This is an optimization exercise on Yosys and OpenROAD, whose aim is small area, a short achievable clock period and few clock cycles, not a production implementation.
Only simulation tests tie the RTL to the original design; equivalence was not proved.
The series may have gaps, and a smaller design here may also do less where the tests do not look.
Power figures rest on the tool's default switching activity, not on a simulated workload.

[design/flow/design.v]
`timescale 1ns / 1ps
module queue_mac_controller #(parameter data_size= 8, out_data_size= 24, img_address_size = 14, weight_address_size = 8,out_address_size = 17,img_size = 128) (
    input clk,
    input rst,
    input start,
    input [data_size-1:0] img_data,
    input [data_size-1:0] weight_data,
    output [img_address_size -1:0] img_address,
    output [weight_address_size-1:0] weight_address,
    output img_data_ena,
    output weight_data_ena,
    output reg done,
    output reg data_validity,
    output reg [out_address_size-1:0] out_address,
    output [out_data_size-1:0] out_data
    );
    reg        busy;       
    reg        wld;        
    reg [1:0]  q;          
    reg        iss;        
    reg [2:0]  ph;         
    reg [6:0]  c;          
    reg [6:0]  r;          
    reg [6:0]  ra;         
    reg [4:0]  waddr;
    reg        wena;
    wire last_ph = (ph == 3'd5);
    wire last_c  = (c == 7'd127);
    wire last_r  = (r == 7'd122);
    wire iss_end = last_ph & last_c & last_r;
    reg        busy_n, wld_n, iss_n;
    reg [1:0]  q_n;
    reg [2:0]  ph_n;
    reg [6:0]  c_n, r_n, ra_n;
    wire begin_img = start & (~busy | done);
    always @(*) begin
        busy_n = busy; wld_n = wld; iss_n = iss; q_n = q;
        ph_n = last_ph ? 3'd0 : ph + 3'd1;
        c_n = c; r_n = r; ra_n = ra;
        if (begin_img) begin
            busy_n = 1'b1; wld_n = 1'b1; iss_n = 1'b0; q_n = 2'd0; ph_n = 3'd0;
            c_n = 7'd0; r_n = 7'd0; ra_n = 7'd0;
        end else if (done) begin
            busy_n = 1'b0; wld_n = 1'b0; iss_n = 1'b0;
        end else if (busy) begin
            if (last_ph) q_n = q + 2'd1;
            if (wld && last_ph && q == 2'd3) begin
                wld_n = 1'b0;
                iss_n = 1'b1;
            end
            if (iss) begin
                if (iss_end) iss_n = 1'b0;
                if (last_ph) begin
                    c_n = c + 7'd1;
                    if (last_c) begin
                        r_n  = r + 7'd2;
                        ra_n = r + 7'd2;
                    end else
                        ra_n = r;
                end else
                    ra_n = ra + 7'd1;
            end
        end
    end
    reg [4:0] wbase;
    always @(*) begin
        case (ph_n)
            3'd2:    wbase = 5'd5;
            3'd3:    wbase = 5'd10;
            3'd4:    wbase = 5'd15;
            3'd5:    wbase = 5'd20;
            default: wbase = 5'd0;
        endcase
        waddr = wbase + (iss_n ? 5'd4 : {3'b000, ~q_n});
    end
    reg [4:0] waddr_q;
    always @(posedge clk) begin
        if (rst) begin
            busy <= 1'b0;
            wld  <= 1'b0;
            iss  <= 1'b0;
            wena <= 1'b0;
        end else begin
            busy <= busy_n;
            wld  <= wld_n;
            iss  <= iss_n;
            wena <= (wld_n | iss_n) & (ph_n != 3'd0);
        end
        q  <= q_n;
        ph <= ph_n;
        c  <= c_n;
        r  <= r_n;
        ra <= ra_n;
        waddr_q <= waddr;
    end
    assign img_address     = {ra, c};
    assign img_data_ena    = iss;
    assign weight_address  = {3'b000, waddr_q};
    assign weight_data_ena = wena;
    reg [2:0] f_zero, f_wld;             
    reg [3:0] f_first;                   
    reg [4:0] f_col;                     
    reg [5:0] f_last, f_cend;            
    reg       out_b;
    always @(posedge clk) begin
        if (rst) begin
            f_zero  <= 3'd0;
            f_wld   <= 3'd0;
            f_first <= 4'd0;
            f_col   <= 5'd0;
            f_last  <= 6'd0;
            f_cend  <= 6'd0;
            out_b   <= 1'b0;
            data_validity <= 1'b0;
            done    <= 1'b0;
        end else begin
            f_zero  <= {f_zero[1:0],  busy & (ph == 3'd0)};
            f_wld   <= {f_wld[1:0],   wld};
            f_first <= {f_first[2:0], iss & (ph == 3'd1)};
            f_col   <= {f_col[3:0],   iss & last_ph & (c >= 7'd4)};
            f_last  <= {f_last[4:0],  iss & iss_end};
            f_cend  <= {f_cend[4:0],  iss & last_ph & last_c};
            out_b   <= f_col[4];
            data_validity <= f_col[3] | f_col[4];
            done    <= f_last[4];
        end
    end
    reg [7:0] pix, pixd, wt;
    always @(posedge clk) begin
        pix  <= img_data;
        pixd <= pix;
        wt   <= f_zero[1] ? 8'd0 : weight_data;
    end
    reg [31:0] wr0, wr1, wr2, wr3, wr4, wr5;
    always @(posedge clk) begin
        wr0 <= wr1;
        wr1 <= wr2;
        wr2 <= wr3;
        wr3 <= wr4;
        wr4 <= wr5;
        wr5 <= f_wld[2] ? {wr0[23:0], wt} : wr0;
    end
    wire signed [7:0] w0 = wr0[7:0];
    wire signed [7:0] w1 = wr0[15:8];
    wire signed [7:0] w2 = wr0[23:16];
    wire signed [7:0] w3 = wr0[31:24];
    wire signed [7:0] w4 = wt;
    wire signed [8:0] pa = {1'b0, pixd};
    wire signed [8:0] pb = {1'b0, pix};
    reg signed [15:0] pa0, pa1, pa2, pa3, pa4, pb0, pb1, pb2, pb3, pb4;
    always @(posedge clk) begin
        pa0 <= pa * w0;  pb0 <= pb * w0;
        pa1 <= pa * w1;  pb1 <= pb * w1;
        pa2 <= pa * w2;  pb2 <= pb * w2;
        pa3 <= pa * w3;  pb3 <= pb * w3;
        pa4 <= pa * w4;  pb4 <= pb * w4;
    end
    reg signed [18:0] a0, b0;
    reg signed [19:0] a1, a2, b1, b2;
    reg signed [20:0] a3, a4, b3, b4;
    wire first = f_first[3];
    wire shift = f_col[4];       
    always @(posedge clk) begin
        a0 <= (first ? 19'sd0 : a0) + pa0;
        a1 <= (first ? a0 : a1) + pa1;
        a2 <= (first ? a1 : a2) + pa2;
        a3 <= (first ? a2 : a3) + pa3;
        a4 <= (shift ? b4 : first ? a3 : a4) + pa4;
        b0 <= (first ? 19'sd0 : b0) + pb0;
        b1 <= (first ? b0 : b1) + pb1;
        b2 <= (first ? b1 : b2) + pb2;
        b3 <= (first ? b2 : b3) + pb3;
        b4 <= (first ? b3 : b4) + pb4;
    end
    assign out_data = {{3{a4[20]}}, a4};
    always @(posedge clk) begin
        if (rst || !busy || begin_img) out_address <= 0;
        else if (data_validity) begin
            if (!out_b)                    out_address <= out_address + 17'd124;
            else if (f_cend[5])            out_address <= out_address + 17'd1;
            else                           out_address <= out_address - 17'd123;
        end
    end
endmodule
[design/flow/run.sh]
#!/bin/bash
# synth_recipe.tcl (not shown) runs the flow's synth.tcl, then flattens the netlist and writes it again
# the make line also repeats each setting of config.mk as NAME=value (left out here)
make -C /OpenROAD-flow-scripts/flow DESIGN_CONFIG=/design/flow/config.mk WORK_HOME=/design/flow/orfs CLKGATE_MAP_FILE= SYNTH_SCRIPT=/design/flow/synth_recipe.tcl finish
[design/flow/config.mk]
export PLATFORM = sky130hd
export DESIGN_NAME = queue_mac_controller
export DESIGN_NICKNAME = queue_mac_controller
export VERILOG_FILES = /design/flow/design.v
export SDC_FILE = /design/flow/constraint.sdc
export NUM_CORES = 4
export LEC_CHECK = 0
export CAP_MARGIN = 20
export CORE_MARGIN = 2
export CORE_UTILIZATION = 30
export SLEW_MARGIN = 20
[design/flow/constraint.sdc]
create_clock -name core_clock -period 9.0 [get_ports {clk}]
set_input_delay 1.8000 -clock core_clock [delete_from_list [all_inputs] [get_ports {clk}]]
set_output_delay 1.8000 -clock core_clock [all_outputs]
set_load 0.01 [all_outputs]
==> notes.md, run 1 <==
CP top delay family adder cells; worst-path fanout max 13; Hold WS 314 ps; Post-synth EDFFs 0; Post-Synth Simple-Gate Area between 10% and 20%; max_slew headroom around a quarter; most frequent cells in the layout 657 x inv_1, 656 x dfxtp_1, 613 x ha_1, 423 x and2_1, 381 x fa_1; largest net degree at the start of global routing 56; met1 Use GR roughly 20%; WS Path Type reg2reg; CTS tree yes; HP Class reg2reg; Final WS setup just under 4000 ps; Max Clock Skew roughly 30 ps; status timing/DRC/antenna clean; Clk power 3130 uW; RR Startpoint wr0[15]; Crit-path slowest cell dfxtp_1; crit share post-route between 50% and 60%; dpl ws approximately 3800 ps; Worst Path Arrival about 5700 ps; detailed-router iteration count before antenna repair 5; cts hold-fix bufs 0; combinational power share a little under half; Area Growth Syn to Fin 11.3%; Overflow after GRT 0; CTS root buf clkbuf_16; core area around 160000 um2; largest family of logic cells by synthesized area adder cells; storage element area 13200 um2; hold_sp wr1[8]; Synth Register Bits 657; crit path to pb1[15]; CP bufs+invs 4; Final min period a little over 5000 ps; Lkg Pwr 0.0252 uW; Slew @ Worst Pin about 1100 ps; sequential element share of the synthesized area 26.8%; Psw 5300 uW; row count roughly 150; commonest non-fill, non-tap cell in the layout inv_1; # Taps around 2200; hold depth 0; Comb group 6270 uW; number of global-route vias before repair 35290; crit end category register; Post-CTS Resized 0; DP HPWL roughly 93 mm; Seq area share about a quarter; Starting Density 30.1%; CP max stage delay 650 ps; Startpoint Class register; part of the power in the clock network approximately 23%; Top Consumer combinational logic; Mapped Cells 5224; yosys warns 1; design area between 50000 and 60000 um2; multi-input gates between 3000 and 4000; layout cells sized above 1 roughly 6.3%; Vias/cell 4.69; synthesized cell area approximately 50000 um2; P_int a little over 8000 uW; Final Hold Fails 0; Final Power between 10000 and 15000 uW; syn_area_per_cell between 9 and 10 um2; fin util 33.6%; sequential share of power 31.0%; R2R Path End pb1[15]; initial antenna violation count 14; clk slew on worst S/H paths roughly 60 ps; CTS H-tree lvls 3; Post-CTS Setup Repair Bufs 0; I/O pins between 80 and 90; Routed met2 length approximately 56 mm; endpoints failing setup 0; max cap viols 0; fmax 0.195 GHz; fin. max-slew vios 0; Placed Area 52100 um2; first-pass GRT wire length 194 mm; metal3 WL about 4.3 mm; Final ANT Viol Nets 0; Synth Area in Adders between 30% and 40%; CTS Sinks roughly 660; top post-synthesis cells by count 657 x dfxtp_1, 657 x inv_1, 613 x ha_1; RSZ-0062 raised after global routing false; pwr dens approximately 250 nW/um2; ys flop type dfxtp_1; unique cell type count in the Yosys netlist 77; number of port buffers 82
Testbench counts for the RTL of run 1, summed over its fixed seeds: cycles 762,336.
==> run_1/clocks.png <==
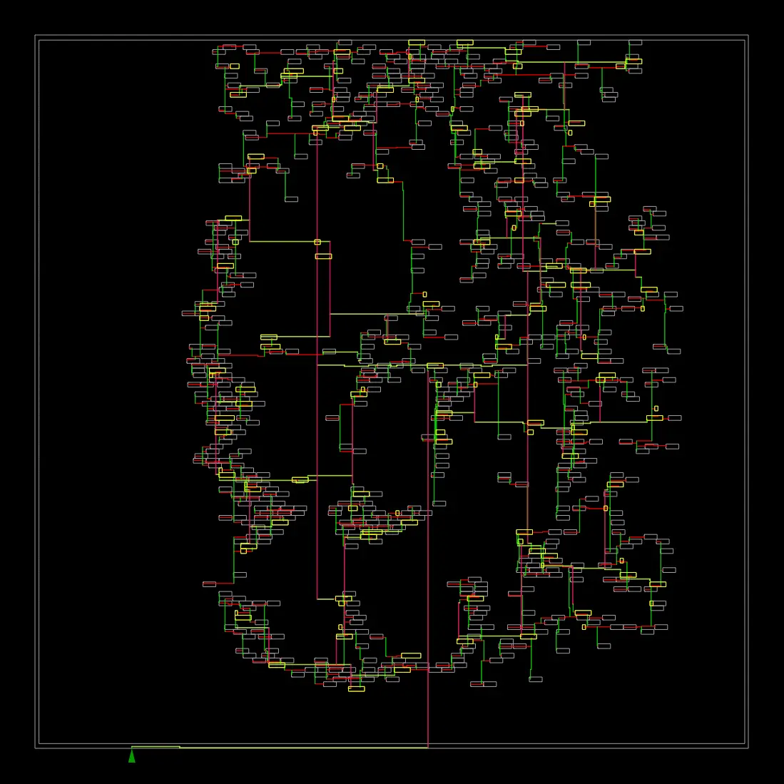
Clk Latency, worst-skew pair: 660 ps
CTS buffer count: 74
num sequential: 657
Clock Buffer Count: 97

==> run_1/power_grid.png <==
Drawn at 1 px/um. Pins as bars on the die edge.
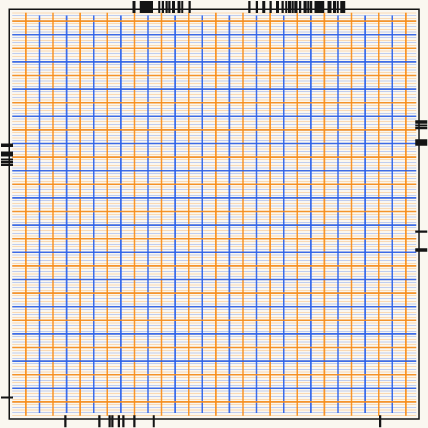
net	color
VDD	blue
VSS	orange
met1 rails	149
rows	148
signal pins	86
met5 straps	29
met4 straps	29
worst vdd ir: 151 uV
Die X: 408 um

==> run_1/metal_density.png <==
Drawn at 1 px/um. 20 x 20 tiles, from black (low) to pale yellow (high), scaled to the fullest tile. Values are wire area over tile area, all layers added.
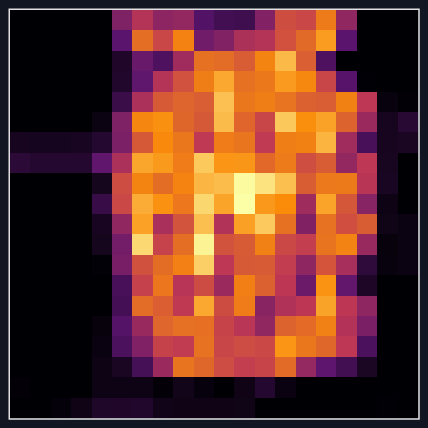
nearly empty tiles	31%
densest ninth of the die	center
tiles over half the peak	38%
emptiest ninth of the die	lower left
fullest tile	0.34
DR vias: 34975
global-route usage over all layers: 14.6%
final WL: 121 mm
WL/cell: 16.2 um

==> run_1/layer_met3.png <==
Drawn at 1.5 px/um.
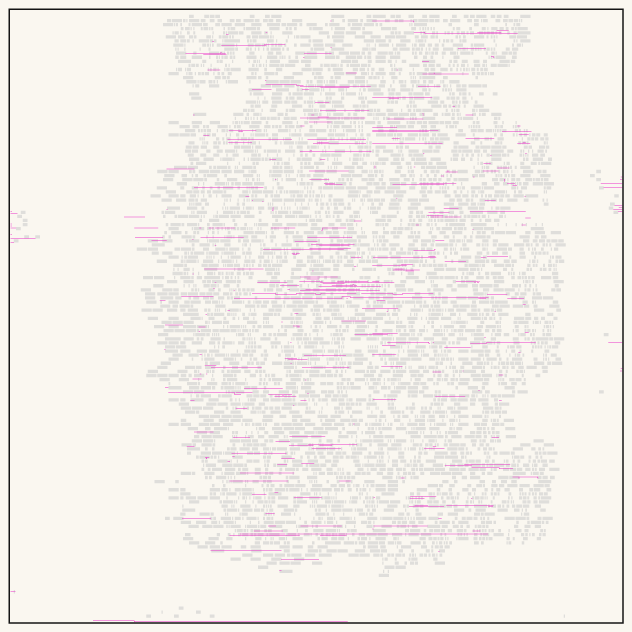
wire length on this layer	4340 um
share of all routed wire	3.6%
main direction	horizontal
nets with wire on the layer	182
longest straight run	142 um
met3 Use GR: 1.41%

==> run_1/placement_by_type.png <==
Drawn at 1 px/um.
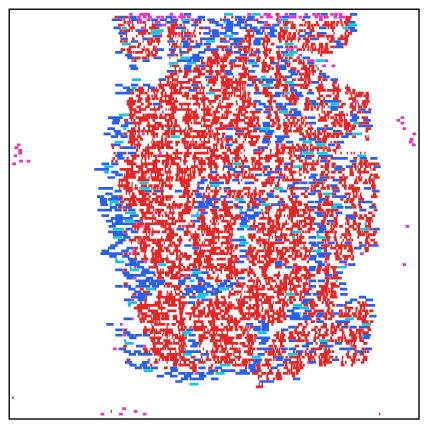

## Run 2: files that changed since run 1, shown whole
==> design/flow/design.v <==
`timescale 1ns / 1ps
module booth_digit (
    input  [2:0] t,             
    output [3:0] sel            
    );
    assign sel[0] = ~t[2] & (t[1] ^ t[0]);
    assign sel[1] = ~t[2] &  t[1] &  t[0];
    assign sel[2] =  t[2] & (t[1] ^ t[0]);
    assign sel[3] =  t[2] & ~t[1] & ~t[0];
endmodule
module mac_cs (
    input  [7:0]  p,
    input  [9:0]  np,
    input  [15:0] sel,           
    input  [20:0] x_s,
    input  [20:0] x_c,
    output [20:0] s,
    output [20:0] c
    );
    wire [9:0] p1  = {2'b00, p};
    wire [9:0] p2  = {1'b0, p, 1'b0};
    wire [9:0] n2  = {np[8:0], 1'b0};
    wire [20:0] row [0:3];
    genvar j;
    generate for (j = 0; j < 4; j = j + 1) begin : g_pp
        wire [3:0] d = sel[4*j+3:4*j];
        wire [9:0] v = ({10{d[0]}} & p1) | ({10{d[1]}} & p2) |
                       ({10{d[2]}} & np) | ({10{d[3]}} & n2);
        wire [9:0] e = {~v[9], v[8:0]};
        assign row[j] = {11'd0, e} << (2*j);
    end endgenerate
    wire [20:0] s1 = x_s ^ x_c ^ row[0];
    wire [20:0] c1 = {(x_s[19:0] & x_c[19:0]) | (x_s[19:0] & row[0][19:0]) | (x_c[19:0] & row[0][19:0]), 1'b0};
    wire [20:0] s2 = row[1] ^ row[2] ^ row[3];
    wire [20:0] c2 = {(row[1][19:0] & row[2][19:0]) | (row[1][19:0] & row[3][19:0]) | (row[2][19:0] & row[3][19:0]), 1'b0};
    wire [20:0] s3 = s1 ^ c1 ^ s2;
    wire [20:0] c3 = {(s1[19:0] & c1[19:0]) | (s1[19:0] & s2[19:0]) | (c1[19:0] & s2[19:0]), 1'b0};
    assign s = s3 ^ c3 ^ c2;
    assign c = {(s3[19:0] & c3[19:0]) | (s3[19:0] & c2[19:0]) | (c3[19:0] & c2[19:0]), 1'b0};
endmodule
`timescale 1ns / 1ps
module queue_mac_controller #(parameter data_size= 8, out_data_size= 24, img_address_size = 14, weight_address_size = 8,out_address_size = 17,img_size = 128) (
    input clk,
    input rst,
    input start,
    input [data_size-1:0] img_data,
    input [data_size-1:0] weight_data,
    output [img_address_size -1:0] img_address,
    output [weight_address_size-1:0] weight_address,
    output img_data_ena,
    output weight_data_ena,
    output reg done,
    output reg data_validity,
    output reg [out_address_size-1:0] out_address,
    output [out_data_size-1:0] out_data
    );
    reg        busy;       
    reg        wld;        
    reg [1:0]  q;          
    reg        iss;        
    reg [2:0]  ph;         
    reg [6:0]  c;          
    reg [6:0]  r;          
    reg [6:0]  ra;         
    reg [4:0]  waddr;
    reg        wena;
    wire last_ph = (ph == 3'd5);
    wire last_c  = (c == 7'd127);
    wire last_r  = (r == 7'd122);
    wire iss_end = last_ph & last_c & last_r;
    reg        busy_n, wld_n, iss_n;
    reg [1:0]  q_n;
    reg [2:0]  ph_n;
    reg [6:0]  c_n, r_n, ra_n;
    reg  go;
    wire begin_img = go;
    always @(*) begin
        busy_n = busy; wld_n = wld; iss_n = iss; q_n = q;
        ph_n = last_ph ? 3'd0 : ph + 3'd1;
        c_n = c; r_n = r; ra_n = ra;
        if (begin_img) begin
            busy_n = 1'b1; wld_n = 1'b1; iss_n = 1'b0; q_n = 2'd0; ph_n = 3'd0;
            c_n = 7'd0; r_n = 7'd0; ra_n = 7'd0;
        end else if (done) begin
            busy_n = 1'b0; wld_n = 1'b0; iss_n = 1'b0;
        end else if (busy) begin
            if (last_ph) q_n = q + 2'd1;
            if (wld && last_ph && q == 2'd3) begin
                wld_n = 1'b0;
                iss_n = 1'b1;
            end
            if (iss) begin
                if (iss_end) iss_n = 1'b0;
                if (last_ph) begin
                    c_n = c + 7'd1;
                    if (last_c) begin
                        r_n  = r + 7'd2;
                        ra_n = r + 7'd2;
                    end else
                        ra_n = r;
                end else
                    ra_n = ra + 7'd1;
            end
        end
    end
    reg [4:0] wbase;
    always @(*) begin
        case (ph_n)
            3'd2:    wbase = 5'd5;
            3'd3:    wbase = 5'd10;
            3'd4:    wbase = 5'd15;
            3'd5:    wbase = 5'd20;
            default: wbase = 5'd0;
        endcase
        waddr = wbase + (iss_n ? 5'd4 : {3'b000, ~q_n});
    end
    reg [4:0] waddr_q;
    always @(posedge clk) begin
        if (rst) begin
            go   <= 1'b0;
            busy <= 1'b0;
            wld  <= 1'b0;
            iss  <= 1'b0;
            wena <= 1'b0;
        end else begin
            go   <= start & ~go & (~busy | done);
            busy <= busy_n;
            wld  <= wld_n;
            iss  <= iss_n;
            wena <= (wld_n | iss_n) & (ph_n != 3'd0);
        end
        q  <= q_n;
        ph <= ph_n;
        c  <= c_n;
        r  <= r_n;
        ra <= ra_n;
        waddr_q <= waddr;
    end
    assign img_address     = {ra, c};
    assign img_data_ena    = iss;
    assign weight_address  = {3'b000, waddr_q};
    assign weight_data_ena = wena;
    reg [2:0] f_zero, f_wld;             
    reg [3:0] f_first;                   
    reg [5:0] f_col, f_last;             
    reg [6:0] f_cend;                    
    reg       out_b;
    always @(posedge clk) begin
        if (rst) begin
            f_zero  <= 3'd0;
            f_wld   <= 3'd0;
            f_first <= 4'd0;
            f_col   <= 6'd0;
            f_last  <= 6'd0;
            f_cend  <= 7'd0;
            out_b   <= 1'b0;
            data_validity <= 1'b0;
            done    <= 1'b0;
        end else begin
            f_zero  <= {f_zero[1:0],  busy & (ph == 3'd0)};
            f_wld   <= {f_wld[1:0],   wld};
            f_first <= {f_first[2:0], iss & (ph == 3'd1)};
            f_col   <= {f_col[4:0],   iss & last_ph & (c >= 7'd4)};
            f_last  <= {f_last[4:0],  iss & iss_end};
            f_cend  <= {f_cend[5:0],  iss & last_ph & last_c};
            out_b   <= f_col[5];
            data_validity <= f_col[4] | f_col[5];
            done    <= f_last[5];
        end
    end
    reg [7:0] pix, pixd, pixdd, wt, wtd;
    reg [9:0] npd, npdd;
    always @(posedge clk) begin
        pix   <= img_data;
        pixd  <= pix;
        pixdd <= pixd;
        npd   <= ~{2'b00, pix} + 10'd1;
        npdd  <= npd;
        wt    <= f_zero[1] ? 8'd0 : weight_data;
        wtd   <= wt;
    end
    reg [31:0] wr0, wr1, wr2, wr3, wr4, wr5;
    always @(posedge clk) begin
        wr0 <= wr1;
        wr1 <= wr2;
        wr2 <= wr3;
        wr3 <= wr4;
        wr4 <= wr5;
        wr5 <= f_wld[2] ? {wr0[23:0], wt} : wr0;
    end
    wire [39:0] wrow = {wtd, wr5};
    wire [79:0] sel;                
    genvar gb, gj;
    generate for (gb = 0; gb < 5; gb = gb + 1) begin : g_w
        wire [8:0] wx = {wrow[8*gb+7:8*gb], 1'b0};
        for (gj = 0; gj < 4; gj = gj + 1) begin : g_d
            booth_digit bd (.t(wx[2*gj+2:2*gj]), .sel(sel[16*gb+4*gj+3:16*gb+4*gj]));
        end
    end endgenerate
    localparam [20:0] START_A = 21'd835072;    
    localparam [20:0] START_B = 21'd791552;    
    wire first = f_first[3];
    wire shift = f_col[4];       
    reg  [20:0] as [0:4], ac [0:4], bs [0:4], bc [0:4];
    wire [20:0] as_n [0:4], ac_n [0:4], bs_n [0:4], bc_n [0:4];
    reg  [20:0] axs [0:4], axc [0:4], bxs [0:4], bxc [0:4];
    integer k;
    always @(*) begin
        axs[0] = first ? START_A : as[0];
        axc[0] = first ? 21'd0   : ac[0];
        bxs[0] = first ? START_B : bs[0];
        bxc[0] = first ? 21'd0   : bc[0];
        for (k = 1; k < 5; k = k + 1) begin
            axs[k] = first ? as[k-1] : as[k];
            axc[k] = first ? ac[k-1] : ac[k];
            bxs[k] = first ? bs[k-1] : bs[k];
            bxc[k] = first ? bc[k-1] : bc[k];
        end
        if (shift) begin
            axs[4] = bs[4];
            axc[4] = bc[4];
        end
    end
    generate for (gb = 0; gb < 5; gb = gb + 1) begin : g_mac
        mac_cs ma (.p(pixdd), .np(npdd), .sel(sel[16*gb+15:16*gb]),
                   .x_s(axs[gb]), .x_c(axc[gb]), .s(as_n[gb]), .c(ac_n[gb]));
        mac_cs mb (.p(pixd),  .np(npd),  .sel(sel[16*gb+15:16*gb]),
                   .x_s(bxs[gb]), .x_c(bxc[gb]), .s(bs_n[gb]), .c(bc_n[gb]));
    end endgenerate
    always @(posedge clk) begin
        for (k = 0; k < 5; k = k + 1) begin
            as[k] <= as_n[k];
            ac[k] <= ac_n[k];
            bs[k] <= bs_n[k];
            bc[k] <= bc_n[k];
        end
    end
    reg [20:0] res;
    always @(posedge clk) res <= as[4] + ac[4];
    assign out_data = {{3{res[20]}}, res};
    always @(posedge clk) begin
        if (rst || !busy || begin_img) out_address <= 0;
        else if (data_validity) begin
            if (!out_b)                    out_address <= out_address + 17'd124;
            else if (f_cend[6])            out_address <= out_address + 17'd1;
            else                           out_address <= out_address - 17'd123;
        end
    end
endmodule
==> run_2/placement_by_type.png <==
Drawn at 1 px/um.
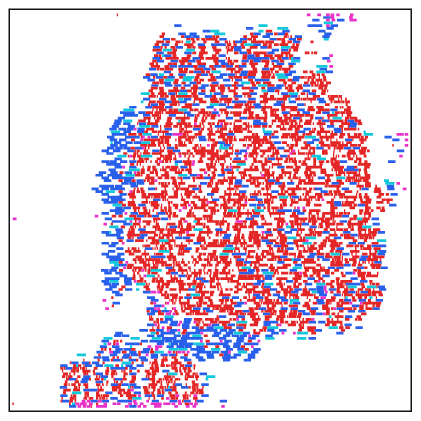
class	color	cells	share of their area
combinational and other logic	red	3554	61%
clock drivers and dummy loads	cyan	154	6.1%
other buffers and delay cells	magenta	184	3.2%
flops	blue	744	30%
Seq area share: 28.2%
row count: 145
core area: 156000 um2
fin util: 33.9%

==> run_2/flops_by_reg.png <==
Drawn at 1 px/um.
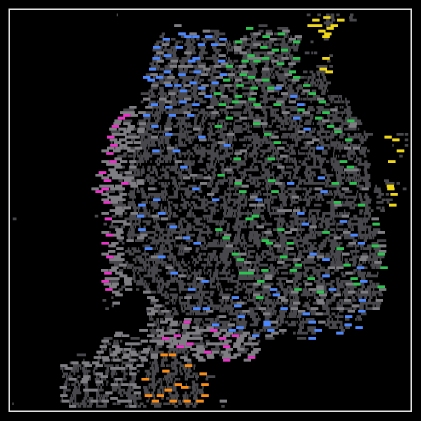
netlist name	color	sequential cells
`wr3`	magenta	32
`bs`	blue	105
`res`	yellow	21
`ac`	green	90
`out_address`	orange	17
not colored	479
Seq group: 4550 uW
storage element area: 14900 um2

==> run 2 against run 1 <==
Net effect:
- register-to-register slack better by 900 ps
- fmax up 21%
- largest cell class unchanged
- via count about the same
- critical path type unchanged
- combinational power down 32%
- clock power up about 20%
- worst hold slack worse by 0.94 ps
- flip-flop and latch count up 87
- count of clock-buffer cells in the layout up 12
- sequential share of layout area up 4.1 points
- largest power group is now sequential cells
==> notes.md, run 2 <==
status timing/DRC/antenna clean (unchanged); Vias/cell 5.22 (was 4.69); RR Startpoint f_first[3] (was wr0[15]); CTS Sinks 744 (was 657); cts hold-fix bufs 0 (unchanged); part of the power in the clock network 29.9% (was 23.0%); CTS tree yes (unchanged); Psw 4390 uW (was 5300 uW); Routed met2 length 66.5 mm (was 56.0 mm); yosys warns 18 (was 1); global-route usage over all layers 17.7% (was 14.6%); Final Hold Fails 0 (unchanged); # Taps 2058 (was 2175); Hold WS 313 ps (was 314 ps); initial antenna violation count 5 (was 14); crit path to as[4][6] (was pb1[15]); Worst Path Arrival 4830 ps (was 5680 ps); CTS buffer count 85 (was 74); synthesized cell area 47200 um2 (was 49000 um2); ys flop type dfxtp_1 (unchanged); number of port buffers 82 (unchanged); commonest non-fill, non-tap cell in the layout dfxtp_1 (was inv_1); metal3 WL 11.5 mm (was 4.34 mm); fmax 0.236 GHz (was 0.195 GHz); Crit-path slowest cell buf_4 (was dfxtp_1); dpl ws 4840 ps (was 3810 ps); Slew @ Worst Pin 1120 ps (was 1130 ps); layout cells sized above 1 14.7% (was 6.30%); Top Consumer sequential cells (was combinational logic); Area Growth Syn to Fin 12.3% (was 11.3%); P_int 8210 uW (was 8310 uW); Synth Register Bits 744 (was 657); met1 Use GR 22.6% (was 19.9%); CP top delay family adder cells (unchanged); GR peak layer met2 (unchanged); Clock Buffer Count 109 (was 97); Final ANT Viol Nets 0 (unchanged); num sequential 744 (was 657); syn_area_per_cell 10.0 um2 (was 9.38 um2); largest net degree at the start of global routing 161 (was 56); unique cell type count in the Yosys netlist 73 (was 77); Final min period 4240 ps (was 5140 ps); crit share post-route 47.1% (was 57.1%); Max Clock Skew 55.6 ps (was 29.7 ps); Synth Area in Adders 24.8% (was 31.2%); clk slew on worst S/H paths 60 ps (about the same); detailed-router iteration count before antenna repair 6 (was 5); RSZ-0062 raised after global routing false (unchanged); Clk Latency, worst-skew pair 740 ps (was 660 ps); Startpoint Class register (unchanged); worst-path fanout max 55 (was 13); DR vias 34953 (was 34975); max_slew headroom 25.4% (was 24.4%); first-pass GRT wire length 220 mm (was 194 mm); CP max stage delay 780 ps (was 650 ps); sequential element share of the synthesized area 31.6% (was 26.8%); design area 53000 um2 (was 54600 um2); I/O pins 86 (unchanged); WS Path Type reg2reg (unchanged); CP bufs+invs 4 (unchanged); largest family of logic cells by synthesized area adder cells (unchanged); Lkg Pwr 0.0227 uW (was 0.0252 uW); Final WS setup 4760 ps (was 3860 ps); Compound-Gate Fraction of Synth Area 14.2% (was 9.97%); combinational power share 34.0% (was 46.0%); Starting Density 30.2% (was 30.1%); multi-input gates 3044 (was 3733); sequential share of power 36.1% (was 31.0%); met3 Use GR 3.20% (was 1.41%); WL/cell 21.4 um (was 16.2 um); Post-synth EDFFs 0 (unchanged); DP HPWL 94.3 mm (was 92.8 mm); top post-synthesis cells by count 744 x dfxtp_1, 507 x inv_1, 372 x fa_1 (was 657 x dfxtp_1, 657 x inv_1, 613 x ha_1); endpoints failing setup 0 (unchanged); final WL 143 mm (was 121 mm); pwr dens 238 nW/um2 (was 249 nW/um2); crit end category register (unchanged); hold depth 0 (unchanged); Overflow after GRT 0 (unchanged); largest registers as: 105 flops, bs: 105 flops; Post-Synth Simple-Gate Area 7.23% (was 15.6%); grt met2 use 28.9% (was 24.2%); HP Class reg2reg (unchanged); Mapped Cells 4719 (was 5224); most frequent cells in the layout 720 x dfxtp_1, 507 x inv_1, 372 x fa_1, 368 x mux2_2, 339 x ha_1 (was 657 x inv_1, 656 x dfxtp_1, 613 x ha_1, 423 x and2_1, 381 x fa_1); Post-CTS Setup Repair Bufs 0 (unchanged); Final Power 12600 uW (was 13600 uW)
Testbench counts for the RTL of run 2, summed over its fixed seeds: cycles 762,368.
==> run_2/layer_met3.png <==
Drawn at 1.5 px/um.
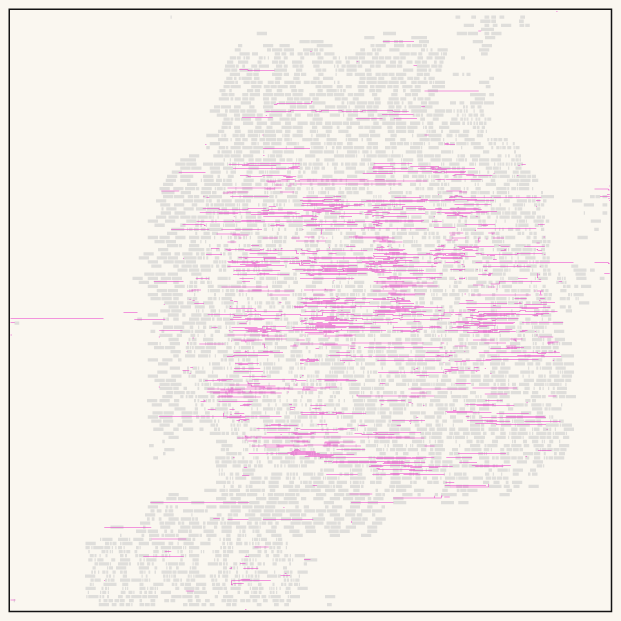

## Run 3: files that changed since run 2, shown whole
==> design/flow/design.v <==
`timescale 1ns / 1ps
module booth_digit (
    input  [2:0] t,             
    output [3:0] sel            
    );
    assign sel[0] = ~t[2] & (t[1] ^ t[0]);
    assign sel[1] = ~t[2] &  t[1] &  t[0];
    assign sel[2] =  t[2] & (t[1] ^ t[0]);
    assign sel[3] =  t[2] & ~t[1] & ~t[0];
endmodule
module mac_cs (
    input  [7:0]  p,
    input  [9:0]  np,
    input  [15:0] sel,           
    input  [20:0] x_s,
    input  [20:0] x_c,
    output [20:0] s,
    output [20:0] c
    );
    wire [9:0] p1  = {2'b00, p};
    wire [9:0] p2  = {1'b0, p, 1'b0};
    wire [9:0] n2  = {np[8:0], 1'b0};
    wire [3:0] d0 = sel[3:0];
    wire [9:0] v0 = ({10{d0[0]}} & p1) | ({10{d0[1]}} & p2) |
                    ({10{d0[2]}} & np) | ({10{d0[3]}} & n2);
    wire [9:0] e0 = {~v0[9], v0[8:0]};
    wire [3:0] d1 = sel[7:4];
    wire [9:0] v1 = ({10{d1[0]}} & p1) | ({10{d1[1]}} & p2) |
                    ({10{d1[2]}} & np) | ({10{d1[3]}} & n2);
    wire [9:0] e1 = {~v1[9], v1[8:0]};
    wire [3:0] d2 = sel[11:8];
    wire [9:0] v2 = ({10{d2[0]}} & p1) | ({10{d2[1]}} & p2) |
                    ({10{d2[2]}} & np) | ({10{d2[3]}} & n2);
    wire [9:0] e2 = {~v2[9], v2[8:0]};
    wire [3:0] d3 = sel[15:12];
    wire [9:0] v3 = ({10{d3[0]}} & p1) | ({10{d3[1]}} & p2) |
                    ({10{d3[2]}} & np) | ({10{d3[3]}} & n2);
    wire [9:0] e3 = {~v3[9], v3[8:0]};
    wire s1 = x_s[4] ^ x_c[4];
    wire c2 = x_s[4] & x_c[4];
    wire s3 = x_s[5] ^ x_c[5] ^ e0[5];
    wire c4 = (x_s[5] & x_c[5]) | (x_s[5] & e0[5]) | (x_c[5] & e0[5]);
    wire s5 = x_s[6] ^ x_c[6] ^ e0[6];
    wire c6 = (x_s[6] & x_c[6]) | (x_s[6] & e0[6]) | (x_c[6] & e0[6]);
    wire s7 = e1[4] ^ e2[2];
    wire c8 = e1[4] & e2[2];
    wire s9 = x_s[7] ^ x_c[7] ^ e0[7];
    wire c10 = (x_s[7] & x_c[7]) | (x_s[7] & e0[7]) | (x_c[7] & e0[7]);
    wire s11 = e1[5] ^ e2[3] ^ e3[1];
    wire c12 = (e1[5] & e2[3]) | (e1[5] & e3[1]) | (e2[3] & e3[1]);
    wire s13 = x_s[8] ^ x_c[8] ^ e0[8];
    wire c14 = (x_s[8] & x_c[8]) | (x_s[8] & e0[8]) | (x_c[8] & e0[8]);
    wire s15 = e1[6] ^ e2[4] ^ e3[2];
    wire c16 = (e1[6] & e2[4]) | (e1[6] & e3[2]) | (e2[4] & e3[2]);
    wire s17 = x_s[9] ^ x_c[9] ^ e0[9];
    wire c18 = (x_s[9] & x_c[9]) | (x_s[9] & e0[9]) | (x_c[9] & e0[9]);
    wire s19 = e1[7] ^ e2[5] ^ e3[3];
    wire c20 = (e1[7] & e2[5]) | (e1[7] & e3[3]) | (e2[5] & e3[3]);
    wire s21 = x_s[10] ^ x_c[10] ^ e1[8];
    wire c22 = (x_s[10] & x_c[10]) | (x_s[10] & e1[8]) | (x_c[10] & e1[8]);
    wire s23 = e2[6] ^ e3[4];
    wire c24 = e2[6] & e3[4];
    wire s25 = x_s[11] ^ x_c[11] ^ e1[9];
    wire c26 = (x_s[11] & x_c[11]) | (x_s[11] & e1[9]) | (x_c[11] & e1[9]);
    wire s27 = e2[7] ^ e3[5];
    wire c28 = e2[7] & e3[5];
    wire s29 = x_s[12] ^ x_c[12] ^ e2[8];
    wire c30 = (x_s[12] & x_c[12]) | (x_s[12] & e2[8]) | (x_c[12] & e2[8]);
    wire s31 = x_s[13] ^ x_c[13];
    wire c32 = x_s[13] & x_c[13];
    wire s33 = x_s[2] ^ x_c[2];
    wire c34 = x_s[2] & x_c[2];
    wire s35 = x_s[3] ^ x_c[3] ^ e0[3];
    wire c36 = (x_s[3] & x_c[3]) | (x_s[3] & e0[3]) | (x_c[3] & e0[3]);
    wire s37 = e0[4] ^ e1[2] ^ e2[0];
    wire c38 = (e0[4] & e1[2]) | (e0[4] & e2[0]) | (e1[2] & e2[0]);
    wire s39 = e1[3] ^ e2[1] ^ c2;
    wire c40 = (e1[3] & e2[1]) | (e1[3] & c2) | (e2[1] & c2);
    wire s41 = e3[0] ^ c4 ^ s5;
    wire c42 = (e3[0] & c4) | (e3[0] & s5) | (c4 & s5);
    wire s43 = c6 ^ c8 ^ s9;
    wire c44 = (c6 & c8) | (c6 & s9) | (c8 & s9);
    wire s45 = c10 ^ c12 ^ s13;
    wire c46 = (c10 & c12) | (c10 & s13) | (c12 & s13);
    wire s47 = c14 ^ c16 ^ s17;
    wire c48 = (c14 & c16) | (c14 & s17) | (c16 & s17);
    wire s49 = c18 ^ c20 ^ s21;
    wire c50 = (c18 & c20) | (c18 & s21) | (c20 & s21);
    wire s51 = c22 ^ c24 ^ s25;
    wire c52 = (c22 & c24) | (c22 & s25) | (c24 & s25);
    wire s53 = e3[6] ^ c26 ^ c28;
    wire c54 = (e3[6] & c26) | (e3[6] & c28) | (c26 & c28);
    wire s55 = e2[9] ^ e3[7] ^ c30;
    wire c56 = (e2[9] & e3[7]) | (e2[9] & c30) | (e3[7] & c30);
    wire s57 = x_s[14] ^ x_c[14] ^ e3[8];
    wire c58 = (x_s[14] & x_c[14]) | (x_s[14] & e3[8]) | (x_c[14] & e3[8]);
    wire s59 = x_s[15] ^ x_c[15];
    wire c60 = x_s[15] & x_c[15];
    wire s61 = x_s[0] ^ x_c[0];
    wire c62 = x_s[0] & x_c[0];
    wire s63 = x_s[1] ^ x_c[1] ^ e0[1];
    wire c64 = (x_s[1] & x_c[1]) | (x_s[1] & e0[1]) | (x_c[1] & e0[1]);
    wire s65 = e0[2] ^ e1[0] ^ s33;
    wire c66 = (e0[2] & e1[0]) | (e0[2] & s33) | (e1[0] & s33);
    wire s67 = e1[1] ^ c34 ^ s35;
    wire c68 = (e1[1] & c34) | (e1[1] & s35) | (c34 & s35);
    wire s69 = s1 ^ c36 ^ s37;
    wire c70 = (s1 & c36) | (s1 & s37) | (c36 & s37);
    wire s71 = s3 ^ c38 ^ s39;
    wire c72 = (s3 & c38) | (s3 & s39) | (c38 & s39);
    wire s73 = s7 ^ c40 ^ s41;
    wire c74 = (s7 & c40) | (s7 & s41) | (c40 & s41);
    wire s75 = s11 ^ c42 ^ s43;
    wire c76 = (s11 & c42) | (s11 & s43) | (c42 & s43);
    wire s77 = s15 ^ c44 ^ s45;
    wire c78 = (s15 & c44) | (s15 & s45) | (c44 & s45);
    wire s79 = s19 ^ c46 ^ s47;
    wire c80 = (s19 & c46) | (s19 & s47) | (c46 & s47);
    wire s81 = s23 ^ c48 ^ s49;
    wire c82 = (s23 & c48) | (s23 & s49) | (c48 & s49);
    wire s83 = s27 ^ c50 ^ s51;
    wire c84 = (s27 & c50) | (s27 & s51) | (c50 & s51);
    wire s85 = s29 ^ c52 ^ s53;
    wire c86 = (s29 & c52) | (s29 & s53) | (c52 & s53);
    wire s87 = s31 ^ c54 ^ s55;
    wire c88 = (s31 & c54) | (s31 & s55) | (c54 & s55);
    wire s89 = c32 ^ c56 ^ s57;
    wire c90 = (c32 & c56) | (c32 & s57) | (c56 & s57);
    wire s91 = e3[9] ^ c58 ^ s59;
    wire c92 = (e3[9] & c58) | (e3[9] & s59) | (c58 & s59);
    wire s93 = x_s[16] ^ x_c[16] ^ c60;
    wire c94 = (x_s[16] & x_c[16]) | (x_s[16] & c60) | (x_c[16] & c60);
    wire s95 = x_s[17] ^ x_c[17];
    wire c96 = x_s[17] & x_c[17];
    wire s97 = x_s[18] ^ x_c[18];
    wire c98 = x_s[18] & x_c[18];
    wire s99 = x_s[19] ^ x_c[19];
    wire c100 = x_s[19] & x_c[19];
    wire s101 = x_s[20] ^ x_c[20];
    wire c102 = x_s[20] & x_c[20];
    assign s[0] = e0[0];
    assign c[0] = s61;
    assign s[1] = c62;
    assign c[1] = s63;
    assign s[2] = c64;
    assign c[2] = s65;
    assign s[3] = c66;
    assign c[3] = s67;
    assign s[4] = c68;
    assign c[4] = s69;
    assign s[5] = c70;
    assign c[5] = s71;
    assign s[6] = c72;
    assign c[6] = s73;
    assign s[7] = c74;
    assign c[7] = s75;
    assign s[8] = c76;
    assign c[8] = s77;
    assign s[9] = c78;
    assign c[9] = s79;
    assign s[10] = c80;
    assign c[10] = s81;
    assign s[11] = c82;
    assign c[11] = s83;
    assign s[12] = c84;
    assign c[12] = s85;
    assign s[13] = c86;
    assign c[13] = s87;
    assign s[14] = c88;
    assign c[14] = s89;
    assign s[15] = c90;
    assign c[15] = s91;
    assign s[16] = c92;
    assign c[16] = s93;
    assign s[17] = c94;
    assign c[17] = s95;
    assign s[18] = c96;
    assign c[18] = s97;
    assign s[19] = c98;
    assign c[19] = s99;
    assign s[20] = c100;
    assign c[20] = s101;
endmodule
`timescale 1ns / 1ps
module queue_mac_controller #(parameter data_size= 8, out_data_size= 24, img_address_size = 14, weight_address_size = 8,out_address_size = 17,img_size = 128) (
    input clk,
    input rst,
    input start,
    input [data_size-1:0] img_data,
    input [data_size-1:0] weight_data,
    output [img_address_size -1:0] img_address,
    output [weight_address_size-1:0] weight_address,
    output img_data_ena,
    output weight_data_ena,
    output reg done,
    output reg data_validity,
    output reg [out_address_size-1:0] out_address,
    output [out_data_size-1:0] out_data
    );
    reg        busy;       
    reg        wld;        
    reg [1:0]  q;          
    reg        iss;        
    reg [2:0]  ph;         
    reg [6:0]  c;          
    reg [6:0]  r;          
    reg [6:0]  ra;         
    reg [4:0]  waddr;
    reg        wena;
    wire last_ph = (ph == 3'd5);
    wire last_c  = (c == 7'd127);
    wire last_r  = (r == 7'd122);
    wire iss_end = last_ph & last_c & last_r;
    reg        busy_n, wld_n, iss_n;
    reg [1:0]  q_n;
    reg [2:0]  ph_n;
    reg [6:0]  c_n, r_n, ra_n;
    reg  go;
    wire begin_img = go;
    always @(*) begin
        busy_n = busy; wld_n = wld; iss_n = iss; q_n = q;
        ph_n = last_ph ? 3'd0 : ph + 3'd1;
        c_n = c; r_n = r; ra_n = ra;
        if (begin_img) begin
            busy_n = 1'b1; wld_n = 1'b1; iss_n = 1'b0; q_n = 2'd0; ph_n = 3'd0;
            c_n = 7'd0; r_n = 7'd0; ra_n = 7'd0;
        end else if (done) begin
            busy_n = 1'b0; wld_n = 1'b0; iss_n = 1'b0;
        end else if (busy) begin
            if (last_ph) q_n = q + 2'd1;
            if (wld && last_ph && q == 2'd3) begin
                wld_n = 1'b0;
                iss_n = 1'b1;
            end
            if (iss) begin
                if (iss_end) iss_n = 1'b0;
                if (last_ph) begin
                    c_n = c + 7'd1;
                    if (last_c) begin
                        r_n  = r + 7'd2;
                        ra_n = r + 7'd2;
                    end else
                        ra_n = r;
                end else
                    ra_n = ra + 7'd1;
            end
        end
    end
    reg [4:0] wbase;
    always @(*) begin
        case (ph_n)
            3'd2:    wbase = 5'd5;
            3'd3:    wbase = 5'd10;
            3'd4:    wbase = 5'd15;
            3'd5:    wbase = 5'd20;
            default: wbase = 5'd0;
        endcase
        waddr = wbase + (iss_n ? 5'd4 : {3'b000, ~q_n});
    end
    reg [4:0] waddr_q;
    always @(posedge clk) begin
        if (rst) begin
            go   <= 1'b0;
            busy <= 1'b0;
            wld  <= 1'b0;
            iss  <= 1'b0;
            wena <= 1'b0;
        end else begin
            go   <= start & ~go & (~busy | done);
            busy <= busy_n;
            wld  <= wld_n;
            iss  <= iss_n;
            wena <= (wld_n | iss_n) & (ph_n != 3'd0);
        end
        q  <= q_n;
        ph <= ph_n;
        c  <= c_n;
        r  <= r_n;
        ra <= ra_n;
        waddr_q <= waddr;
    end
    assign img_address     = {ra, c};
    assign img_data_ena    = iss;
    assign weight_address  = {3'b000, waddr_q};
    assign weight_data_ena = wena;
    reg [2:0] f_zero, f_wld;             
    reg [3:0] f_first;                   
    reg [5:0] f_col, f_last;             
    reg [6:0] f_cend;                    
    reg       out_b;
    always @(posedge clk) begin
        if (rst) begin
            f_zero  <= 3'd0;
            f_wld   <= 3'd0;
            f_first <= 4'd0;
            f_col   <= 6'd0;
            f_last  <= 6'd0;
            f_cend  <= 7'd0;
            out_b   <= 1'b0;
            data_validity <= 1'b0;
            done    <= 1'b0;
        end else begin
            f_zero  <= {f_zero[1:0],  busy & (ph == 3'd0)};
            f_wld   <= {f_wld[1:0],   wld};
            f_first <= {f_first[2:0], iss & (ph == 3'd1)};
            f_col   <= {f_col[4:0],   iss & last_ph & (c >= 7'd4)};
            f_last  <= {f_last[4:0],  iss & iss_end};
            f_cend  <= {f_cend[5:0],  iss & last_ph & last_c};
            out_b   <= f_col[5];
            data_validity <= f_col[4] | f_col[5];
            done    <= f_last[5];
        end
    end
    reg [7:0] pix, pixd, pixdd, wt, wtd;
    reg [9:0] npd, npdd;
    always @(posedge clk) begin
        pix   <= img_data;
        pixd  <= pix;
        pixdd <= pixd;
        npd   <= ~{2'b00, pix} + 10'd1;
        npdd  <= npd;
        wt    <= f_zero[1] ? 8'd0 : weight_data;
        wtd   <= wt;
    end
    reg [31:0] wr0, wr1, wr2, wr3, wr4, wr5;
    always @(posedge clk) begin
        wr0 <= wr1;
        wr1 <= wr2;
        wr2 <= wr3;
        wr3 <= wr4;
        wr4 <= wr5;
        wr5 <= f_wld[2] ? {wr0[23:0], wt} : wr0;
    end
    wire [39:0] wrow = {wtd, wr5};
    wire [79:0] sel;                
    genvar gb, gj;
    generate for (gb = 0; gb < 5; gb = gb + 1) begin : g_w
        wire [8:0] wx = {wrow[8*gb+7:8*gb], 1'b0};
        for (gj = 0; gj < 4; gj = gj + 1) begin : g_d
            booth_digit bd (.t(wx[2*gj+2:2*gj]), .sel(sel[16*gb+4*gj+3:16*gb+4*gj]));
        end
    end endgenerate
    localparam [20:0] START_A = 21'd835072;    
    localparam [20:0] START_B = 21'd791552;    
    wire shift = f_col[4];       
    reg  [20:0] as [0:4], ac [0:4], bs [0:4], bc [0:4];
    wire [20:0] as_n [0:4], ac_n [0:4], bs_n [0:4], bc_n [0:4];
    integer k;
    reg  [2:0] jca [0:4], jcb [0:4];
    wire [4:0] fa, fb;
    always @(posedge clk) begin
        for (k = 0; k < 5; k = k + 1) begin
            jca[k] <= begin_img ? 3'b000 : {jca[k][1:0], ~jca[k][2]};
            jcb[k] <= begin_img ? 3'b000 : {jcb[k][1:0], ~jcb[k][2]};
        end
    end
    generate for (gb = 0; gb < 5; gb = gb + 1) begin : g_first
        assign fa[gb] = jca[gb][2] & ~jca[gb][1];
        assign fb[gb] = jcb[gb][2] & ~jcb[gb][1];
    end endgenerate
    reg  [20:0] axs [0:4], axc [0:4], bxs [0:4], bxc [0:4];
    always @(*) begin
        axs[0] = fa[0] ? START_A : as[0];
        axc[0] = fa[0] ? 21'd0   : ac[0];
        bxs[0] = fb[0] ? START_B : bs[0];
        bxc[0] = fb[0] ? 21'd0   : bc[0];
        for (k = 1; k < 5; k = k + 1) begin
            axs[k] = fa[k] ? as[k-1] : as[k];
            axc[k] = fa[k] ? ac[k-1] : ac[k];
            bxs[k] = fb[k] ? bs[k-1] : bs[k];
            bxc[k] = fb[k] ? bc[k-1] : bc[k];
        end
        if (shift) begin
            axs[4] = bs[4];
            axc[4] = bc[4];
        end
    end
    generate for (gb = 0; gb < 5; gb = gb + 1) begin : g_mac
        mac_cs ma (.p(pixdd), .np(npdd), .sel(sel[16*gb+15:16*gb]),
                   .x_s(axs[gb]), .x_c(axc[gb]), .s(as_n[gb]), .c(ac_n[gb]));
        mac_cs mb (.p(pixd),  .np(npd),  .sel(sel[16*gb+15:16*gb]),
                   .x_s(bxs[gb]), .x_c(bxc[gb]), .s(bs_n[gb]), .c(bc_n[gb]));
    end endgenerate
    always @(posedge clk) begin
        for (k = 0; k < 5; k = k + 1) begin
            as[k] <= as_n[k];
            ac[k] <= ac_n[k];
            bs[k] <= bs_n[k];
            bc[k] <= bc_n[k];
        end
    end
    reg [20:0] res;
    always @(posedge clk) res <= as[4] + ac[4];
    assign out_data = {{3{res[20]}}, res};
    always @(posedge clk) begin
        if (rst || !busy || begin_img) out_address <= 0;
        else if (data_validity) begin
            if (!out_b)                    out_address <= out_address + 17'd124;
            else if (f_cend[6])            out_address <= out_address + 17'd1;
            else                           out_address <= out_address - 17'd123;
        end
    end
endmodule
==> design/flow/config.mk <==
export PLATFORM = sky130hd
export DESIGN_NAME = queue_mac_controller
export DESIGN_NICKNAME = queue_mac_controller
export VERILOG_FILES = /design/flow/design.v
export SDC_FILE = /design/flow/constraint.sdc
export NUM_CORES = 4
export LEC_CHECK = 0
export CAP_MARGIN = 20
export CORE_MARGIN = 2
export CORE_UTILIZATION = 55
export SLEW_MARGIN = 20
==> run_3/layer_met3.png <==
Drawn at 2 px/um.
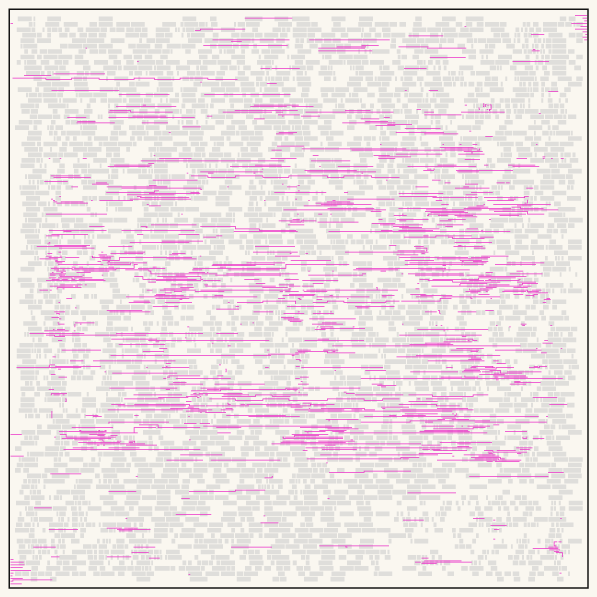
wire length on this layer	11700 um
longest straight run	101 um
nets with wire on the layer	368
main direction	horizontal
DR vias: 32758
met3 Use GR: 6.42%

==> run 3 against run 2 <==
Net effect:
- utilization increased by 27 points
- sequential power increased by 16%
- combinational power increased by 16%
- design area decreased by 7.0%
- still clean
- largest cell class unchanged
- flip-flop and latch count increased by 56
- highest routed layer unchanged
- largest power group unchanged
- critical path depth decreased by 8
==> notes.md, run 3 <==
WS Path Type reg2out (was reg2reg); initial antenna violation count 4 (was 5); Area Growth Syn to Fin 10.5% (was 12.3%); Post-synth EDFFs 0 (unchanged); CTS Sinks 800 (was 744); dpl ws 4360 ps (was 4840 ps); crit path to data_validity (was as[4][6]); row count 104 (was 145); num sequential 800 (was 744); met1 Use GR 46.5% (was 22.6%); endpoints failing setup 0 (unchanged); R2R Path End ac[3][8] (was as[4][6]); Hold WS 319 ps (was 313 ps); Final ANT Viol Nets 0 (unchanged); max cap viols 0 (unchanged); Final min period 4110 ps (was 4240 ps); Lkg Pwr 0.0222 uW (was 0.0227 uW); syn_area_per_cell 10.6 um2 (was 10.0 um2); Async S/R FF share, synth 0% (unchanged); unique cell type count in the Yosys netlist 70 (was 73); Final WS setup 4890 ps (was 4760 ps); GP Congestion 0.942 (was 0.860); CP bufs+invs 1 (was 4); Clock Buffer Count 105 (was 109); part of the power in the clock network 27.3% (was 29.9%); Max Clock Skew 23.7 ps (was 55.6 ps); grt met2 use 49.7% (was 28.9%); fin. max-slew vios 0 (unchanged); global-route usage over all layers 33.0% (was 17.7%); Startpoint Class register (unchanged); placed insts 5078 (was 6539); Psw 5120 uW (was 4390 uW); hold_sp wr4[27] (was wr3[16]); max_slew headroom 23.1% (was 25.4%); Comb group 4950 uW (was 4280 uW); # Taps 1060 (was 2058); crit share post-route 45.7% (was 47.1%); top post-synthesis cells by count 800 x dfxtp_1, 409 x inv_1, 392 x fa_1 (was 744 x dfxtp_1, 507 x inv_1, 372 x fa_1); multi-input gates 2624 (was 3044); Top Consumer sequential cells (unchanged); synthesized cell area 44600 um2 (was 47200 um2); sequential element share of the synthesized area 35.9% (was 31.6%); Overflow after GRT 0 (unchanged); largest net degree at the start of global routing 83 (was 161); Synth Register Bits 800 (was 744); Placed Area 46200 um2 (was 49900 um2); Post-CTS Resized 0 (unchanged); Routed met2 length 59.4 mm (was 66.5 mm); Final Power 14100 uW (was 12600 uW); cts hold-fix bufs 0 (unchanged); Worst Path Arrival 2310 ps (was 4830 ps); CP max stage delay 950 ps (was 780 ps); status timing/DRC/antenna clean (unchanged); GR peak layer met2 (unchanged); ys flop type dfxtp_1 (unchanged); combinational power share 35.2% (was 34.0%); storage element area 16000 um2 (was 14900 um2); number of global-route vias before repair 33176 (was 35425); clk slew on worst S/H paths 70 ps (was 60 ps); Mapped Cells 4215 (was 4719); CTS H-tree lvls 3 (unchanged); Clk power 3830 uW (was 3770 uW); post-synthesis xor/xnor area fraction 1.47% (was 1.82%); worst-path fanout max 26 (was 55); P_int 8930 uW (was 8210 uW); Starting Density 55.4% (was 30.2%); hold depth 0 (unchanged); CP top delay family flip-flops (was adder cells); CTS buffer count 87 (was 85); Final Hold Fails 0 (unchanged); Synth Area in Adders 21.9% (was 24.8%); Slew @ Worst Pin 1150 ps (was 1120 ps); number of port buffers 82 (unchanged); Seq group 5270 uW (was 4550 uW); HP Class reg2reg (unchanged); crit end category output pin (was register); design area 49300 um2 (was 53000 um2); Post-Synth Simple-Gate Area 6.40% (was 7.23%); Seq area share 32.5% (was 28.2%); I/O pins 86 (unchanged); CTS tree yes (unchanged); RR Startpoint wr5[29] (was f_first[3]); yosys warns 21 (was 18); Clk Latency, worst-skew pair 660 ps (was 740 ps); Post-CTS Setup Repair Bufs 0 (unchanged); Crit-path slowest cell dfxtp_1 (was buf_4); CTS root buf clkbuf_16 (unchanged); first-pass GRT wire length 206 mm (was 220 mm); commonest non-fill, non-tap cell in the layout dfxtp_1 (unchanged); most frequent cells in the layout 794 x dfxtp_1, 409 x inv_1, 392 x fa_1, 308 x mux2_2, 265 x a22oi_1 (was 720 x dfxtp_1, 507 x inv_1, 372 x fa_1, 368 x mux2_2, 339 x ha_1); Compound-Gate Fraction of Synth Area 15.6% (was 14.2%); sequential share of power 37.5% (was 36.1%); worst vdd ir 184 uV (was 163 uV); fmax 0.243 GHz (was 0.236 GHz); layout cells sized above 1 14.6% (was 14.7%); core area 80400 um2 (was 156000 um2); metal3 WL 11.7 mm (was 11.5 mm); largest family of logic cells by synthesized area adder cells (unchanged); RSZ-0062 raised after global routing false (unchanged); detailed-router iteration count before antenna repair 6 (unchanged); DP HPWL 93.3 mm (was 94.3 mm); Die X 289 um (was 401 um); Vias/cell 6.26 (was 5.22); Critical Path Stages 1 (was 9)
Testbench counts for the RTL of run 3, summed over its fixed seeds: cycles 762,368.
==> run_3/metal_density.png <==
Drawn at 1 px/um. 29 x 29 tiles, from black (low) to pale yellow (high), scaled to the fullest tile. Values are wire area over tile area, all layers added.
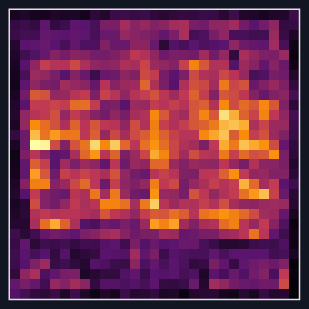
mean over tiles	0.27
tiles over half the peak	23%
fullest tile	0.74
nearly empty tiles	0.40%
final WL: 136 mm
WL/cell: 26.1 um

==> run_3/placement_by_type.png <==
Drawn at 1.5 px/um.
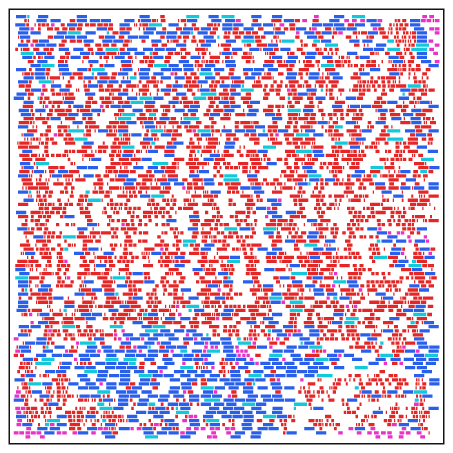

--- run 4 (diff from run 3) ---
--- a/design/flow/config.mk
+++ b/design/flow/config.mk
@@ -9,3 +9,4 @@
 export CORE_MARGIN = 2
 export CORE_UTILIZATION = 55
+export SETUP_SLACK_MARGIN = 5
 export SLEW_MARGIN = 20
==> run_4/placement_by_type.png <==
Drawn at 1.5 px/um.
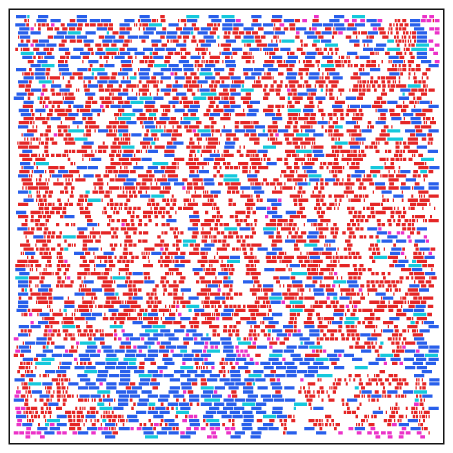
class	color	cells	share of their area
combinational and other logic	red	3034	57%
flops	blue	800	33%
other buffers and delay cells	magenta	184	3.3%
clock drivers and dummy loads	cyan	158	6.4%
design area: 49300 um2
core area: 80400 um2
Seq area share: 32.5%
row count: 104

==> run_4/metal_density.png <==
Drawn at 1 px/um. 29 x 29 tiles, from black (low) to pale yellow (high), scaled to the fullest tile. Values are wire area over tile area, all layers added.
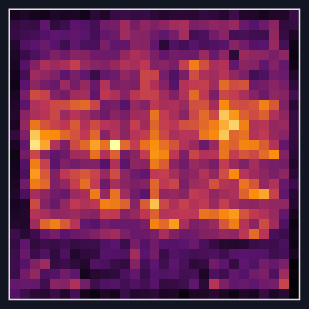
nearly empty tiles	0.50%
tiles over half the peak	21%
mean over tiles	0.27
global-route usage over all layers: 33.0%
final WL: 136 mm
DR vias: 32692
WL/cell: 26.0 um

==> run 4 against run 3 <==
Net effect:
- die area is the same
- worst hold slack improved by 1.5 ps
- clock skew about the same
- non-clock buffer count unchanged
- fmax up 9.5%
- critical path type unchanged
- clock power about the same
- largest power group unchanged
- via count down 0.20%
- wire length about the same
==> notes.md, run 4 <==
status timing/DRC/antenna clean (unchanged); CP bufs+invs 1 (unchanged); Post-CTS Resized 1 (was 0); Final WS setup 5250 ps (was 4890 ps); RSZ-0062 raised after global routing false (unchanged); crit path to data_validity (unchanged); DP HPWL 93.3 mm (unchanged); Clk power 3830 uW (about the same); cts hold-fix bufs 0 (unchanged); Overflow after GRT 0 (unchanged); CP top delay family flip-flops (unchanged); part of the power in the clock network 27.2% (was 27.3%); Area Growth Syn to Fin 10.5% (about the same); Final min period 3750 ps (was 4110 ps); syn_area_per_cell 10.6 um2 (unchanged); detailed-router iteration count before antenna repair 9 (was 6); sequential share of power 37.5% (about the same); combinational power share 35.2% (about the same); Vias/cell 6.24 (was 6.26); Die X 289 um (unchanged); initial antenna violation count 4 (unchanged); synthesized cell area 44600 um2 (unchanged); commonest non-fill, non-tap cell in the layout dfxtp_1 (unchanged); hold depth 0 (unchanged); hold_sp wr4[15] (was wr4[27]); Clock Buffer Count 105 (unchanged); Top Consumer sequential cells (unchanged); largest net degree at the start of global routing 83 (unchanged); # Taps 1060 (unchanged); fmax 0.266 GHz (was 0.243 GHz); GR peak layer met2 (unchanged); multi-input gates 2624 (unchanged); CTS buffer count 87 (unchanged); Max Clock Skew 23.5 ps (was 23.7 ps); num sequential 800 (unchanged); most frequent cells in the layout 793 x dfxtp_1, 409 x inv_1, 392 x fa_1, 308 x mux2_2, 265 x a22oi_1 (was 794 x dfxtp_1, 409 x inv_1, 392 x fa_1, 308 x mux2_2, 265 x a22oi_1); Async S/R FF share, synth 0% (unchanged); Seq group 5270 uW (about the same); storage element area 16000 um2 (about the same); max cap viols 0 (unchanged); Routed met2 length 59.4 mm (about the same); CTS H-tree lvls 3 (unchanged); sequential element share of the synthesized area 35.9% (unchanged); Post-synth EDFFs 0 (unchanged); CTS root buf clkbuf_16 (unchanged); Final Power 14000 uW (was 14100 uW); R2R Path End ac[3][8] (unchanged); max_slew headroom 23.2% (was 23.1%); Final Hold Fails 0 (unchanged)
==> run_4/power_grid.png <==
Drawn at 1 px/um. Pins as bars on the die edge.
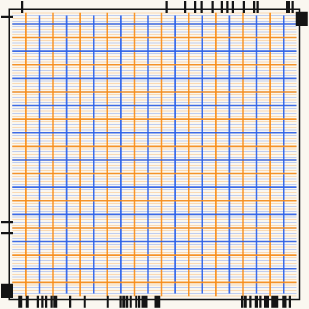

--- run 5 (diff from run 4) ---
--- a/design/flow/config.mk
+++ b/design/flow/config.mk
@@ -8,5 +8,4 @@
 export CAP_MARGIN = 20
 export CORE_MARGIN = 2
-export CORE_UTILIZATION = 55
-export SETUP_SLACK_MARGIN = 5
+export CORE_UTILIZATION = 30
 export SLEW_MARGIN = 20
==> run_5/power_grid.png <==
Drawn at 1 px/um. Pins as bars on the die edge.
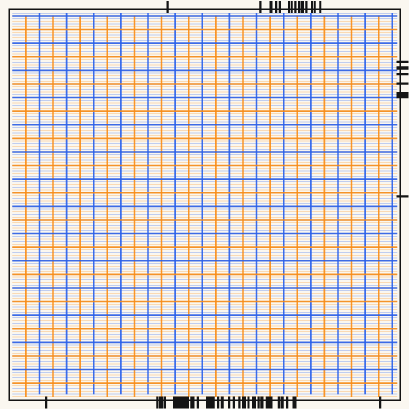
net	color
VSS	orange
VDD	blue
met4 straps	28
signal pins	86
core area: 148000 um2
Die X: 389 um

==> run 5 against run 4 <==
Net effect:
- largest cell class unchanged
- sequential share of layout area down 0.78 points
- largest power group unchanged
- via count shrank 1.6%
- total power fell by 1.0%
- critical path type unchanged
- first-iteration DRC count shrank 5.9%
- final cell count rose by 17%
- still clean on timing, DRC and antenna
==> notes.md, run 5 <==
layout cells sized above 1 14.6% (was 14.7%); Top Consumer sequential cells (unchanged); synthesized cell area 44600 um2 (unchanged); crit path to data_validity (unchanged); placed insts 5953 (was 5078); HP Class reg2reg (unchanged); met3 Use GR 4.05% (was 6.42%); status timing/DRC/antenna clean (unchanged); largest net degree at the start of global routing 83 (unchanged); met1 Use GR 22.2% (was 46.5%); CTS root buf clkbuf_16 (unchanged); Mapped Cells 4215 (unchanged); I/O pins 86 (unchanged); Final Hold Fails 0 (unchanged); Final WS setup 4990 ps (was 5250 ps); design area 50500 um2 (was 49300 um2); Post-CTS Resized 0 (was 1); Worst Path Arrival 2210 ps (was 1950 ps); Synth Register Bits 800 (unchanged); detailed-router iteration count before antenna repair 7 (was 9); Seq group 5160 uW (was 5270 uW); commonest non-fill, non-tap cell in the layout dfxtp_1 (unchanged); syn_area_per_cell 10.6 um2 (unchanged); R2R Path End bc[4][10] (was ac[3][8]); combinational power share 34.7% (was 35.2%); Placed Area 47300 um2 (was 46200 um2); hold depth 0 (unchanged); RR Startpoint wtd[1] (was wr5[29]); Post-CTS Setup Repair Bufs 0 (unchanged); DR vias 32172 (was 32692); Final ANT Viol Nets 0 (unchanged); RSZ-0062 raised after global routing false (unchanged); first-pass GRT wire length 204 mm (was 206 mm); Clk Latency, worst-skew pair 680 ps (was 660 ps); multi-input gates 2624 (unchanged); sequential share of power 37.1% (was 37.5%); CP bufs+invs 1 (unchanged); initial antenna violation count 6 (was 4); WS Path Type reg2out (unchanged); Overflow after GRT 0 (unchanged); P_int 9010 uW (was 8930 uW); Starting Density 30.2% (was 55.4%); final setup TNS 0 ps (unchanged); Max Clock Skew 36.4 ps (was 23.5 ps); WL/cell 22.0 um (was 26.0 um); CP top delay family flip-flops (unchanged); Slew @ Worst Pin 1180 ps (was 1150 ps); hold_sp wr2[7] (was wr4[15]); fin util 34.2% (was 61.3%); clk buf depth 3 (unchanged); # Taps 1930 (was 1060); CP max stage delay 870 ps (was 650 ps); Comb group 4820 uW (was 4950 uW); number of port buffers 82 (unchanged); top post-synthesis cells by count 800 x dfxtp_1, 409 x inv_1, 392 x fa_1 (unchanged); GP Congestion 0.899 (was 0.942); dpl ws 4520 ps (was 4360 ps); global-route usage over all layers 17.5% (was 33.0%); fmax 0.250 GHz (was 0.266 GHz); Async S/R FF share, synth 0% (unchanged); endpoints failing setup 0 (unchanged); Psw 4890 uW (was 5120 uW); post-synthesis xor/xnor area fraction 1.47% (unchanged); crit end category output pin (unchanged); crit share post-route 44.5% (was 41.7%); sequential element share of the synthesized area 35.9% (unchanged); worst vdd ir 152 uV (was 184 uV); max cap viols 0 (unchanged); pwr dens 276 nW/um2 (was 285 nW/um2); CTS tree yes (unchanged); yosys warns 21 (unchanged); Final min period 4010 ps (was 3750 ps); max_slew headroom 21.3% (was 23.2%); metal3 WL 12.6 mm (was 11.5 mm); Hold WS 317 ps (was 320 ps); Vias/cell 5.26 (was 6.24); DP HPWL 89.7 mm (was 93.3 mm); Synth Area in Adders 21.9% (unchanged); unique cell type count in the Yosys netlist 70 (unchanged); storage element area 16000 um2 (about the same); clk slew on worst S/H paths 60 ps (about the same); Final Power 13900 uW (was 14000 uW); largest family of logic cells by synthesized area adder cells (unchanged); worst-path fanout max 26 (unchanged); Crit-path slowest cell dfxtp_1 (was dfxtp_2); GR peak layer met2 (unchanged); cts hold-fix bufs 0 (unchanged); part of the power in the clock network 28.2% (was 27.2%); ys flop type dfxtp_1 (unchanged); Startpoint Class register (unchanged); Critical Path Stages 1 (unchanged); grt met2 use 28.4% (was 49.7%); number of global-route vias before repair 32528 (was 33176); Routed met2 length 62.2 mm (was 59.4 mm); Seq area share 31.7% (was 32.5%); fin. max-slew vios 0 (unchanged); Lkg Pwr 0.0222 uW (about the same); row count 141 (was 104); most frequent cells in the layout 797 x dfxtp_1, 409 x inv_1, 392 x fa_1, 308 x mux2_2, 265 x a22oi_1 (was 793 x dfxtp_1, 409 x inv_1, 392 x fa_1, 308 x mux2_2, 265 x a22oi_1); CTS H-tree lvls 3 (unchanged); final WL 134 mm (was 136 mm)
==> run_5/clocks.png <==
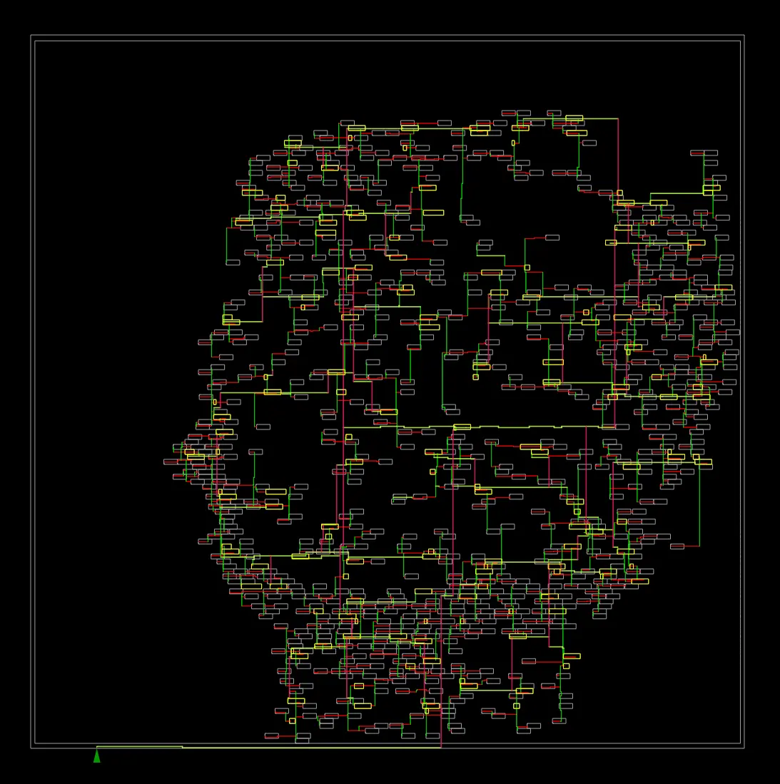
Clock Buffer Count: 119
CTS buffer count: 89
CTS Sinks: 800
Clk power: 3920 uW
num sequential: 800

==> run_5/layer_met3.png <==
Drawn at 1.5 px/um.
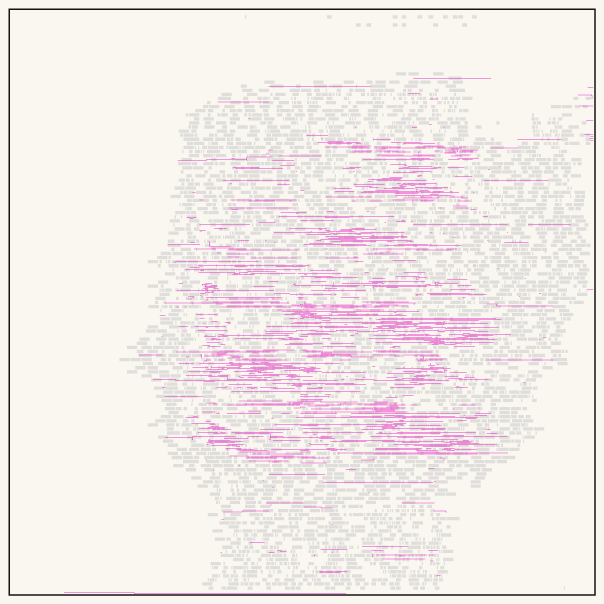

--- run 6 (diff from run 5) ---
--- a/design/flow/design.v
+++ b/design/flow/design.v
@@ -225,5 +225,5 @@
             busy_n = 1'b1; wld_n = 1'b1; iss_n = 1'b0; q_n = 2'd0; ph_n = 3'd0;
             c_n = 7'd0; r_n = 7'd0; ra_n = 7'd0;
-        end else if (done) begin
+        end else if (f_last[5]) begin
             busy_n = 1'b0; wld_n = 1'b0; iss_n = 1'b0;
         end else if (busy) begin
@@ -267,5 +267,5 @@
             wena <= 1'b0;
         end else begin
-            go   <= start & ~go & (~busy | done);
+            go   <= start & ~go & ~busy;
             busy <= busy_n;
             wld  <= wld_n;
@@ -285,16 +285,15 @@
     assign weight_data_ena = wena;
     reg [2:0] f_zero, f_wld;             
-    reg [3:0] f_first;                   
     reg [5:0] f_col, f_last;             
     reg [6:0] f_cend;                    
-    reg       out_b;
+    reg       out_a, out_b;                
     always @(posedge clk) begin
         if (rst) begin
             f_zero  <= 3'd0;
             f_wld   <= 3'd0;
-            f_first <= 4'd0;
             f_col   <= 6'd0;
             f_last  <= 6'd0;
             f_cend  <= 7'd0;
+            out_a   <= 1'b0;
             out_b   <= 1'b0;
             data_validity <= 1'b0;
@@ -303,8 +302,8 @@
             f_zero  <= {f_zero[1:0],  busy & (ph == 3'd0)};
             f_wld   <= {f_wld[1:0],   wld};
-            f_first <= {f_first[2:0], iss & (ph == 3'd1)};
             f_col   <= {f_col[4:0],   iss & last_ph & (c >= 7'd4)};
             f_last  <= {f_last[4:0],  iss & iss_end};
             f_cend  <= {f_cend[5:0],  iss & last_ph & last_c};
+            out_a   <= f_col[4];
             out_b   <= f_col[5];
             data_validity <= f_col[4] | f_col[5];
@@ -312,5 +311,5 @@
         end
     end
-    reg [7:0] pix, pixd, pixdd, wt, wtd;
+    reg [7:0] pix, pixd, pixdd, wt;
     reg [9:0] npd, npdd;
     always @(posedge clk) begin
@@ -321,5 +320,4 @@
         npdd  <= npd;
         wt    <= f_zero[1] ? 8'd0 : weight_data;
-        wtd   <= wt;
     end
     reg [31:0] wr0, wr1, wr2, wr3, wr4, wr5;
@@ -332,13 +330,15 @@
         wr5 <= f_wld[2] ? {wr0[23:0], wt} : wr0;
     end
-    wire [39:0] wrow = {wtd, wr5};
-    wire [79:0] sel;                
+    wire [39:0] wrow = {wt, wr0};
+    wire [79:0] sel_n;              
+    reg  [79:0] sel;
     genvar gb, gj;
     generate for (gb = 0; gb < 5; gb = gb + 1) begin : g_w
         wire [8:0] wx = {wrow[8*gb+7:8*gb], 1'b0};
         for (gj = 0; gj < 4; gj = gj + 1) begin : g_d
-            booth_digit bd (.t(wx[2*gj+2:2*gj]), .sel(sel[16*gb+4*gj+3:16*gb+4*gj]));
+            booth_digit bd (.t(wx[2*gj+2:2*gj]), .sel(sel_n[16*gb+4*gj+3:16*gb+4*gj]));
         end
     end endgenerate
+    always @(posedge clk) sel <= sel_n;
     localparam [20:0] START_A = 21'd835072;    
     localparam [20:0] START_B = 21'd791552;    
@@ -395,5 +395,5 @@
     always @(posedge clk) begin
         if (rst || !busy || begin_img) out_address <= 0;
-        else if (data_validity) begin
+        else if (out_a | out_b) begin
             if (!out_b)                    out_address <= out_address + 17'd124;
             else if (f_cend[6])            out_address <= out_address + 17'd1;
==> design/flow/flow/run.sh (new file) <==
#!/bin/bash
set -euo pipefail
bash standard.sh "BUFFER_PORTS_ARGS=-buffer_cell sky130_fd_sc_hd__buf_4" \
    SETUP_SLACK_MARGIN=6.2 finish > make_finish.log 2>&1
==> design/flow/standard.sh (new file) <==
#!/bin/bash
# synth_recipe.tcl (not shown) runs the flow's synth.tcl, then flattens the netlist and writes it again
# the make line also repeats each setting of config.mk as NAME=value (left out here)
make -C /OpenROAD-flow-scripts/flow DESIGN_CONFIG=/design/flow/config.mk WORK_HOME=/design/flow/orfs CLKGATE_MAP_FILE= SYNTH_SCRIPT=/design/flow/synth_recipe.tcl "${@:-finish}"
--- a/design/flow/config.mk
+++ b/design/flow/config.mk
@@ -8,4 +8,4 @@
 export CAP_MARGIN = 20
 export CORE_MARGIN = 2
-export CORE_UTILIZATION = 30
+export CORE_UTILIZATION = 55
 export SLEW_MARGIN = 20
removed: design/flow/run.sh
==> run_6/layer_met3.png <==
Drawn at 2 px/um.
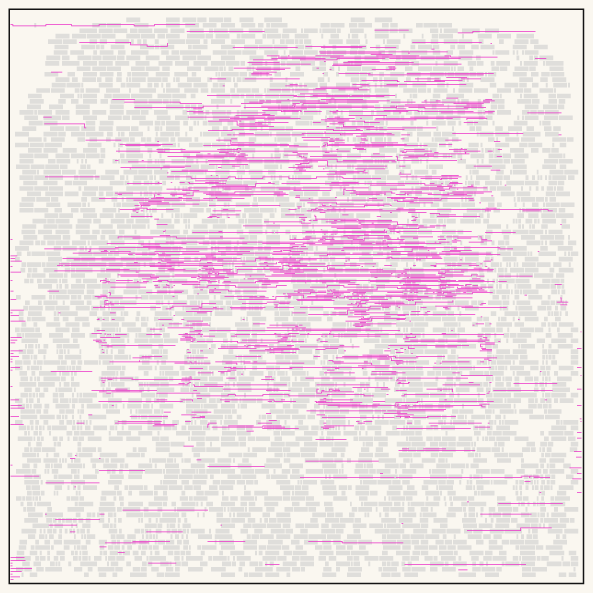
share of all routed wire	11%
main direction	horizontal
nets with wire on the layer	422
final WL: 140 mm
DR vias: 32824
met3 Use GR: 8.66%

==> run_6/power_grid.png <==
Drawn at 1 px/um. Pins as bars on the die edge.
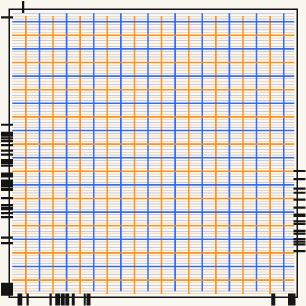
net	color
VSS	orange
VDD	blue
rows	103
met4 straps	20
met1 rails	104
signal pins	86
met5 straps	20
Die Y: 286 um
worst vdd ir: 176 uV
core area: 79000 um2

==> run 6 against run 5 <==
Net effect:
- still clean
- combinational power is 4% higher
- utilization up 31 points
- total power rose by 3.1%
- clock skew up 30 ps
- via count is 2.0% higher
- worst hold slack worse by 1.2 ps
- flip-flop and latch count rose by 67
- critical endpoint is now out_data[23]
==> notes.md, run 6 <==
Die X 286 um (was 389 um); Slew @ Worst Pin 797 ps (was 1180 ps); Comb group 4990 uW (was 4820 uW); Worst Path Arrival 1160 ps (was 2210 ps); max_slew headroom 46.8% (was 21.3%); storage element area 17600 um2 (was 16000 um2); CTS Sinks 867 (was 800); global-route usage over all layers 33.5% (was 17.5%); CTS tree yes (unchanged); Post-synth EDFFs 0 (unchanged); # Taps 1050 (was 1930); I/O pins 86 (unchanged); Clock Buffer Count 121 (was 119); GR peak layer met2 (unchanged); Final Power 14300 uW (was 13900 uW); combinational power share 34.8% (was 34.7%); Psw 5000 uW (was 4890 uW); top post-synthesis cells by count 867 x dfxtp_1, 463 x inv_1, 392 x fa_1 (was 800 x dfxtp_1, 409 x inv_1, 392 x fa_1); unique cell type count in the Yosys netlist 65 (was 70); first-pass GRT wire length 207 mm (was 204 mm); Placed Area 45100 um2 (was 47300 um2); Seq group 5520 uW (was 5160 uW); Top Consumer sequential cells (unchanged); Clk Latency, worst-skew pair 710 ps (was 680 ps); row count 103 (was 141); Vias/cell 6.28 (was 5.26); Synth Area in Adders 22.2% (was 21.9%); status timing/DRC/antenna clean (unchanged); DP HPWL 81.5 mm (was 89.7 mm); max cap viols 0 (unchanged); num sequential 867 (was 800); Final WS setup 6040 ps (was 4990 ps); hold_sp wr4[21] (was wr2[7]); worst-path fanout max 4 (was 26); Starting Density 55.5% (was 30.2%); commonest non-fill, non-tap cell in the layout dfxtp_1 (unchanged); CTS buffer count 91 (was 89); CP top delay family flip-flops (unchanged); HP Class reg2reg (unchanged); CTS H-tree lvls 3 (unchanged); grt met2 use 52.8% (was 28.4%); number of global-route vias before repair 33906 (was 32528); clk buf depth 3 (unchanged); hold depth 0 (unchanged); synthesized cell area 43900 um2 (was 44600 um2); CP bufs+invs 1 (unchanged); final setup TNS 0 ps (unchanged); R2R Path End bc[3][11] (was bc[4][10]); pwr dens 277 nW/um2 (was 276 nW/um2); Final ANT Viol Nets 0 (unchanged); Critical Path Stages 1 (unchanged); Compound-Gate Fraction of Synth Area 13.7% (was 15.6%)
Testbench counts for the RTL of run 6, summed over its fixed seeds: cycles 762,368.
==> run_6/placement_by_type.png <==
Drawn at 1.5 px/um.
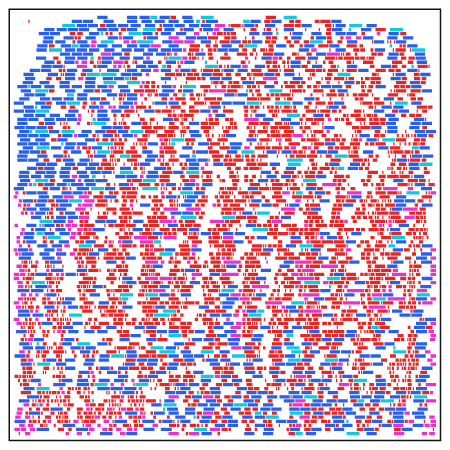

--- run 7 (diff from run 6) ---
==> design/flow/run.sh (new file) <==
#!/bin/bash
# synth_recipe.tcl (not shown) runs the flow's synth.tcl, then flattens the netlist and writes it again
# the make line also repeats each setting of config.mk as NAME=value (left out here)
make -C /OpenROAD-flow-scripts/flow DESIGN_CONFIG=/design/flow/config.mk WORK_HOME=/design/flow/orfs CLKGATE_MAP_FILE= SYNTH_SCRIPT=/design/flow/synth_recipe.tcl finish
--- a/design/flow/config.mk
+++ b/design/flow/config.mk
@@ -9,3 +9,4 @@
 export CORE_MARGIN = 2
 export CORE_UTILIZATION = 55
+export SETUP_SLACK_MARGIN = 5
 export SLEW_MARGIN = 20
removed: design/flow/flow/run.sh
removed: design/flow/standard.sh
==> run_7/placement_by_type.png <==
Drawn at 1.5 px/um.
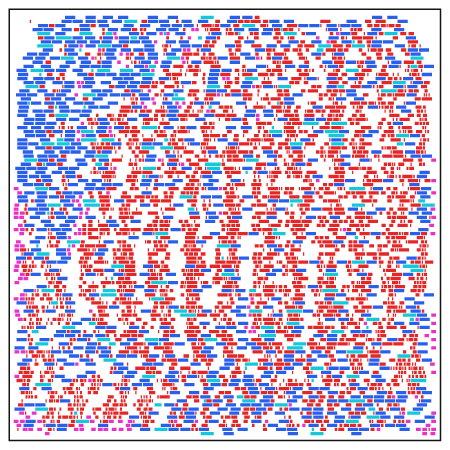
class	color	cells	share of their area
other buffers and delay cells	magenta	179	3.3%
combinational and other logic	red	2825	53%
clock drivers and dummy loads	cyan	171	7.3%
flops	blue	867	37%
Seq area share: 35.6%
row count: 103

==> run 7 against run 6 <==
Net effect:
- worst hold slack improved by 2.5 ps
- still clean on timing, DRC and antenna
- largest power group unchanged
- non-clock buffer count is 147 lower
- highest routed layer unchanged
- critical endpoint is now out_address[3]
- flip-flop and latch count is the same
- design area shrank 5.7%
- synthesized cell count stayed put
- final cell count down 2.5%
- wire length shrank 9.1%
- utilization is 3.7 points lower
- clock power is 11% higher
- sequential power fell by 2%
- first-iteration DRC count fell by 21%
==> notes.md, run 7 <==
dpl ws 5320 ps (was 5710 ps); Final Hold Fails 0 (unchanged); Final ANT Viol Nets 0 (unchanged); sequential share of power 38.2% (was 38.5%); storage element area 17400 um2 (was 17600 um2); Clock Buffer Count 122 (was 121); ys flop type dfxtp_1 (unchanged); Final min period 3620 ps (was 2960 ps); largest family of logic cells by synthesized area adder cells (unchanged); syn_area_per_cell 10.8 um2 (unchanged); DR vias 31474 (was 32824); CTS root buf clkbuf_16 (unchanged); Post-CTS Resized 0 (was 278); hold_sp wr3[26] (was wr4[21]); most frequent cells in the layout 862 x dfxtp_1, 463 x inv_1, 392 x fa_1, 193 x nand2_1, 192 x mux2_2 (was 746 x dfxtp_1, 449 x inv_1, 383 x fa_1, 193 x nand2_1, 187 x a22oi_1); max cap viols 0 (unchanged); detailed-router iteration count before antenna repair 7 (was 10); final setup TNS 0 ps (unchanged); multi-input gates 2362 (unchanged); Die Y 286 um (unchanged); layout cells sized above 1 12.1% (was 21.3%); fin. max-slew vios 0 (unchanged); Critical Path Stages 1 (unchanged); RSZ-0062 raised after global routing false (was true); Crit-path slowest cell clkdlybuf4s50_1 (was dfxtp_4); Async S/R FF share, synth 0% (unchanged); P_int 9360 uW (was 9330 uW); Area Growth Syn to Fin 11.3% (was 18.0%); clk slew on worst S/H paths 60 ps (about the same); crit end category output pin (unchanged); Mapped Cells 4058 (unchanged); CP bufs+invs 1 (unchanged); fmax 0.276 GHz (was 0.338 GHz); first-pass GRT wire length 195 mm (was 207 mm); CP top delay family buffers and inverters (was flip-flops); Synth Register Bits 867 (unchanged); Startpoint Class register (unchanged); DP HPWL 81.0 mm (was 81.5 mm); RR Startpoint pixdd[2] (was jcb[3][1]); crit share post-route 40.3% (was 32.9%); fin util 61.8% (was 65.5%); yosys warns 21 (unchanged); Final Power 14200 uW (was 14300 uW); pwr dens 291 nW/um2 (was 277 nW/um2); HP Class reg2reg (unchanged); Clk Latency, worst-skew pair 700 ps (was 710 ps); CP max stage delay 620 ps (was 360 ps); Starting Density 55.5% (unchanged); max_slew headroom 23.7% (was 46.8%); sequential element share of the synthesized area 39.6% (unchanged); WS Path Type reg2out (unchanged); cts hold-fix bufs 0 (unchanged); hold depth 0 (unchanged); WL/cell 25.1 um (was 26.9 um); worst-path fanout max 9 (was 4); Lkg Pwr 0.0220 uW (was 0.0234 uW); Die X 286 um (unchanged); initial antenna violation count 3 (was 1); CTS buffer count 92 (was 91); core area 79000 um2 (unchanged); clk buf depth 3 (unchanged); Worst Path Arrival 1820 ps (was 1160 ps); met1 Use GR 40.3% (was 42.6%); status timing/DRC/antenna clean (unchanged); Post-CTS Setup Repair Bufs 0 (was 63); post-synthesis xor/xnor area fraction 1.64% (unchanged); I/O pins 86 (unchanged); metal3 WL 12.3 mm (was 15.9 mm); worst vdd ir 174 uV (was 176 uV); CTS tree yes (unchanged)
==> run_7/clocks.png <==
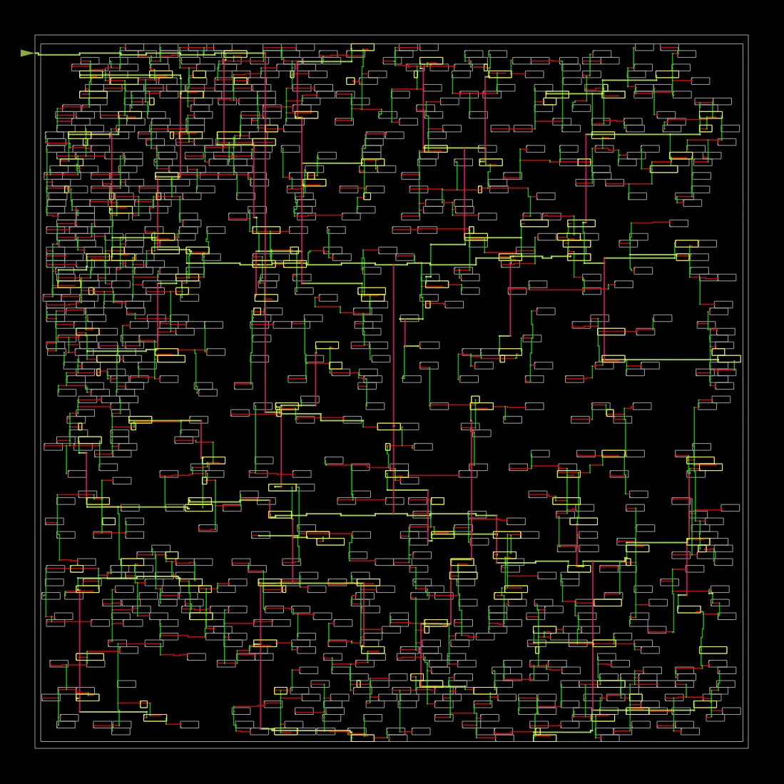
Clk power: 4250 uW
Max Clock Skew: 60.2 ps
num sequential: 867
CTS Sinks: 867

==> run_7/layer_met3.png <==
Drawn at 2 px/um.
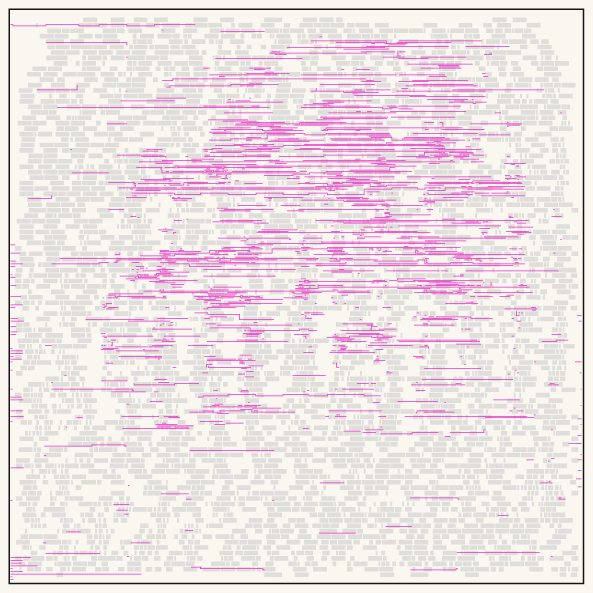

--- run 8 (diff from run 7) ---
--- a/design/flow/config.mk
+++ b/design/flow/config.mk
@@ -9,4 +9,6 @@
 export CORE_MARGIN = 2
 export CORE_UTILIZATION = 55
+export CTS_CLUSTER_DIAMETER = 100
+export CTS_CLUSTER_SIZE = 30
 export SETUP_SLACK_MARGIN = 5
 export SLEW_MARGIN = 20
==> run_8/layer_met3.png <==
Drawn at 2 px/um.
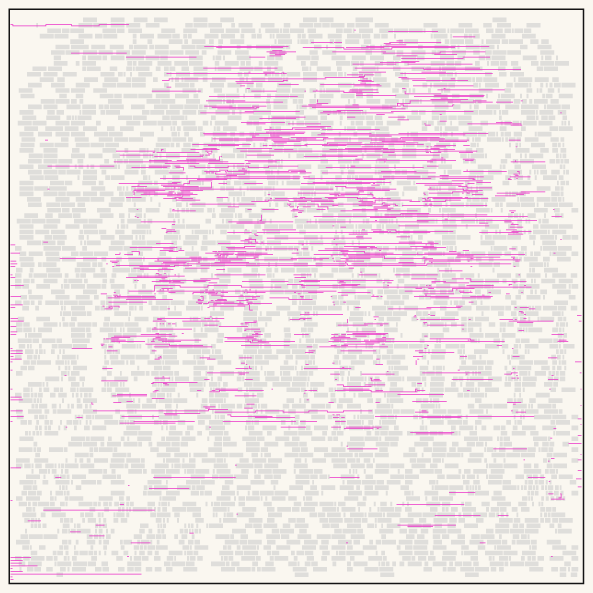
main direction	horizontal
longest straight run	110 um
share of all routed wire	9.4%
wire length on this layer	11800 um
met3 Use GR: 5.62%
final WL: 126 mm

==> run 8 against run 7 <==
Net effect:
- design area decreased by 4.4%
- final cell count decreased by 2.2%
- worst hold slack improved by 6.9 ps
- clock skew decreased by 24 ps
- synthesized cell count unchanged
- global-route usage decreased by 0.49 points
- sequential power about the same
- via count decreased by 1.1%
- total power decreased by 14%
- critical path type unchanged
- wire length decreased by 1.2%
- largest cell class unchanged
- utilization decreased by 2.7 points
==> notes.md, run 8 <==
status timing/DRC/antenna clean (unchanged); largest family of logic cells by synthesized area adder cells (unchanged); Area Growth Syn to Fin 6.40% (was 11.3%); max_slew headroom 23.8% (was 23.7%); initial antenna violation count 3 (unchanged); GR peak layer met2 (unchanged); Final Hold Fails 0 (unchanged); CTS H-tree lvls 2 (was 3); Crit-path slowest cell clkdlybuf4s50_1 (unchanged); core area 79000 um2 (unchanged); crit path to out_address[3] (unchanged); CTS buffer count 40 (was 92); post-synthesis xor/xnor area fraction 1.64% (unchanged); Seq area share 37.2% (was 35.6%); # Taps 1050 (unchanged); Slew @ Worst Pin 1140 ps (about the same); Mapped Cells 4058 (unchanged); sequential element share of the synthesized area 39.6% (unchanged); Routed met2 length 57.6 mm (was 58.7 mm); Placed Area 45400 um2 (unchanged); CP bufs+invs 1 (unchanged); placed insts 4921 (unchanged); CP top delay family buffers and inverters (unchanged); Hold WS 325 ps (was 318 ps); met1 Use GR 40.3% (about the same); worst-path fanout max 9 (unchanged); CP max stage delay 620 ps (about the same); Synth Register Bits 867 (unchanged); pwr dens 261 nW/um2 (was 291 nW/um2); number of global-route vias before repair 32666 (was 33363); storage element area 17400 um2 (unchanged); P_int 7690 uW (was 9360 uW); CTS Sinks 867 (unchanged); Vias/cell 6.25 (was 6.18); RR Startpoint pixdd[2] (unchanged); CTS root buf clkbuf_16 (unchanged); Critical Path Stages 1 (unchanged); endpoints failing setup 0 (unchanged); I/O pins 86 (unchanged); Final Power 12200 uW (was 14200 uW); yosys warns 21 (unchanged); Clk Latency, worst-skew pair 650 ps (was 700 ps); ys flop type dfxtp_1 (unchanged); global-route usage over all layers 30.6% (was 31.1%); max cap viols 0 (unchanged); GP Congestion 0.910 (unchanged); commonest non-fill, non-tap cell in the layout dfxtp_1 (unchanged); Clk power 2290 uW (was 4250 uW); Post-synth EDFFs 0 (unchanged); crit end category output pin (unchanged); num sequential 867 (unchanged); multi-input gates 2362 (unchanged); Max Clock Skew 36.2 ps (was 60.2 ps); number of port buffers 82 (unchanged); hold depth 0 (unchanged); Post-CTS Setup Repair Bufs 0 (unchanged); grt met2 use 49.4% (was 49.7%); R2R Path End ac[4][9] (unchanged); Clock Buffer Count 42 (was 122); unique cell type count in the Yosys netlist 65 (unchanged); top post-synthesis cells by count 867 x dfxtp_1, 463 x inv_1, 392 x fa_1 (unchanged); Top Consumer sequential cells (unchanged); final setup TNS 0 ps (unchanged); Worst Path Arrival 1830 ps (was 1820 ps); Final min period 3630 ps (was 3620 ps); hold_sp wr2[12] (was wr3[26]); Final ANT Viol Nets 0 (unchanged); cts hold-fix bufs 0 (unchanged); largest net degree at the start of global routing 65 (unchanged); Comb group 4510 uW (was 4530 uW); crit share post-route 40.3% (about the same); most frequent cells in the layout 862 x dfxtp_1, 463 x inv_1, 392 x fa_1, 193 x nand2_1, 192 x mux2_2 (unchanged); Starting Density 55.5% (unchanged); Synth Area in Adders 22.2% (unchanged); clk buf depth 3 (unchanged); Startpoint Class register (unchanged); metal3 WL 11.8 mm (was 12.3 mm); DR vias 31120 (was 31474); WS Path Type reg2out (unchanged); detailed-router iteration count before antenna repair 8 (was 7); Final WS setup 5370 ps (was 5380 ps); fin. max-slew vios 0 (unchanged); synthesized cell area 43900 um2 (unchanged); DP HPWL 81.0 mm (unchanged); dpl ws 5320 ps (unchanged); Compound-Gate Fraction of Synth Area 13.7% (unchanged); design area 46700 um2 (was 48800 um2)
==> run_8/power_grid.png <==
Drawn at 1 px/um. Pins as bars on the die edge.
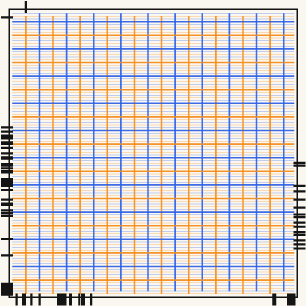
net	color
VSS	orange
VDD	blue
met4 straps	20
met5 straps	20
signal pins	86
rows	103
met1 rails	104
worst vdd ir: 173 uV
Die X: 286 um

==> run_8/placement_by_type.png <==
Drawn at 1.5 px/um.
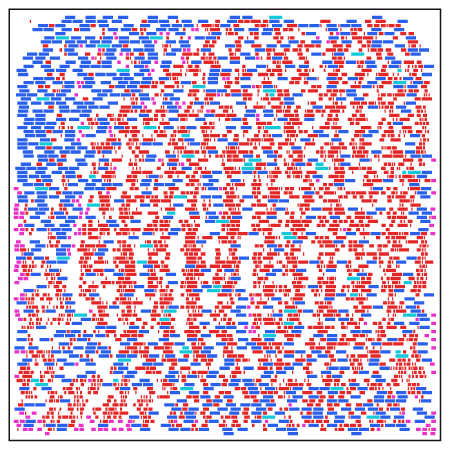

--- run 9 (diff from run 8) ---
==> design/flow/flow/run.sh (new file) <==
#!/bin/bash
set -euo pipefail
bash standard.sh "BUFFER_PORTS_ARGS=-buffer_cell sky130_fd_sc_hd__buf_4" \
    SETUP_SLACK_MARGIN=6.2 \
    "CTS_ARGS=-sink_clustering_enable -repair_clock_nets -dont_use_dummy_load -sink_clustering_size 20 -sink_clustering_max_diameter 80" \
    finish > make_finish.log 2>&1
==> design/flow/standard.sh (new file) <==
#!/bin/bash
# synth_recipe.tcl (not shown) runs the flow's synth.tcl, then flattens the netlist and writes it again
# the make line also repeats each setting of config.mk as NAME=value (left out here)
make -C /OpenROAD-flow-scripts/flow DESIGN_CONFIG=/design/flow/config.mk WORK_HOME=/design/flow/orfs CLKGATE_MAP_FILE= SYNTH_SCRIPT=/design/flow/synth_recipe.tcl "${@:-finish}"
--- a/design/flow/config.mk
+++ b/design/flow/config.mk
@@ -8,7 +8,4 @@
 export CAP_MARGIN = 20
 export CORE_MARGIN = 2
-export CORE_UTILIZATION = 55
-export CTS_CLUSTER_DIAMETER = 100
-export CTS_CLUSTER_SIZE = 30
-export SETUP_SLACK_MARGIN = 5
+export CORE_UTILIZATION = 45
 export SLEW_MARGIN = 20
removed: design/flow/run.sh
==> run_9/placement_by_type.png <==
Drawn at 1.5 px/um.
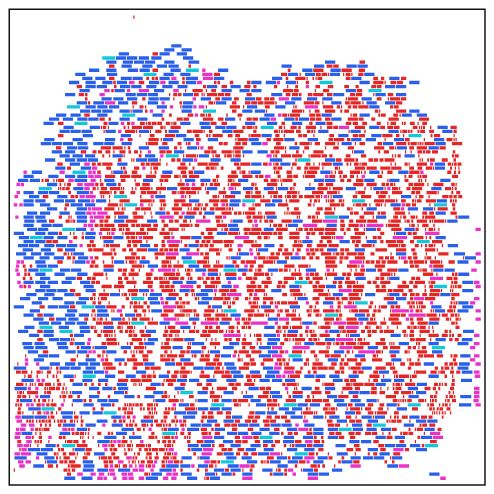
class	color	cells	share of their area
combinational and other logic	red	2825	53%
clock drivers	cyan	54	2.8%
other buffers and delay cells	magenta	329	8.1%
flops	blue	867	36%
fin util: 51.8%
design area: 50100 um2
row count: 114
Seq area share: 35.2%

==> run_9/power_grid.png <==
Drawn at 1 px/um. Pins as bars on the die edge.
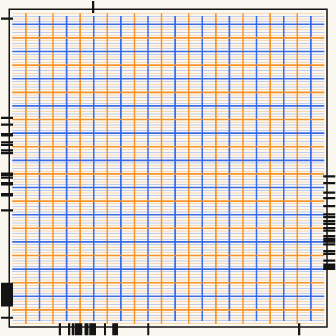
net	color
VSS	orange
VDD	blue
met1 rails	115
met4 straps	22
rows	114
signal pins	86
met5 straps	22
Die X: 316 um
core area: 96700 um2
worst vdd ir: 163 uV
Die Y: 316 um

==> run 9 against run 8 <==
Net effect:
- clock power grew 3%
- final cell count grew 7.4%
- synthesized cell count is the same
- critical path type unchanged
- critical endpoint is now out_address[13]
==> notes.md, run 9 <==
initial antenna violation count 2 (was 3); Starting Density 45.4% (was 55.5%); synthesized cell area 43900 um2 (unchanged); Area Growth Syn to Fin 14.1% (was 6.40%); Max Clock Skew 57.8 ps (was 36.2 ps); CP max stage delay 370 ps (was 620 ps); Synth Register Bits 867 (unchanged); CTS tree yes (unchanged); CTS Sinks 867 (unchanged); largest net degree at the start of global routing 64 (was 65); Vias/cell 5.88 (was 6.25); combinational power share 38.2% (was 37.0%); metal3 WL 13.3 mm (was 11.8 mm); Final min period 2940 ps (was 3630 ps); crit end category output pin (unchanged); final WL 132 mm (was 126 mm); multi-input gates 2362 (unchanged); WL/cell 24.7 um (was 25.3 um); Seq group 5470 uW (was 5400 uW); hold depth 0 (unchanged); storage element area 17600 um2 (was 17400 um2); fmax 0.340 GHz (was 0.276 GHz); Compound-Gate Fraction of Synth Area 13.7% (unchanged); sequential element share of the synthesized area 39.6% (unchanged); largest family of logic cells by synthesized area adder cells (unchanged); Top Consumer sequential cells (unchanged); Post-CTS Setup Repair Bufs 52 (was 0); CTS buffer count 54 (was 40); Synth Area in Adders 22.2% (unchanged); RR Startpoint jca[2][1] (was pixdd[2]); dpl ws 5770 ps (was 5320 ps); sequential share of power 43.2% (was 44.3%); HP Class reg2reg (unchanged); Routed met2 length 60.0 mm (was 57.6 mm); status timing/DRC/antenna clean (unchanged); Clk Latency, worst-skew pair 660 ps (was 650 ps); grt met2 use 41.3% (was 49.4%); CP top delay family flip-flops (was buffers and inverters); RSZ-0062 raised after global routing true (was false); hold_sp wr4[20] (was wr2[12]); met3 Use GR 5.34% (was 5.62%); num sequential 867 (unchanged); final setup TNS 0 ps (unchanged); Critical Path Stages 1 (unchanged); clk slew on worst S/H paths 80 ps (was 110 ps); DP HPWL 78.1 mm (was 81.0 mm); number of global-route vias before repair 31628 (was 32666); global-route usage over all layers 25.5% (was 30.6%); CTS root buf clkbuf_16 (unchanged); Hold WS 311 ps (was 325 ps); Slew @ Worst Pin 701 ps (was 1140 ps); R2R Path End ac[2][11] (was ac[4][9]); Async S/R FF share, synth 0% (unchanged); cts hold-fix bufs 0 (unchanged); ys flop type dfxtp_1 (unchanged); unique cell type count in the Yosys netlist 65 (unchanged); # Taps 1276 (was 1050); Overflow after GRT 0 (unchanged); CP bufs+invs 1 (unchanged); Post-Synth Simple-Gate Area 6.88% (unchanged); fin. max-slew vios 0 (unchanged); layout cells sized above 1 19.0% (was 9.87%); max_slew headroom 53.3% (was 23.8%); crit share post-route 32.7% (was 40.3%); met1 WL 53.3 mm (was 50.4 mm); Psw 4540 uW (was 4510 uW); Lkg Pwr 0.0224 uW (was 0.0209 uW); crit path to out_address[13] (was out_address[3]); Placed Area 45500 um2 (was 45400 um2); commonest non-fill, non-tap cell in the layout dfxtp_1 (unchanged); Mapped Cells 4058 (unchanged); P_int 8110 uW (was 7690 uW); first-pass GRT wire length 194 mm (was 193 mm); Final ANT Viol Nets 0 (unchanged); DR vias 31477 (was 31120); Comb group 4830 uW (was 4510 uW); Post-synth EDFFs 0 (unchanged); yosys warns 21 (unchanged); placed insts 5155 (was 4921); Clk power 2360 uW (was 2290 uW); I/O pins 86 (unchanged); pwr dens 253 nW/um2 (was 261 nW/um2); CTS H-tree lvls 2 (unchanged); Clock Buffer Count 54 (was 42); WS Path Type reg2out (unchanged); worst-path fanout max 2 (was 9); GP Congestion 0.862 (was 0.910); GR peak layer met2 (unchanged); Post-CTS Resized 220 (was 0); syn_area_per_cell 10.8 um2 (unchanged); top post-synthesis cells by count 867 x dfxtp_1, 463 x inv_1, 392 x fa_1 (unchanged)
==> run_9/clocks.png <==
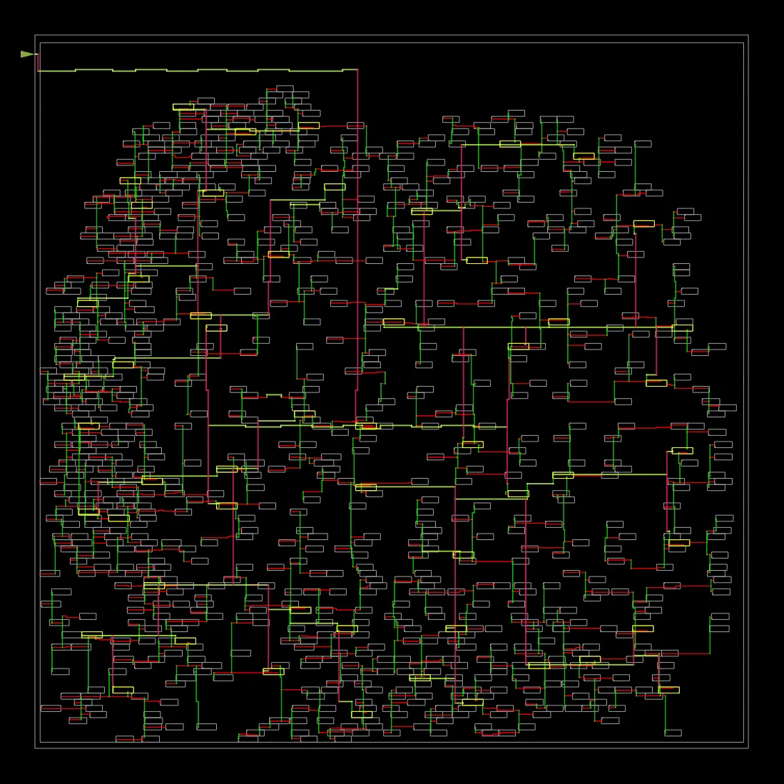

--- run 10 (diff from run 9) ---
==> design/flow/flow/run.sh (replaced) <==
#!/bin/bash
set -euo pipefail
bash standard.sh "BUFFER_PORTS_ARGS=-buffer_cell sky130_fd_sc_hd__buf_4" \
    SETUP_SLACK_MARGIN=6.05 \
    "CTS_ARGS=-sink_clustering_enable -repair_clock_nets -dont_use_dummy_load -sink_clustering_size 24 -sink_clustering_max_diameter 90" \
    finish > make_finish.log 2>&1
==> run_10/clocks.png <==
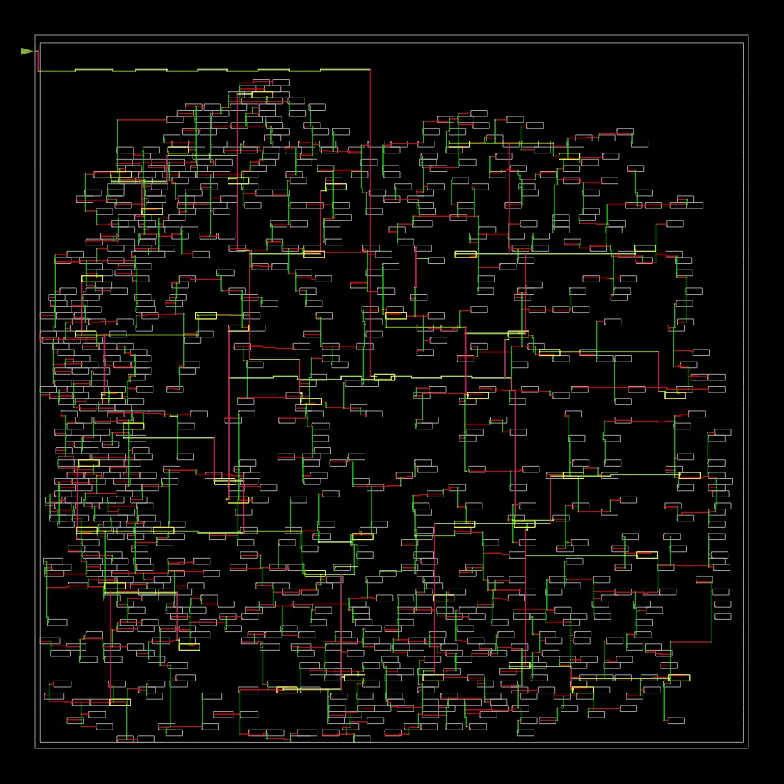
Clk power: 2180 uW
Clock Buffer Count: 46

==> run 10 against run 9 <==
Net effect:
- critical path depth unchanged
- utilization fell by 2.4 points
- synthesized area unchanged
- register-to-register slack got worse by 60 ps
- combinational power decreased by 7.0%
- flip-flop and latch count did not move
- sequential share of layout area grew 1.5 points
- via count shrank 2.1%
- total power down 4.5%
==> notes.md, run 10 <==
I/O pins 86 (unchanged); Final min period 2940 ps (about the same); initial antenna violation count 4 (was 2); Placed Area 45500 um2 (about the same); CP top delay family flip-flops (unchanged); CTS root buf clkbuf_16 (unchanged); Post-CTS Setup Repair Bufs 30 (was 52); R2R Path End bc[0][11] (was ac[2][11]); Mapped Cells 4058 (unchanged); CTS Sinks 867 (unchanged); DP HPWL 77.9 mm (was 78.1 mm); detailed-router iteration count before antenna repair 10 (was 9); Area Growth Syn to Fin 8.83% (was 14.1%); Final Hold Fails 0 (unchanged); Startpoint Class register (unchanged); final setup TNS 0 ps (unchanged); yosys warns 21 (unchanged); num sequential 867 (unchanged); GP Congestion 0.880 (was 0.862); crit path to img_address[0] (was out_address[13]); Starting Density 45.4% (unchanged); CP max stage delay 380 ps (was 370 ps); cts hold-fix bufs 0 (unchanged); storage element area 17500 um2 (was 17600 um2); fmax 0.340 GHz (about the same); combinational power share 37.2% (was 38.2%); Vias/cell 5.86 (was 5.88); max cap viols 0 (unchanged); Post-synth EDFFs 0 (unchanged); commonest non-fill, non-tap cell in the layout dfxtp_1 (unchanged); first-pass GRT wire length 188 mm (was 194 mm); number of port buffers 82 (unchanged); P_int 7700 uW (was 8110 uW); placed insts 5159 (was 5155); post-synthesis xor/xnor area fraction 1.64% (unchanged); Psw 4380 uW (was 4540 uW); Async S/R FF share, synth 0% (unchanged); endpoints failing setup 0 (unchanged); CTS buffer count 46 (was 54); synthesized cell area 43900 um2 (unchanged); Seq group 5410 uW (was 5470 uW); grt met2 use 38.0% (was 41.3%); Worst Path Arrival 1140 ps (about the same); most frequent cells in the layout 814 x dfxtp_1, 463 x inv_1, 392 x fa_1, 193 x nand2_1, 192 x mux2_2 (was 760 x dfxtp_1, 449 x inv_1, 388 x fa_1, 193 x nand2_1, 189 x a22oi_1); crit share post-route 32.7% (about the same); Die X 316 um (unchanged); WS Path Type reg2out (unchanged); sequential element share of the synthesized area 39.6% (unchanged); Overflow after GRT 0 (unchanged); unique cell type count in the Yosys netlist 65 (unchanged); ys flop type dfxtp_1 (unchanged); crit end category output pin (unchanged); number of global-route vias before repair 31576 (was 31628); clk buf depth 3 (unchanged); sequential share of power 44.8% (was 43.2%); design area 47700 um2 (was 50100 um2); status timing/DRC/antenna clean (unchanged); GR peak layer met2 (unchanged); Clk Latency, worst-skew pair 650 ps (was 660 ps); syn_area_per_cell 10.8 um2 (unchanged); layout cells sized above 1 14.3% (was 19.0%); Comb group 4490 uW (was 4830 uW); hold depth 0 (unchanged); Post-Synth Simple-Gate Area 6.88% (unchanged); HP Class reg2reg (unchanged)
==> run_10/layer_met3.png <==
Drawn at 2 px/um.
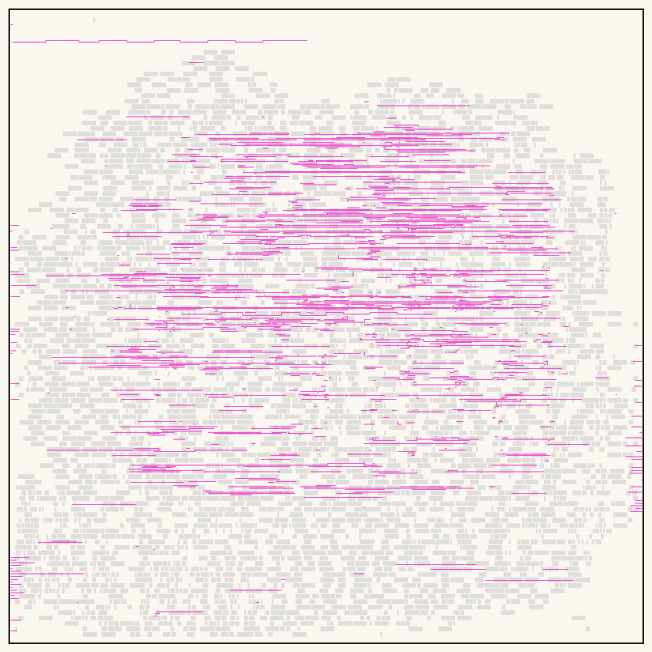
longest straight run	112 um
main direction	horizontal
nets with wire on the layer	313
wire length on this layer	13100 um
share of all routed wire	10%
DR vias: 30814
final WL: 126 mm
met3 Use GR: 5.82%

==> run_10/power_grid.png <==
Drawn at 1 px/um. Pins as bars on the die edge.
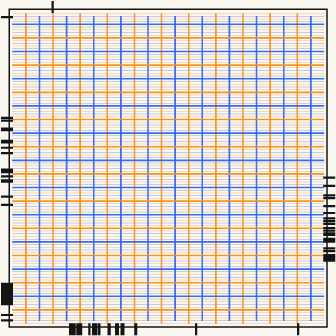

--- run 11 (diff from run 10) ---
--- a/design/flow/design.v
+++ b/design/flow/design.v
@@ -347,15 +347,14 @@
     wire [20:0] as_n [0:4], ac_n [0:4], bs_n [0:4], bc_n [0:4];
     integer k;
-    reg  [2:0] jca [0:4], jcb [0:4];
+    reg  [2:0] jca [0:4];
     wire [4:0] fa, fb;
     always @(posedge clk) begin
         for (k = 0; k < 5; k = k + 1) begin
             jca[k] <= begin_img ? 3'b000 : {jca[k][1:0], ~jca[k][2]};
-            jcb[k] <= begin_img ? 3'b000 : {jcb[k][1:0], ~jcb[k][2]};
         end
     end
     generate for (gb = 0; gb < 5; gb = gb + 1) begin : g_first
         assign fa[gb] = jca[gb][2] & ~jca[gb][1];
-        assign fb[gb] = jcb[gb][2] & ~jcb[gb][1];
+        assign fb[gb] = fa[gb];
     end endgenerate
     reg  [20:0] axs [0:4], axc [0:4], bxs [0:4], bxc [0:4];
==> design/flow/flow/run.sh (replaced) <==
#!/bin/bash
set -euo pipefail
bash standard.sh "BUFFER_PORTS_ARGS=-buffer_cell sky130_fd_sc_hd__buf_4" \
    SETUP_SLACK_MARGIN=6.0 \
    "CTS_ARGS=-sink_clustering_enable -repair_clock_nets -dont_use_dummy_load -sink_clustering_size 27 -sink_clustering_max_diameter 95" \
    finish > make_finish.log 2>&1
==> run_11/power_grid.png <==
Drawn at 1 px/um. Pins as bars on the die edge.
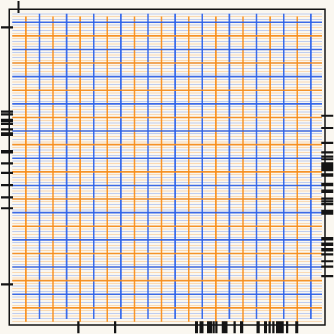
net	color
VDD	blue
VSS	orange
rows	113
met1 rails	114
met4 straps	22
signal pins	86
core area: 95200 um2
Die X: 314 um
Die Y: 314 um
worst vdd ir: 156 uV

==> run_11/layer_met3.png <==
Drawn at 2 px/um.
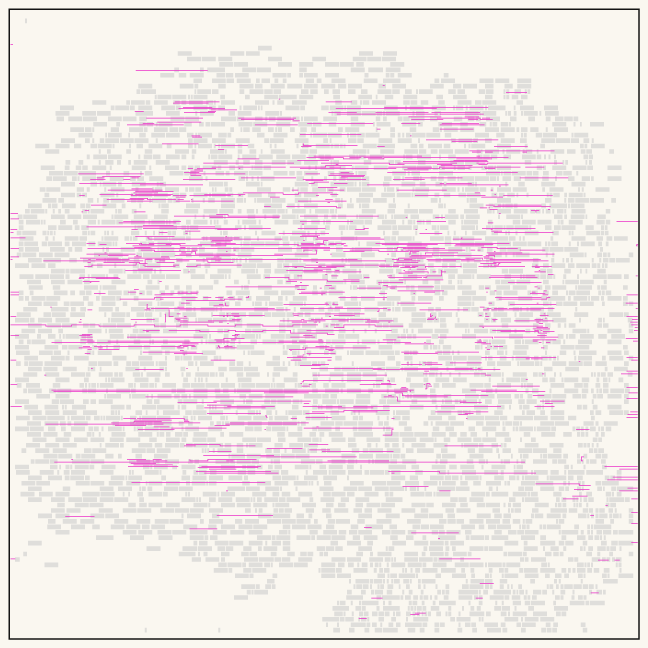
wire length on this layer	11200 um
main direction	horizontal
longest straight run	235 um
nets with wire on the layer	308
met3 Use GR: 4.87%
final WL: 121 mm
DR vias: 29853

==> run 11 against run 10 <==
Net effect:
- largest cell class unchanged
- fmax is 0.75% lower
- critical endpoint is now img_address[1]
- worst setup slack worse by 22 ps
- clock power is 7% lower
- synthesized area is 1.3% lower
- still clean
- synthesized cell count is 1.7% lower
- via count is 3.1% lower
==> notes.md, run 11 <==
dpl ws 5230 ps (was 5740 ps); sequential share of power 45.8% (was 44.8%); cts hold-fix bufs 0 (unchanged); top post-synthesis cells by count 852 x dfxtp_1, 456 x inv_1, 392 x fa_1 (was 867 x dfxtp_1, 463 x inv_1, 392 x fa_1); CTS H-tree lvls 2 (unchanged); placed insts 5040 (was 5159); most frequent cells in the layout 790 x dfxtp_1, 456 x inv_1, 392 x fa_1, 189 x a22oi_1, 178 x nand2_1 (was 814 x dfxtp_1, 463 x inv_1, 392 x fa_1, 193 x nand2_1, 192 x mux2_2); Crit-path slowest cell dfxtp_4 (unchanged); Max Clock Skew 59.1 ps (was 62.3 ps); largest net degree at the start of global routing 75 (was 52); row count 113 (was 114); Worst Path Arrival 1170 ps (was 1140 ps); synthesized cell area 43300 um2 (was 43900 um2); storage element area 17200 um2 (was 17500 um2); clk slew on worst S/H paths 110 ps (was 100 ps); CTS tree yes (unchanged); Seq area share 37.0% (was 36.6%); Final WS setup 6030 ps (was 6060 ps); Async S/R FF share, synth 0% (unchanged); unique cell type count in the Yosys netlist 63 (was 65); GP Congestion 0.845 (was 0.880); grt met2 use 38.1% (was 38.0%); HP Class reg2reg (unchanged); sequential element share of the synthesized area 39.4% (was 39.6%); detailed-router iteration count before antenna repair 8 (was 10); clk buf depth 3 (unchanged); worst-path fanout max 4 (unchanged); Vias/cell 5.82 (was 5.86); met1 WL 52.0 mm (was 51.8 mm); multi-input gates 2328 (was 2362); fmax 0.337 GHz (was 0.340 GHz); CTS Sinks 852 (was 867); Final Hold Fails 0 (unchanged); post-synthesis xor/xnor area fraction 1.82% (was 1.64%); Hold WS 304 ps (was 298 ps); max cap viols 0 (unchanged); Lkg Pwr 0.0209 uW (was 0.0215 uW); Final ANT Viol Nets 0 (unchanged); hold_sp wr1[23] (was wr5[16]); Clock Buffer Count 41 (was 46); WL/cell 23.7 um (was 24.0 um); Seq group 5440 uW (was 5410 uW); fin util 48.8% (was 49.4%); number of port buffers 82 (unchanged); status timing/DRC/antenna clean (unchanged); final setup TNS 0 ps (unchanged); Comb group 4390 uW (was 4490 uW); P_int 7510 uW (was 7700 uW); metal3 WL 11.2 mm (was 13.1 mm); Compound-Gate Fraction of Synth Area 13.6% (was 13.7%); fin. max-slew vios 0 (unchanged); commonest non-fill, non-tap cell in the layout dfxtp_1 (unchanged); initial antenna violation count 1 (was 4); part of the power in the clock network 17.1% (was 18.0%); number of global-route vias before repair 30517 (was 31576); Synth Area in Adders 22.5% (was 22.2%); # Taps 1265 (was 1276); first-pass GRT wire length 185 mm (was 188 mm); num sequential 852 (was 867); combinational power share 37.0% (was 37.2%); CP top delay family flip-flops (unchanged); syn_area_per_cell 10.9 um2 (was 10.8 um2); Overflow after GRT 0 (unchanged); DP HPWL 76.0 mm (was 77.9 mm); Clk Latency, worst-skew pair 640 ps (was 650 ps); max_slew headroom 28.5% (was 52.9%); RSZ-0062 raised after global routing true (unchanged); CTS root buf clkbuf_16 (unchanged); WS Path Type reg2out (unchanged); yosys warns 19 (was 21); layout cells sized above 1 12.8% (was 14.3%); Startpoint Class register (unchanged); Post-synth EDFFs 0 (unchanged); Psw 4350 uW (was 4380 uW); crit path to img_address[1] (was img_address[0]); GR peak layer met2 (unchanged); Post-CTS Setup Repair Bufs 26 (was 30); R2R Path End ac[1][6] (was bc[0][11]); crit share post-route 32.9% (was 32.7%); Final Power 11900 uW (was 12100 uW); Post-Synth Simple-Gate Area 6.40% (was 6.88%); Mapped Cells 3990 (was 4058); Slew @ Worst Pin 1070 ps (was 705 ps); Top Consumer sequential cells (unchanged); largest family of logic cells by synthesized area adder cells (unchanged); Area Growth Syn to Fin 7.16% (was 8.83%); Starting Density 45.5% (was 45.4%); hold depth 0 (unchanged); ys flop type dfxtp_1 (unchanged); Synth Register Bits 852 (was 867); I/O pins 86 (unchanged); Final min period 2970 ps (was 2940 ps); CTS buffer count 41 (was 46)
Testbench counts for the RTL of run 11, summed over its fixed seeds: cycles 762,368.
==> run_11/clocks.png <==
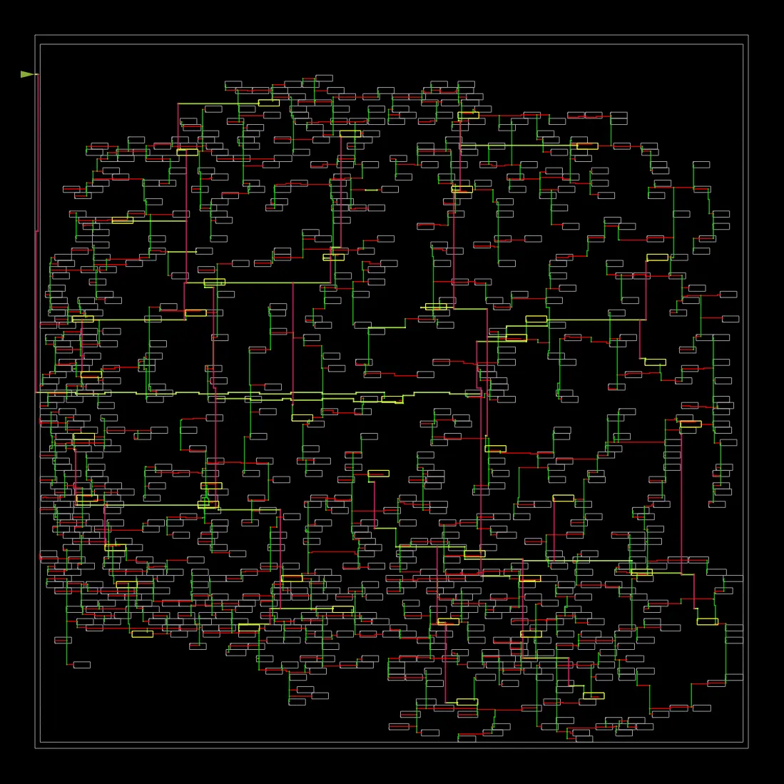

--- run 12 (diff from run 11) ---
==> design/flow/flow/run.sh (replaced) <==
#!/bin/bash
set -euo pipefail
bash standard.sh "BUFFER_PORTS_ARGS=-buffer_cell sky130_fd_sc_hd__buf_4" \
    SETUP_SLACK_MARGIN=5.95 \
    "CTS_ARGS=-sink_clustering_enable -repair_clock_nets -dont_use_dummy_load -sink_clustering_size 27 -sink_clustering_max_diameter 95" \
    finish > make_finish.log 2>&1
==> run_12/clocks.png <==
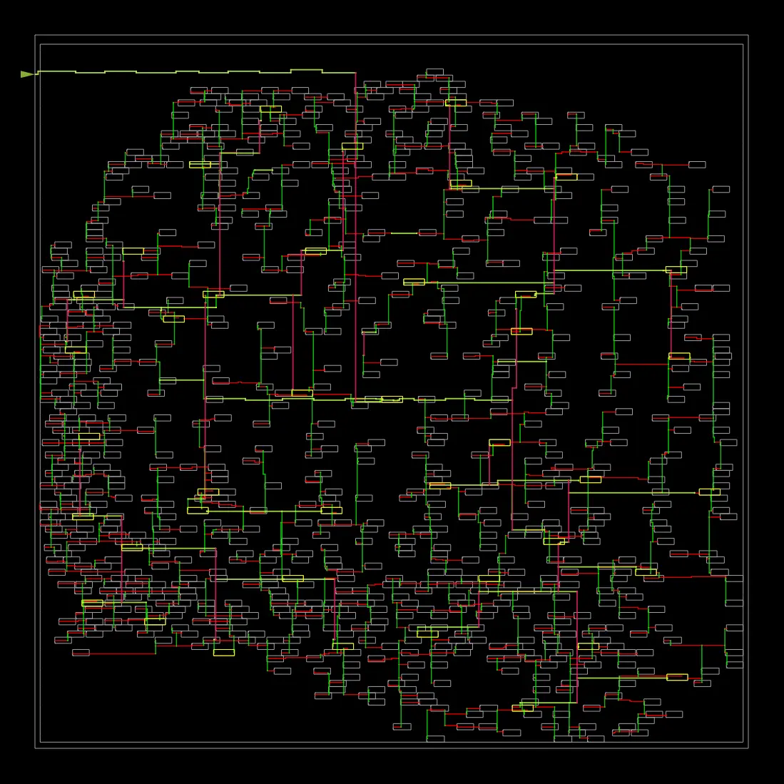
Clk Latency, worst-skew pair: 640 ps
Clk power: 2030 uW
CTS buffer count: 41
num sequential: 852
Max Clock Skew: 61.9 ps

==> run 12 against run 11 <==
Net effect:
- die area did not move
- critical path depth is the same
- design area decreased by 0.59%
- count of clock-buffer cells in the layout unchanged
- register-to-register slack got worse by 40 ps
- non-clock buffer count is 28 lower
- critical endpoint is now img_address[5]
==> notes.md, run 12 <==
Starting Density 45.5% (unchanged); Worst Path Arrival 1220 ps (was 1170 ps); initial antenna violation count 1 (unchanged); Psw 4330 uW (was 4350 uW); ys flop type dfxtp_1 (unchanged); Placed Area 44600 um2 (about the same); pwr dens 257 nW/um2 (was 256 nW/um2); Final min period 3020 ps (was 2970 ps); Seq area share 37.1% (was 37.0%); crit path to img_address[5] (was img_address[1]); Synth Area in Adders 22.5% (unchanged); DP HPWL 75.7 mm (was 76.0 mm); clk slew on worst S/H paths 100 ps (was 110 ps); Top Consumer sequential cells (unchanged); Final Hold Fails 0 (unchanged); Seq group 5440 uW (about the same); placed insts 5035 (was 5040); CP top delay family flip-flops (unchanged); crit share post-route 33.6% (was 32.9%); final setup TNS 0 ps (unchanged); Compound-Gate Fraction of Synth Area 13.6% (unchanged); Post-CTS Setup Repair Bufs 6 (was 26); endpoints failing setup 0 (unchanged); unique cell type count in the Yosys netlist 63 (unchanged); commonest non-fill, non-tap cell in the layout dfxtp_1 (unchanged); Hold WS 291 ps (was 304 ps); hold depth 0 (unchanged); CP max stage delay 420 ps (was 370 ps); hold_sp wr5[20] (was wr1[23]); status timing/DRC/antenna clean (unchanged); Crit-path slowest cell dfxtp_1 (was dfxtp_4); RR Startpoint jca[3][1] (was jca[1][1]); synthesized cell area 43300 um2 (unchanged); RSZ-0062 raised after global routing true (unchanged); Comb group 4350 uW (was 4390 uW); Overflow after GRT 0 (unchanged); sequential element share of the synthesized area 39.4% (unchanged); Mapped Cells 3990 (unchanged); cts hold-fix bufs 0 (unchanged); CTS H-tree lvls 2 (unchanged); fin. max-slew vios 0 (unchanged); worst-path fanout max 4 (unchanged); HP Class reg2reg (unchanged); CP bufs+invs 1 (unchanged); first-pass GRT wire length 183 mm (was 185 mm); P_int 7500 uW (was 7510 uW); R2R Path End bc[3][9] (was ac[1][6]); fin util 48.5% (was 48.8%); combinational power share 36.8% (was 37.0%); Routed met2 length 54.8 mm (was 54.3 mm); clk buf depth 3 (unchanged); most frequent cells in the layout 809 x dfxtp_1, 456 x inv_1, 392 x fa_1, 189 x a22oi_1, 178 x nand2_1 (was 790 x dfxtp_1, 456 x inv_1, 392 x fa_1, 189 x a22oi_1, 178 x nand2_1); fmax 0.331 GHz (was 0.337 GHz); Synth Register Bits 852 (unchanged); Startpoint Class register (unchanged); max cap viols 0 (unchanged); part of the power in the clock network 17.2% (was 17.1%); Final ANT Viol Nets 0 (unchanged); Slew @ Worst Pin 1090 ps (was 1070 ps); number of port buffers 82 (unchanged); yosys warns 19 (unchanged); grt met2 use 38.3% (was 38.1%)
==> run_12/layer_met3.png <==
Drawn at 2 px/um.
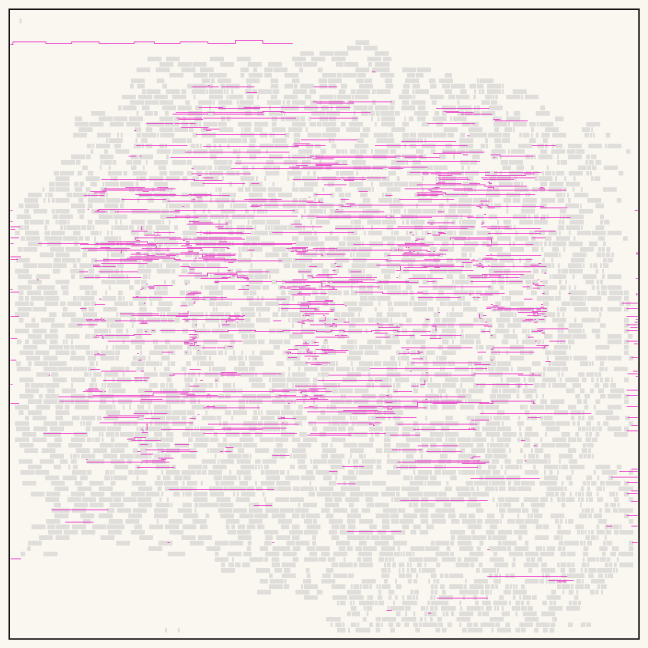
longest straight run	203 um
nets with wire on the layer	289
wire length on this layer	10100 um
main direction	horizontal
share of all routed wire	8.3%
met3 Use GR: 3.99%
DR vias: 29477
final WL: 121 mm


==> gallery <==
Placement by cell class.
picture 1
Drawn at 1 px/um.
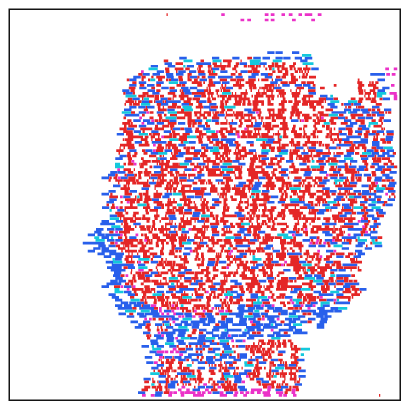
picture 2
Drawn at 1.5 px/um.
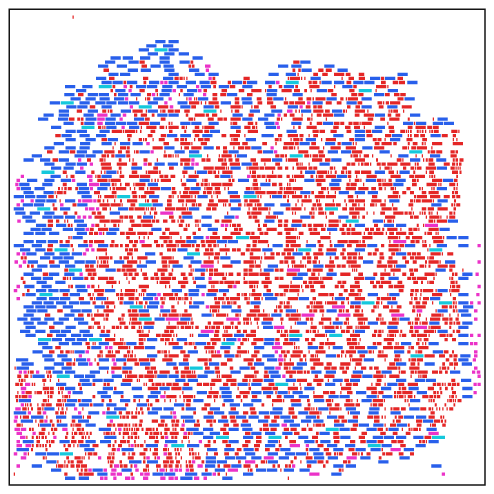
picture 3
Drawn at 1.5 px/um.
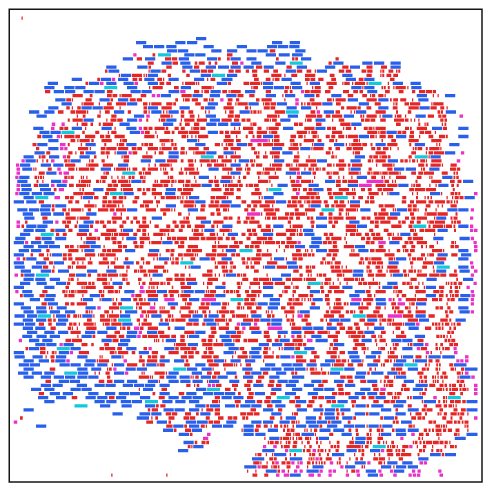
Of these, lowest utilization: picture 1
Of these, most cells: picture 1
run 5 -> picture 1
run 11 -> picture 3
run 10 -> picture 2

Key to picture 3:
class	color	cells	share of their area
combinational and other logic	red	2784	56%
flops	blue	852	38%
other buffers and delay cells	magenta	183	3.6%
clock drivers	cyan	41	2.3%

re-timing with driven ports:
The flow's constraints put no driver on any port. The routed layouts listed below were extracted and timed again, unchanged, in two steps.
Step 1, drivers: a clkbuf_16 drives clk and a buf_2 each remaining input, both assumed.
Step 2 adds t to the input delays and takes it off the output delays; t is the mean of the earliest and latest rising clock arrival at the registers after step 1. Input paths then give back, and output paths get back, about the clock's delay inside the block.
Slacks: ideal / step 1 / step 2; pairs: ideal / step 1.
run	t (ns)	setup slack, ns	worst data-port slew with drivers (ns)	cell pins on the clock port's net
run 1	0.722	3.859 / 3.859 / 3.859	0.06	1
run 2	0.794	4.757 / 4.757 / 4.757	0.10	1
run 3	0.722	4.890 / 4.820 / 4.338	0.04	1
run 4	0.722	5.246 / 5.176 / 4.670	0.04	1
run 5	0.734	4.994 / 4.923 / 4.498	0.08	1
run 6	0.742	6.042 / 5.971 / 5.791	0.03	1
run 7	0.736	5.376 / 5.307 / 5.324	0.03	1
run 8	0.707	5.373 / 5.301 / 5.326	0.03	1
run 9	0.701	6.060 / 5.988 / 5.782	0.04	1
run 10	0.681	6.057 / 5.991 / 5.718	0.04	1
run 11	0.684	6.035 / 5.969 / 6.011	0.04	1
run 12	0.682	5.978 / 5.908 / 6.008	0.03	1
After both steps every run listed still meets setup and hold. For run 4, which loses most, drivers alone change the setup slack by -0.070 ns; drivers and shift together by -0.576 ns.
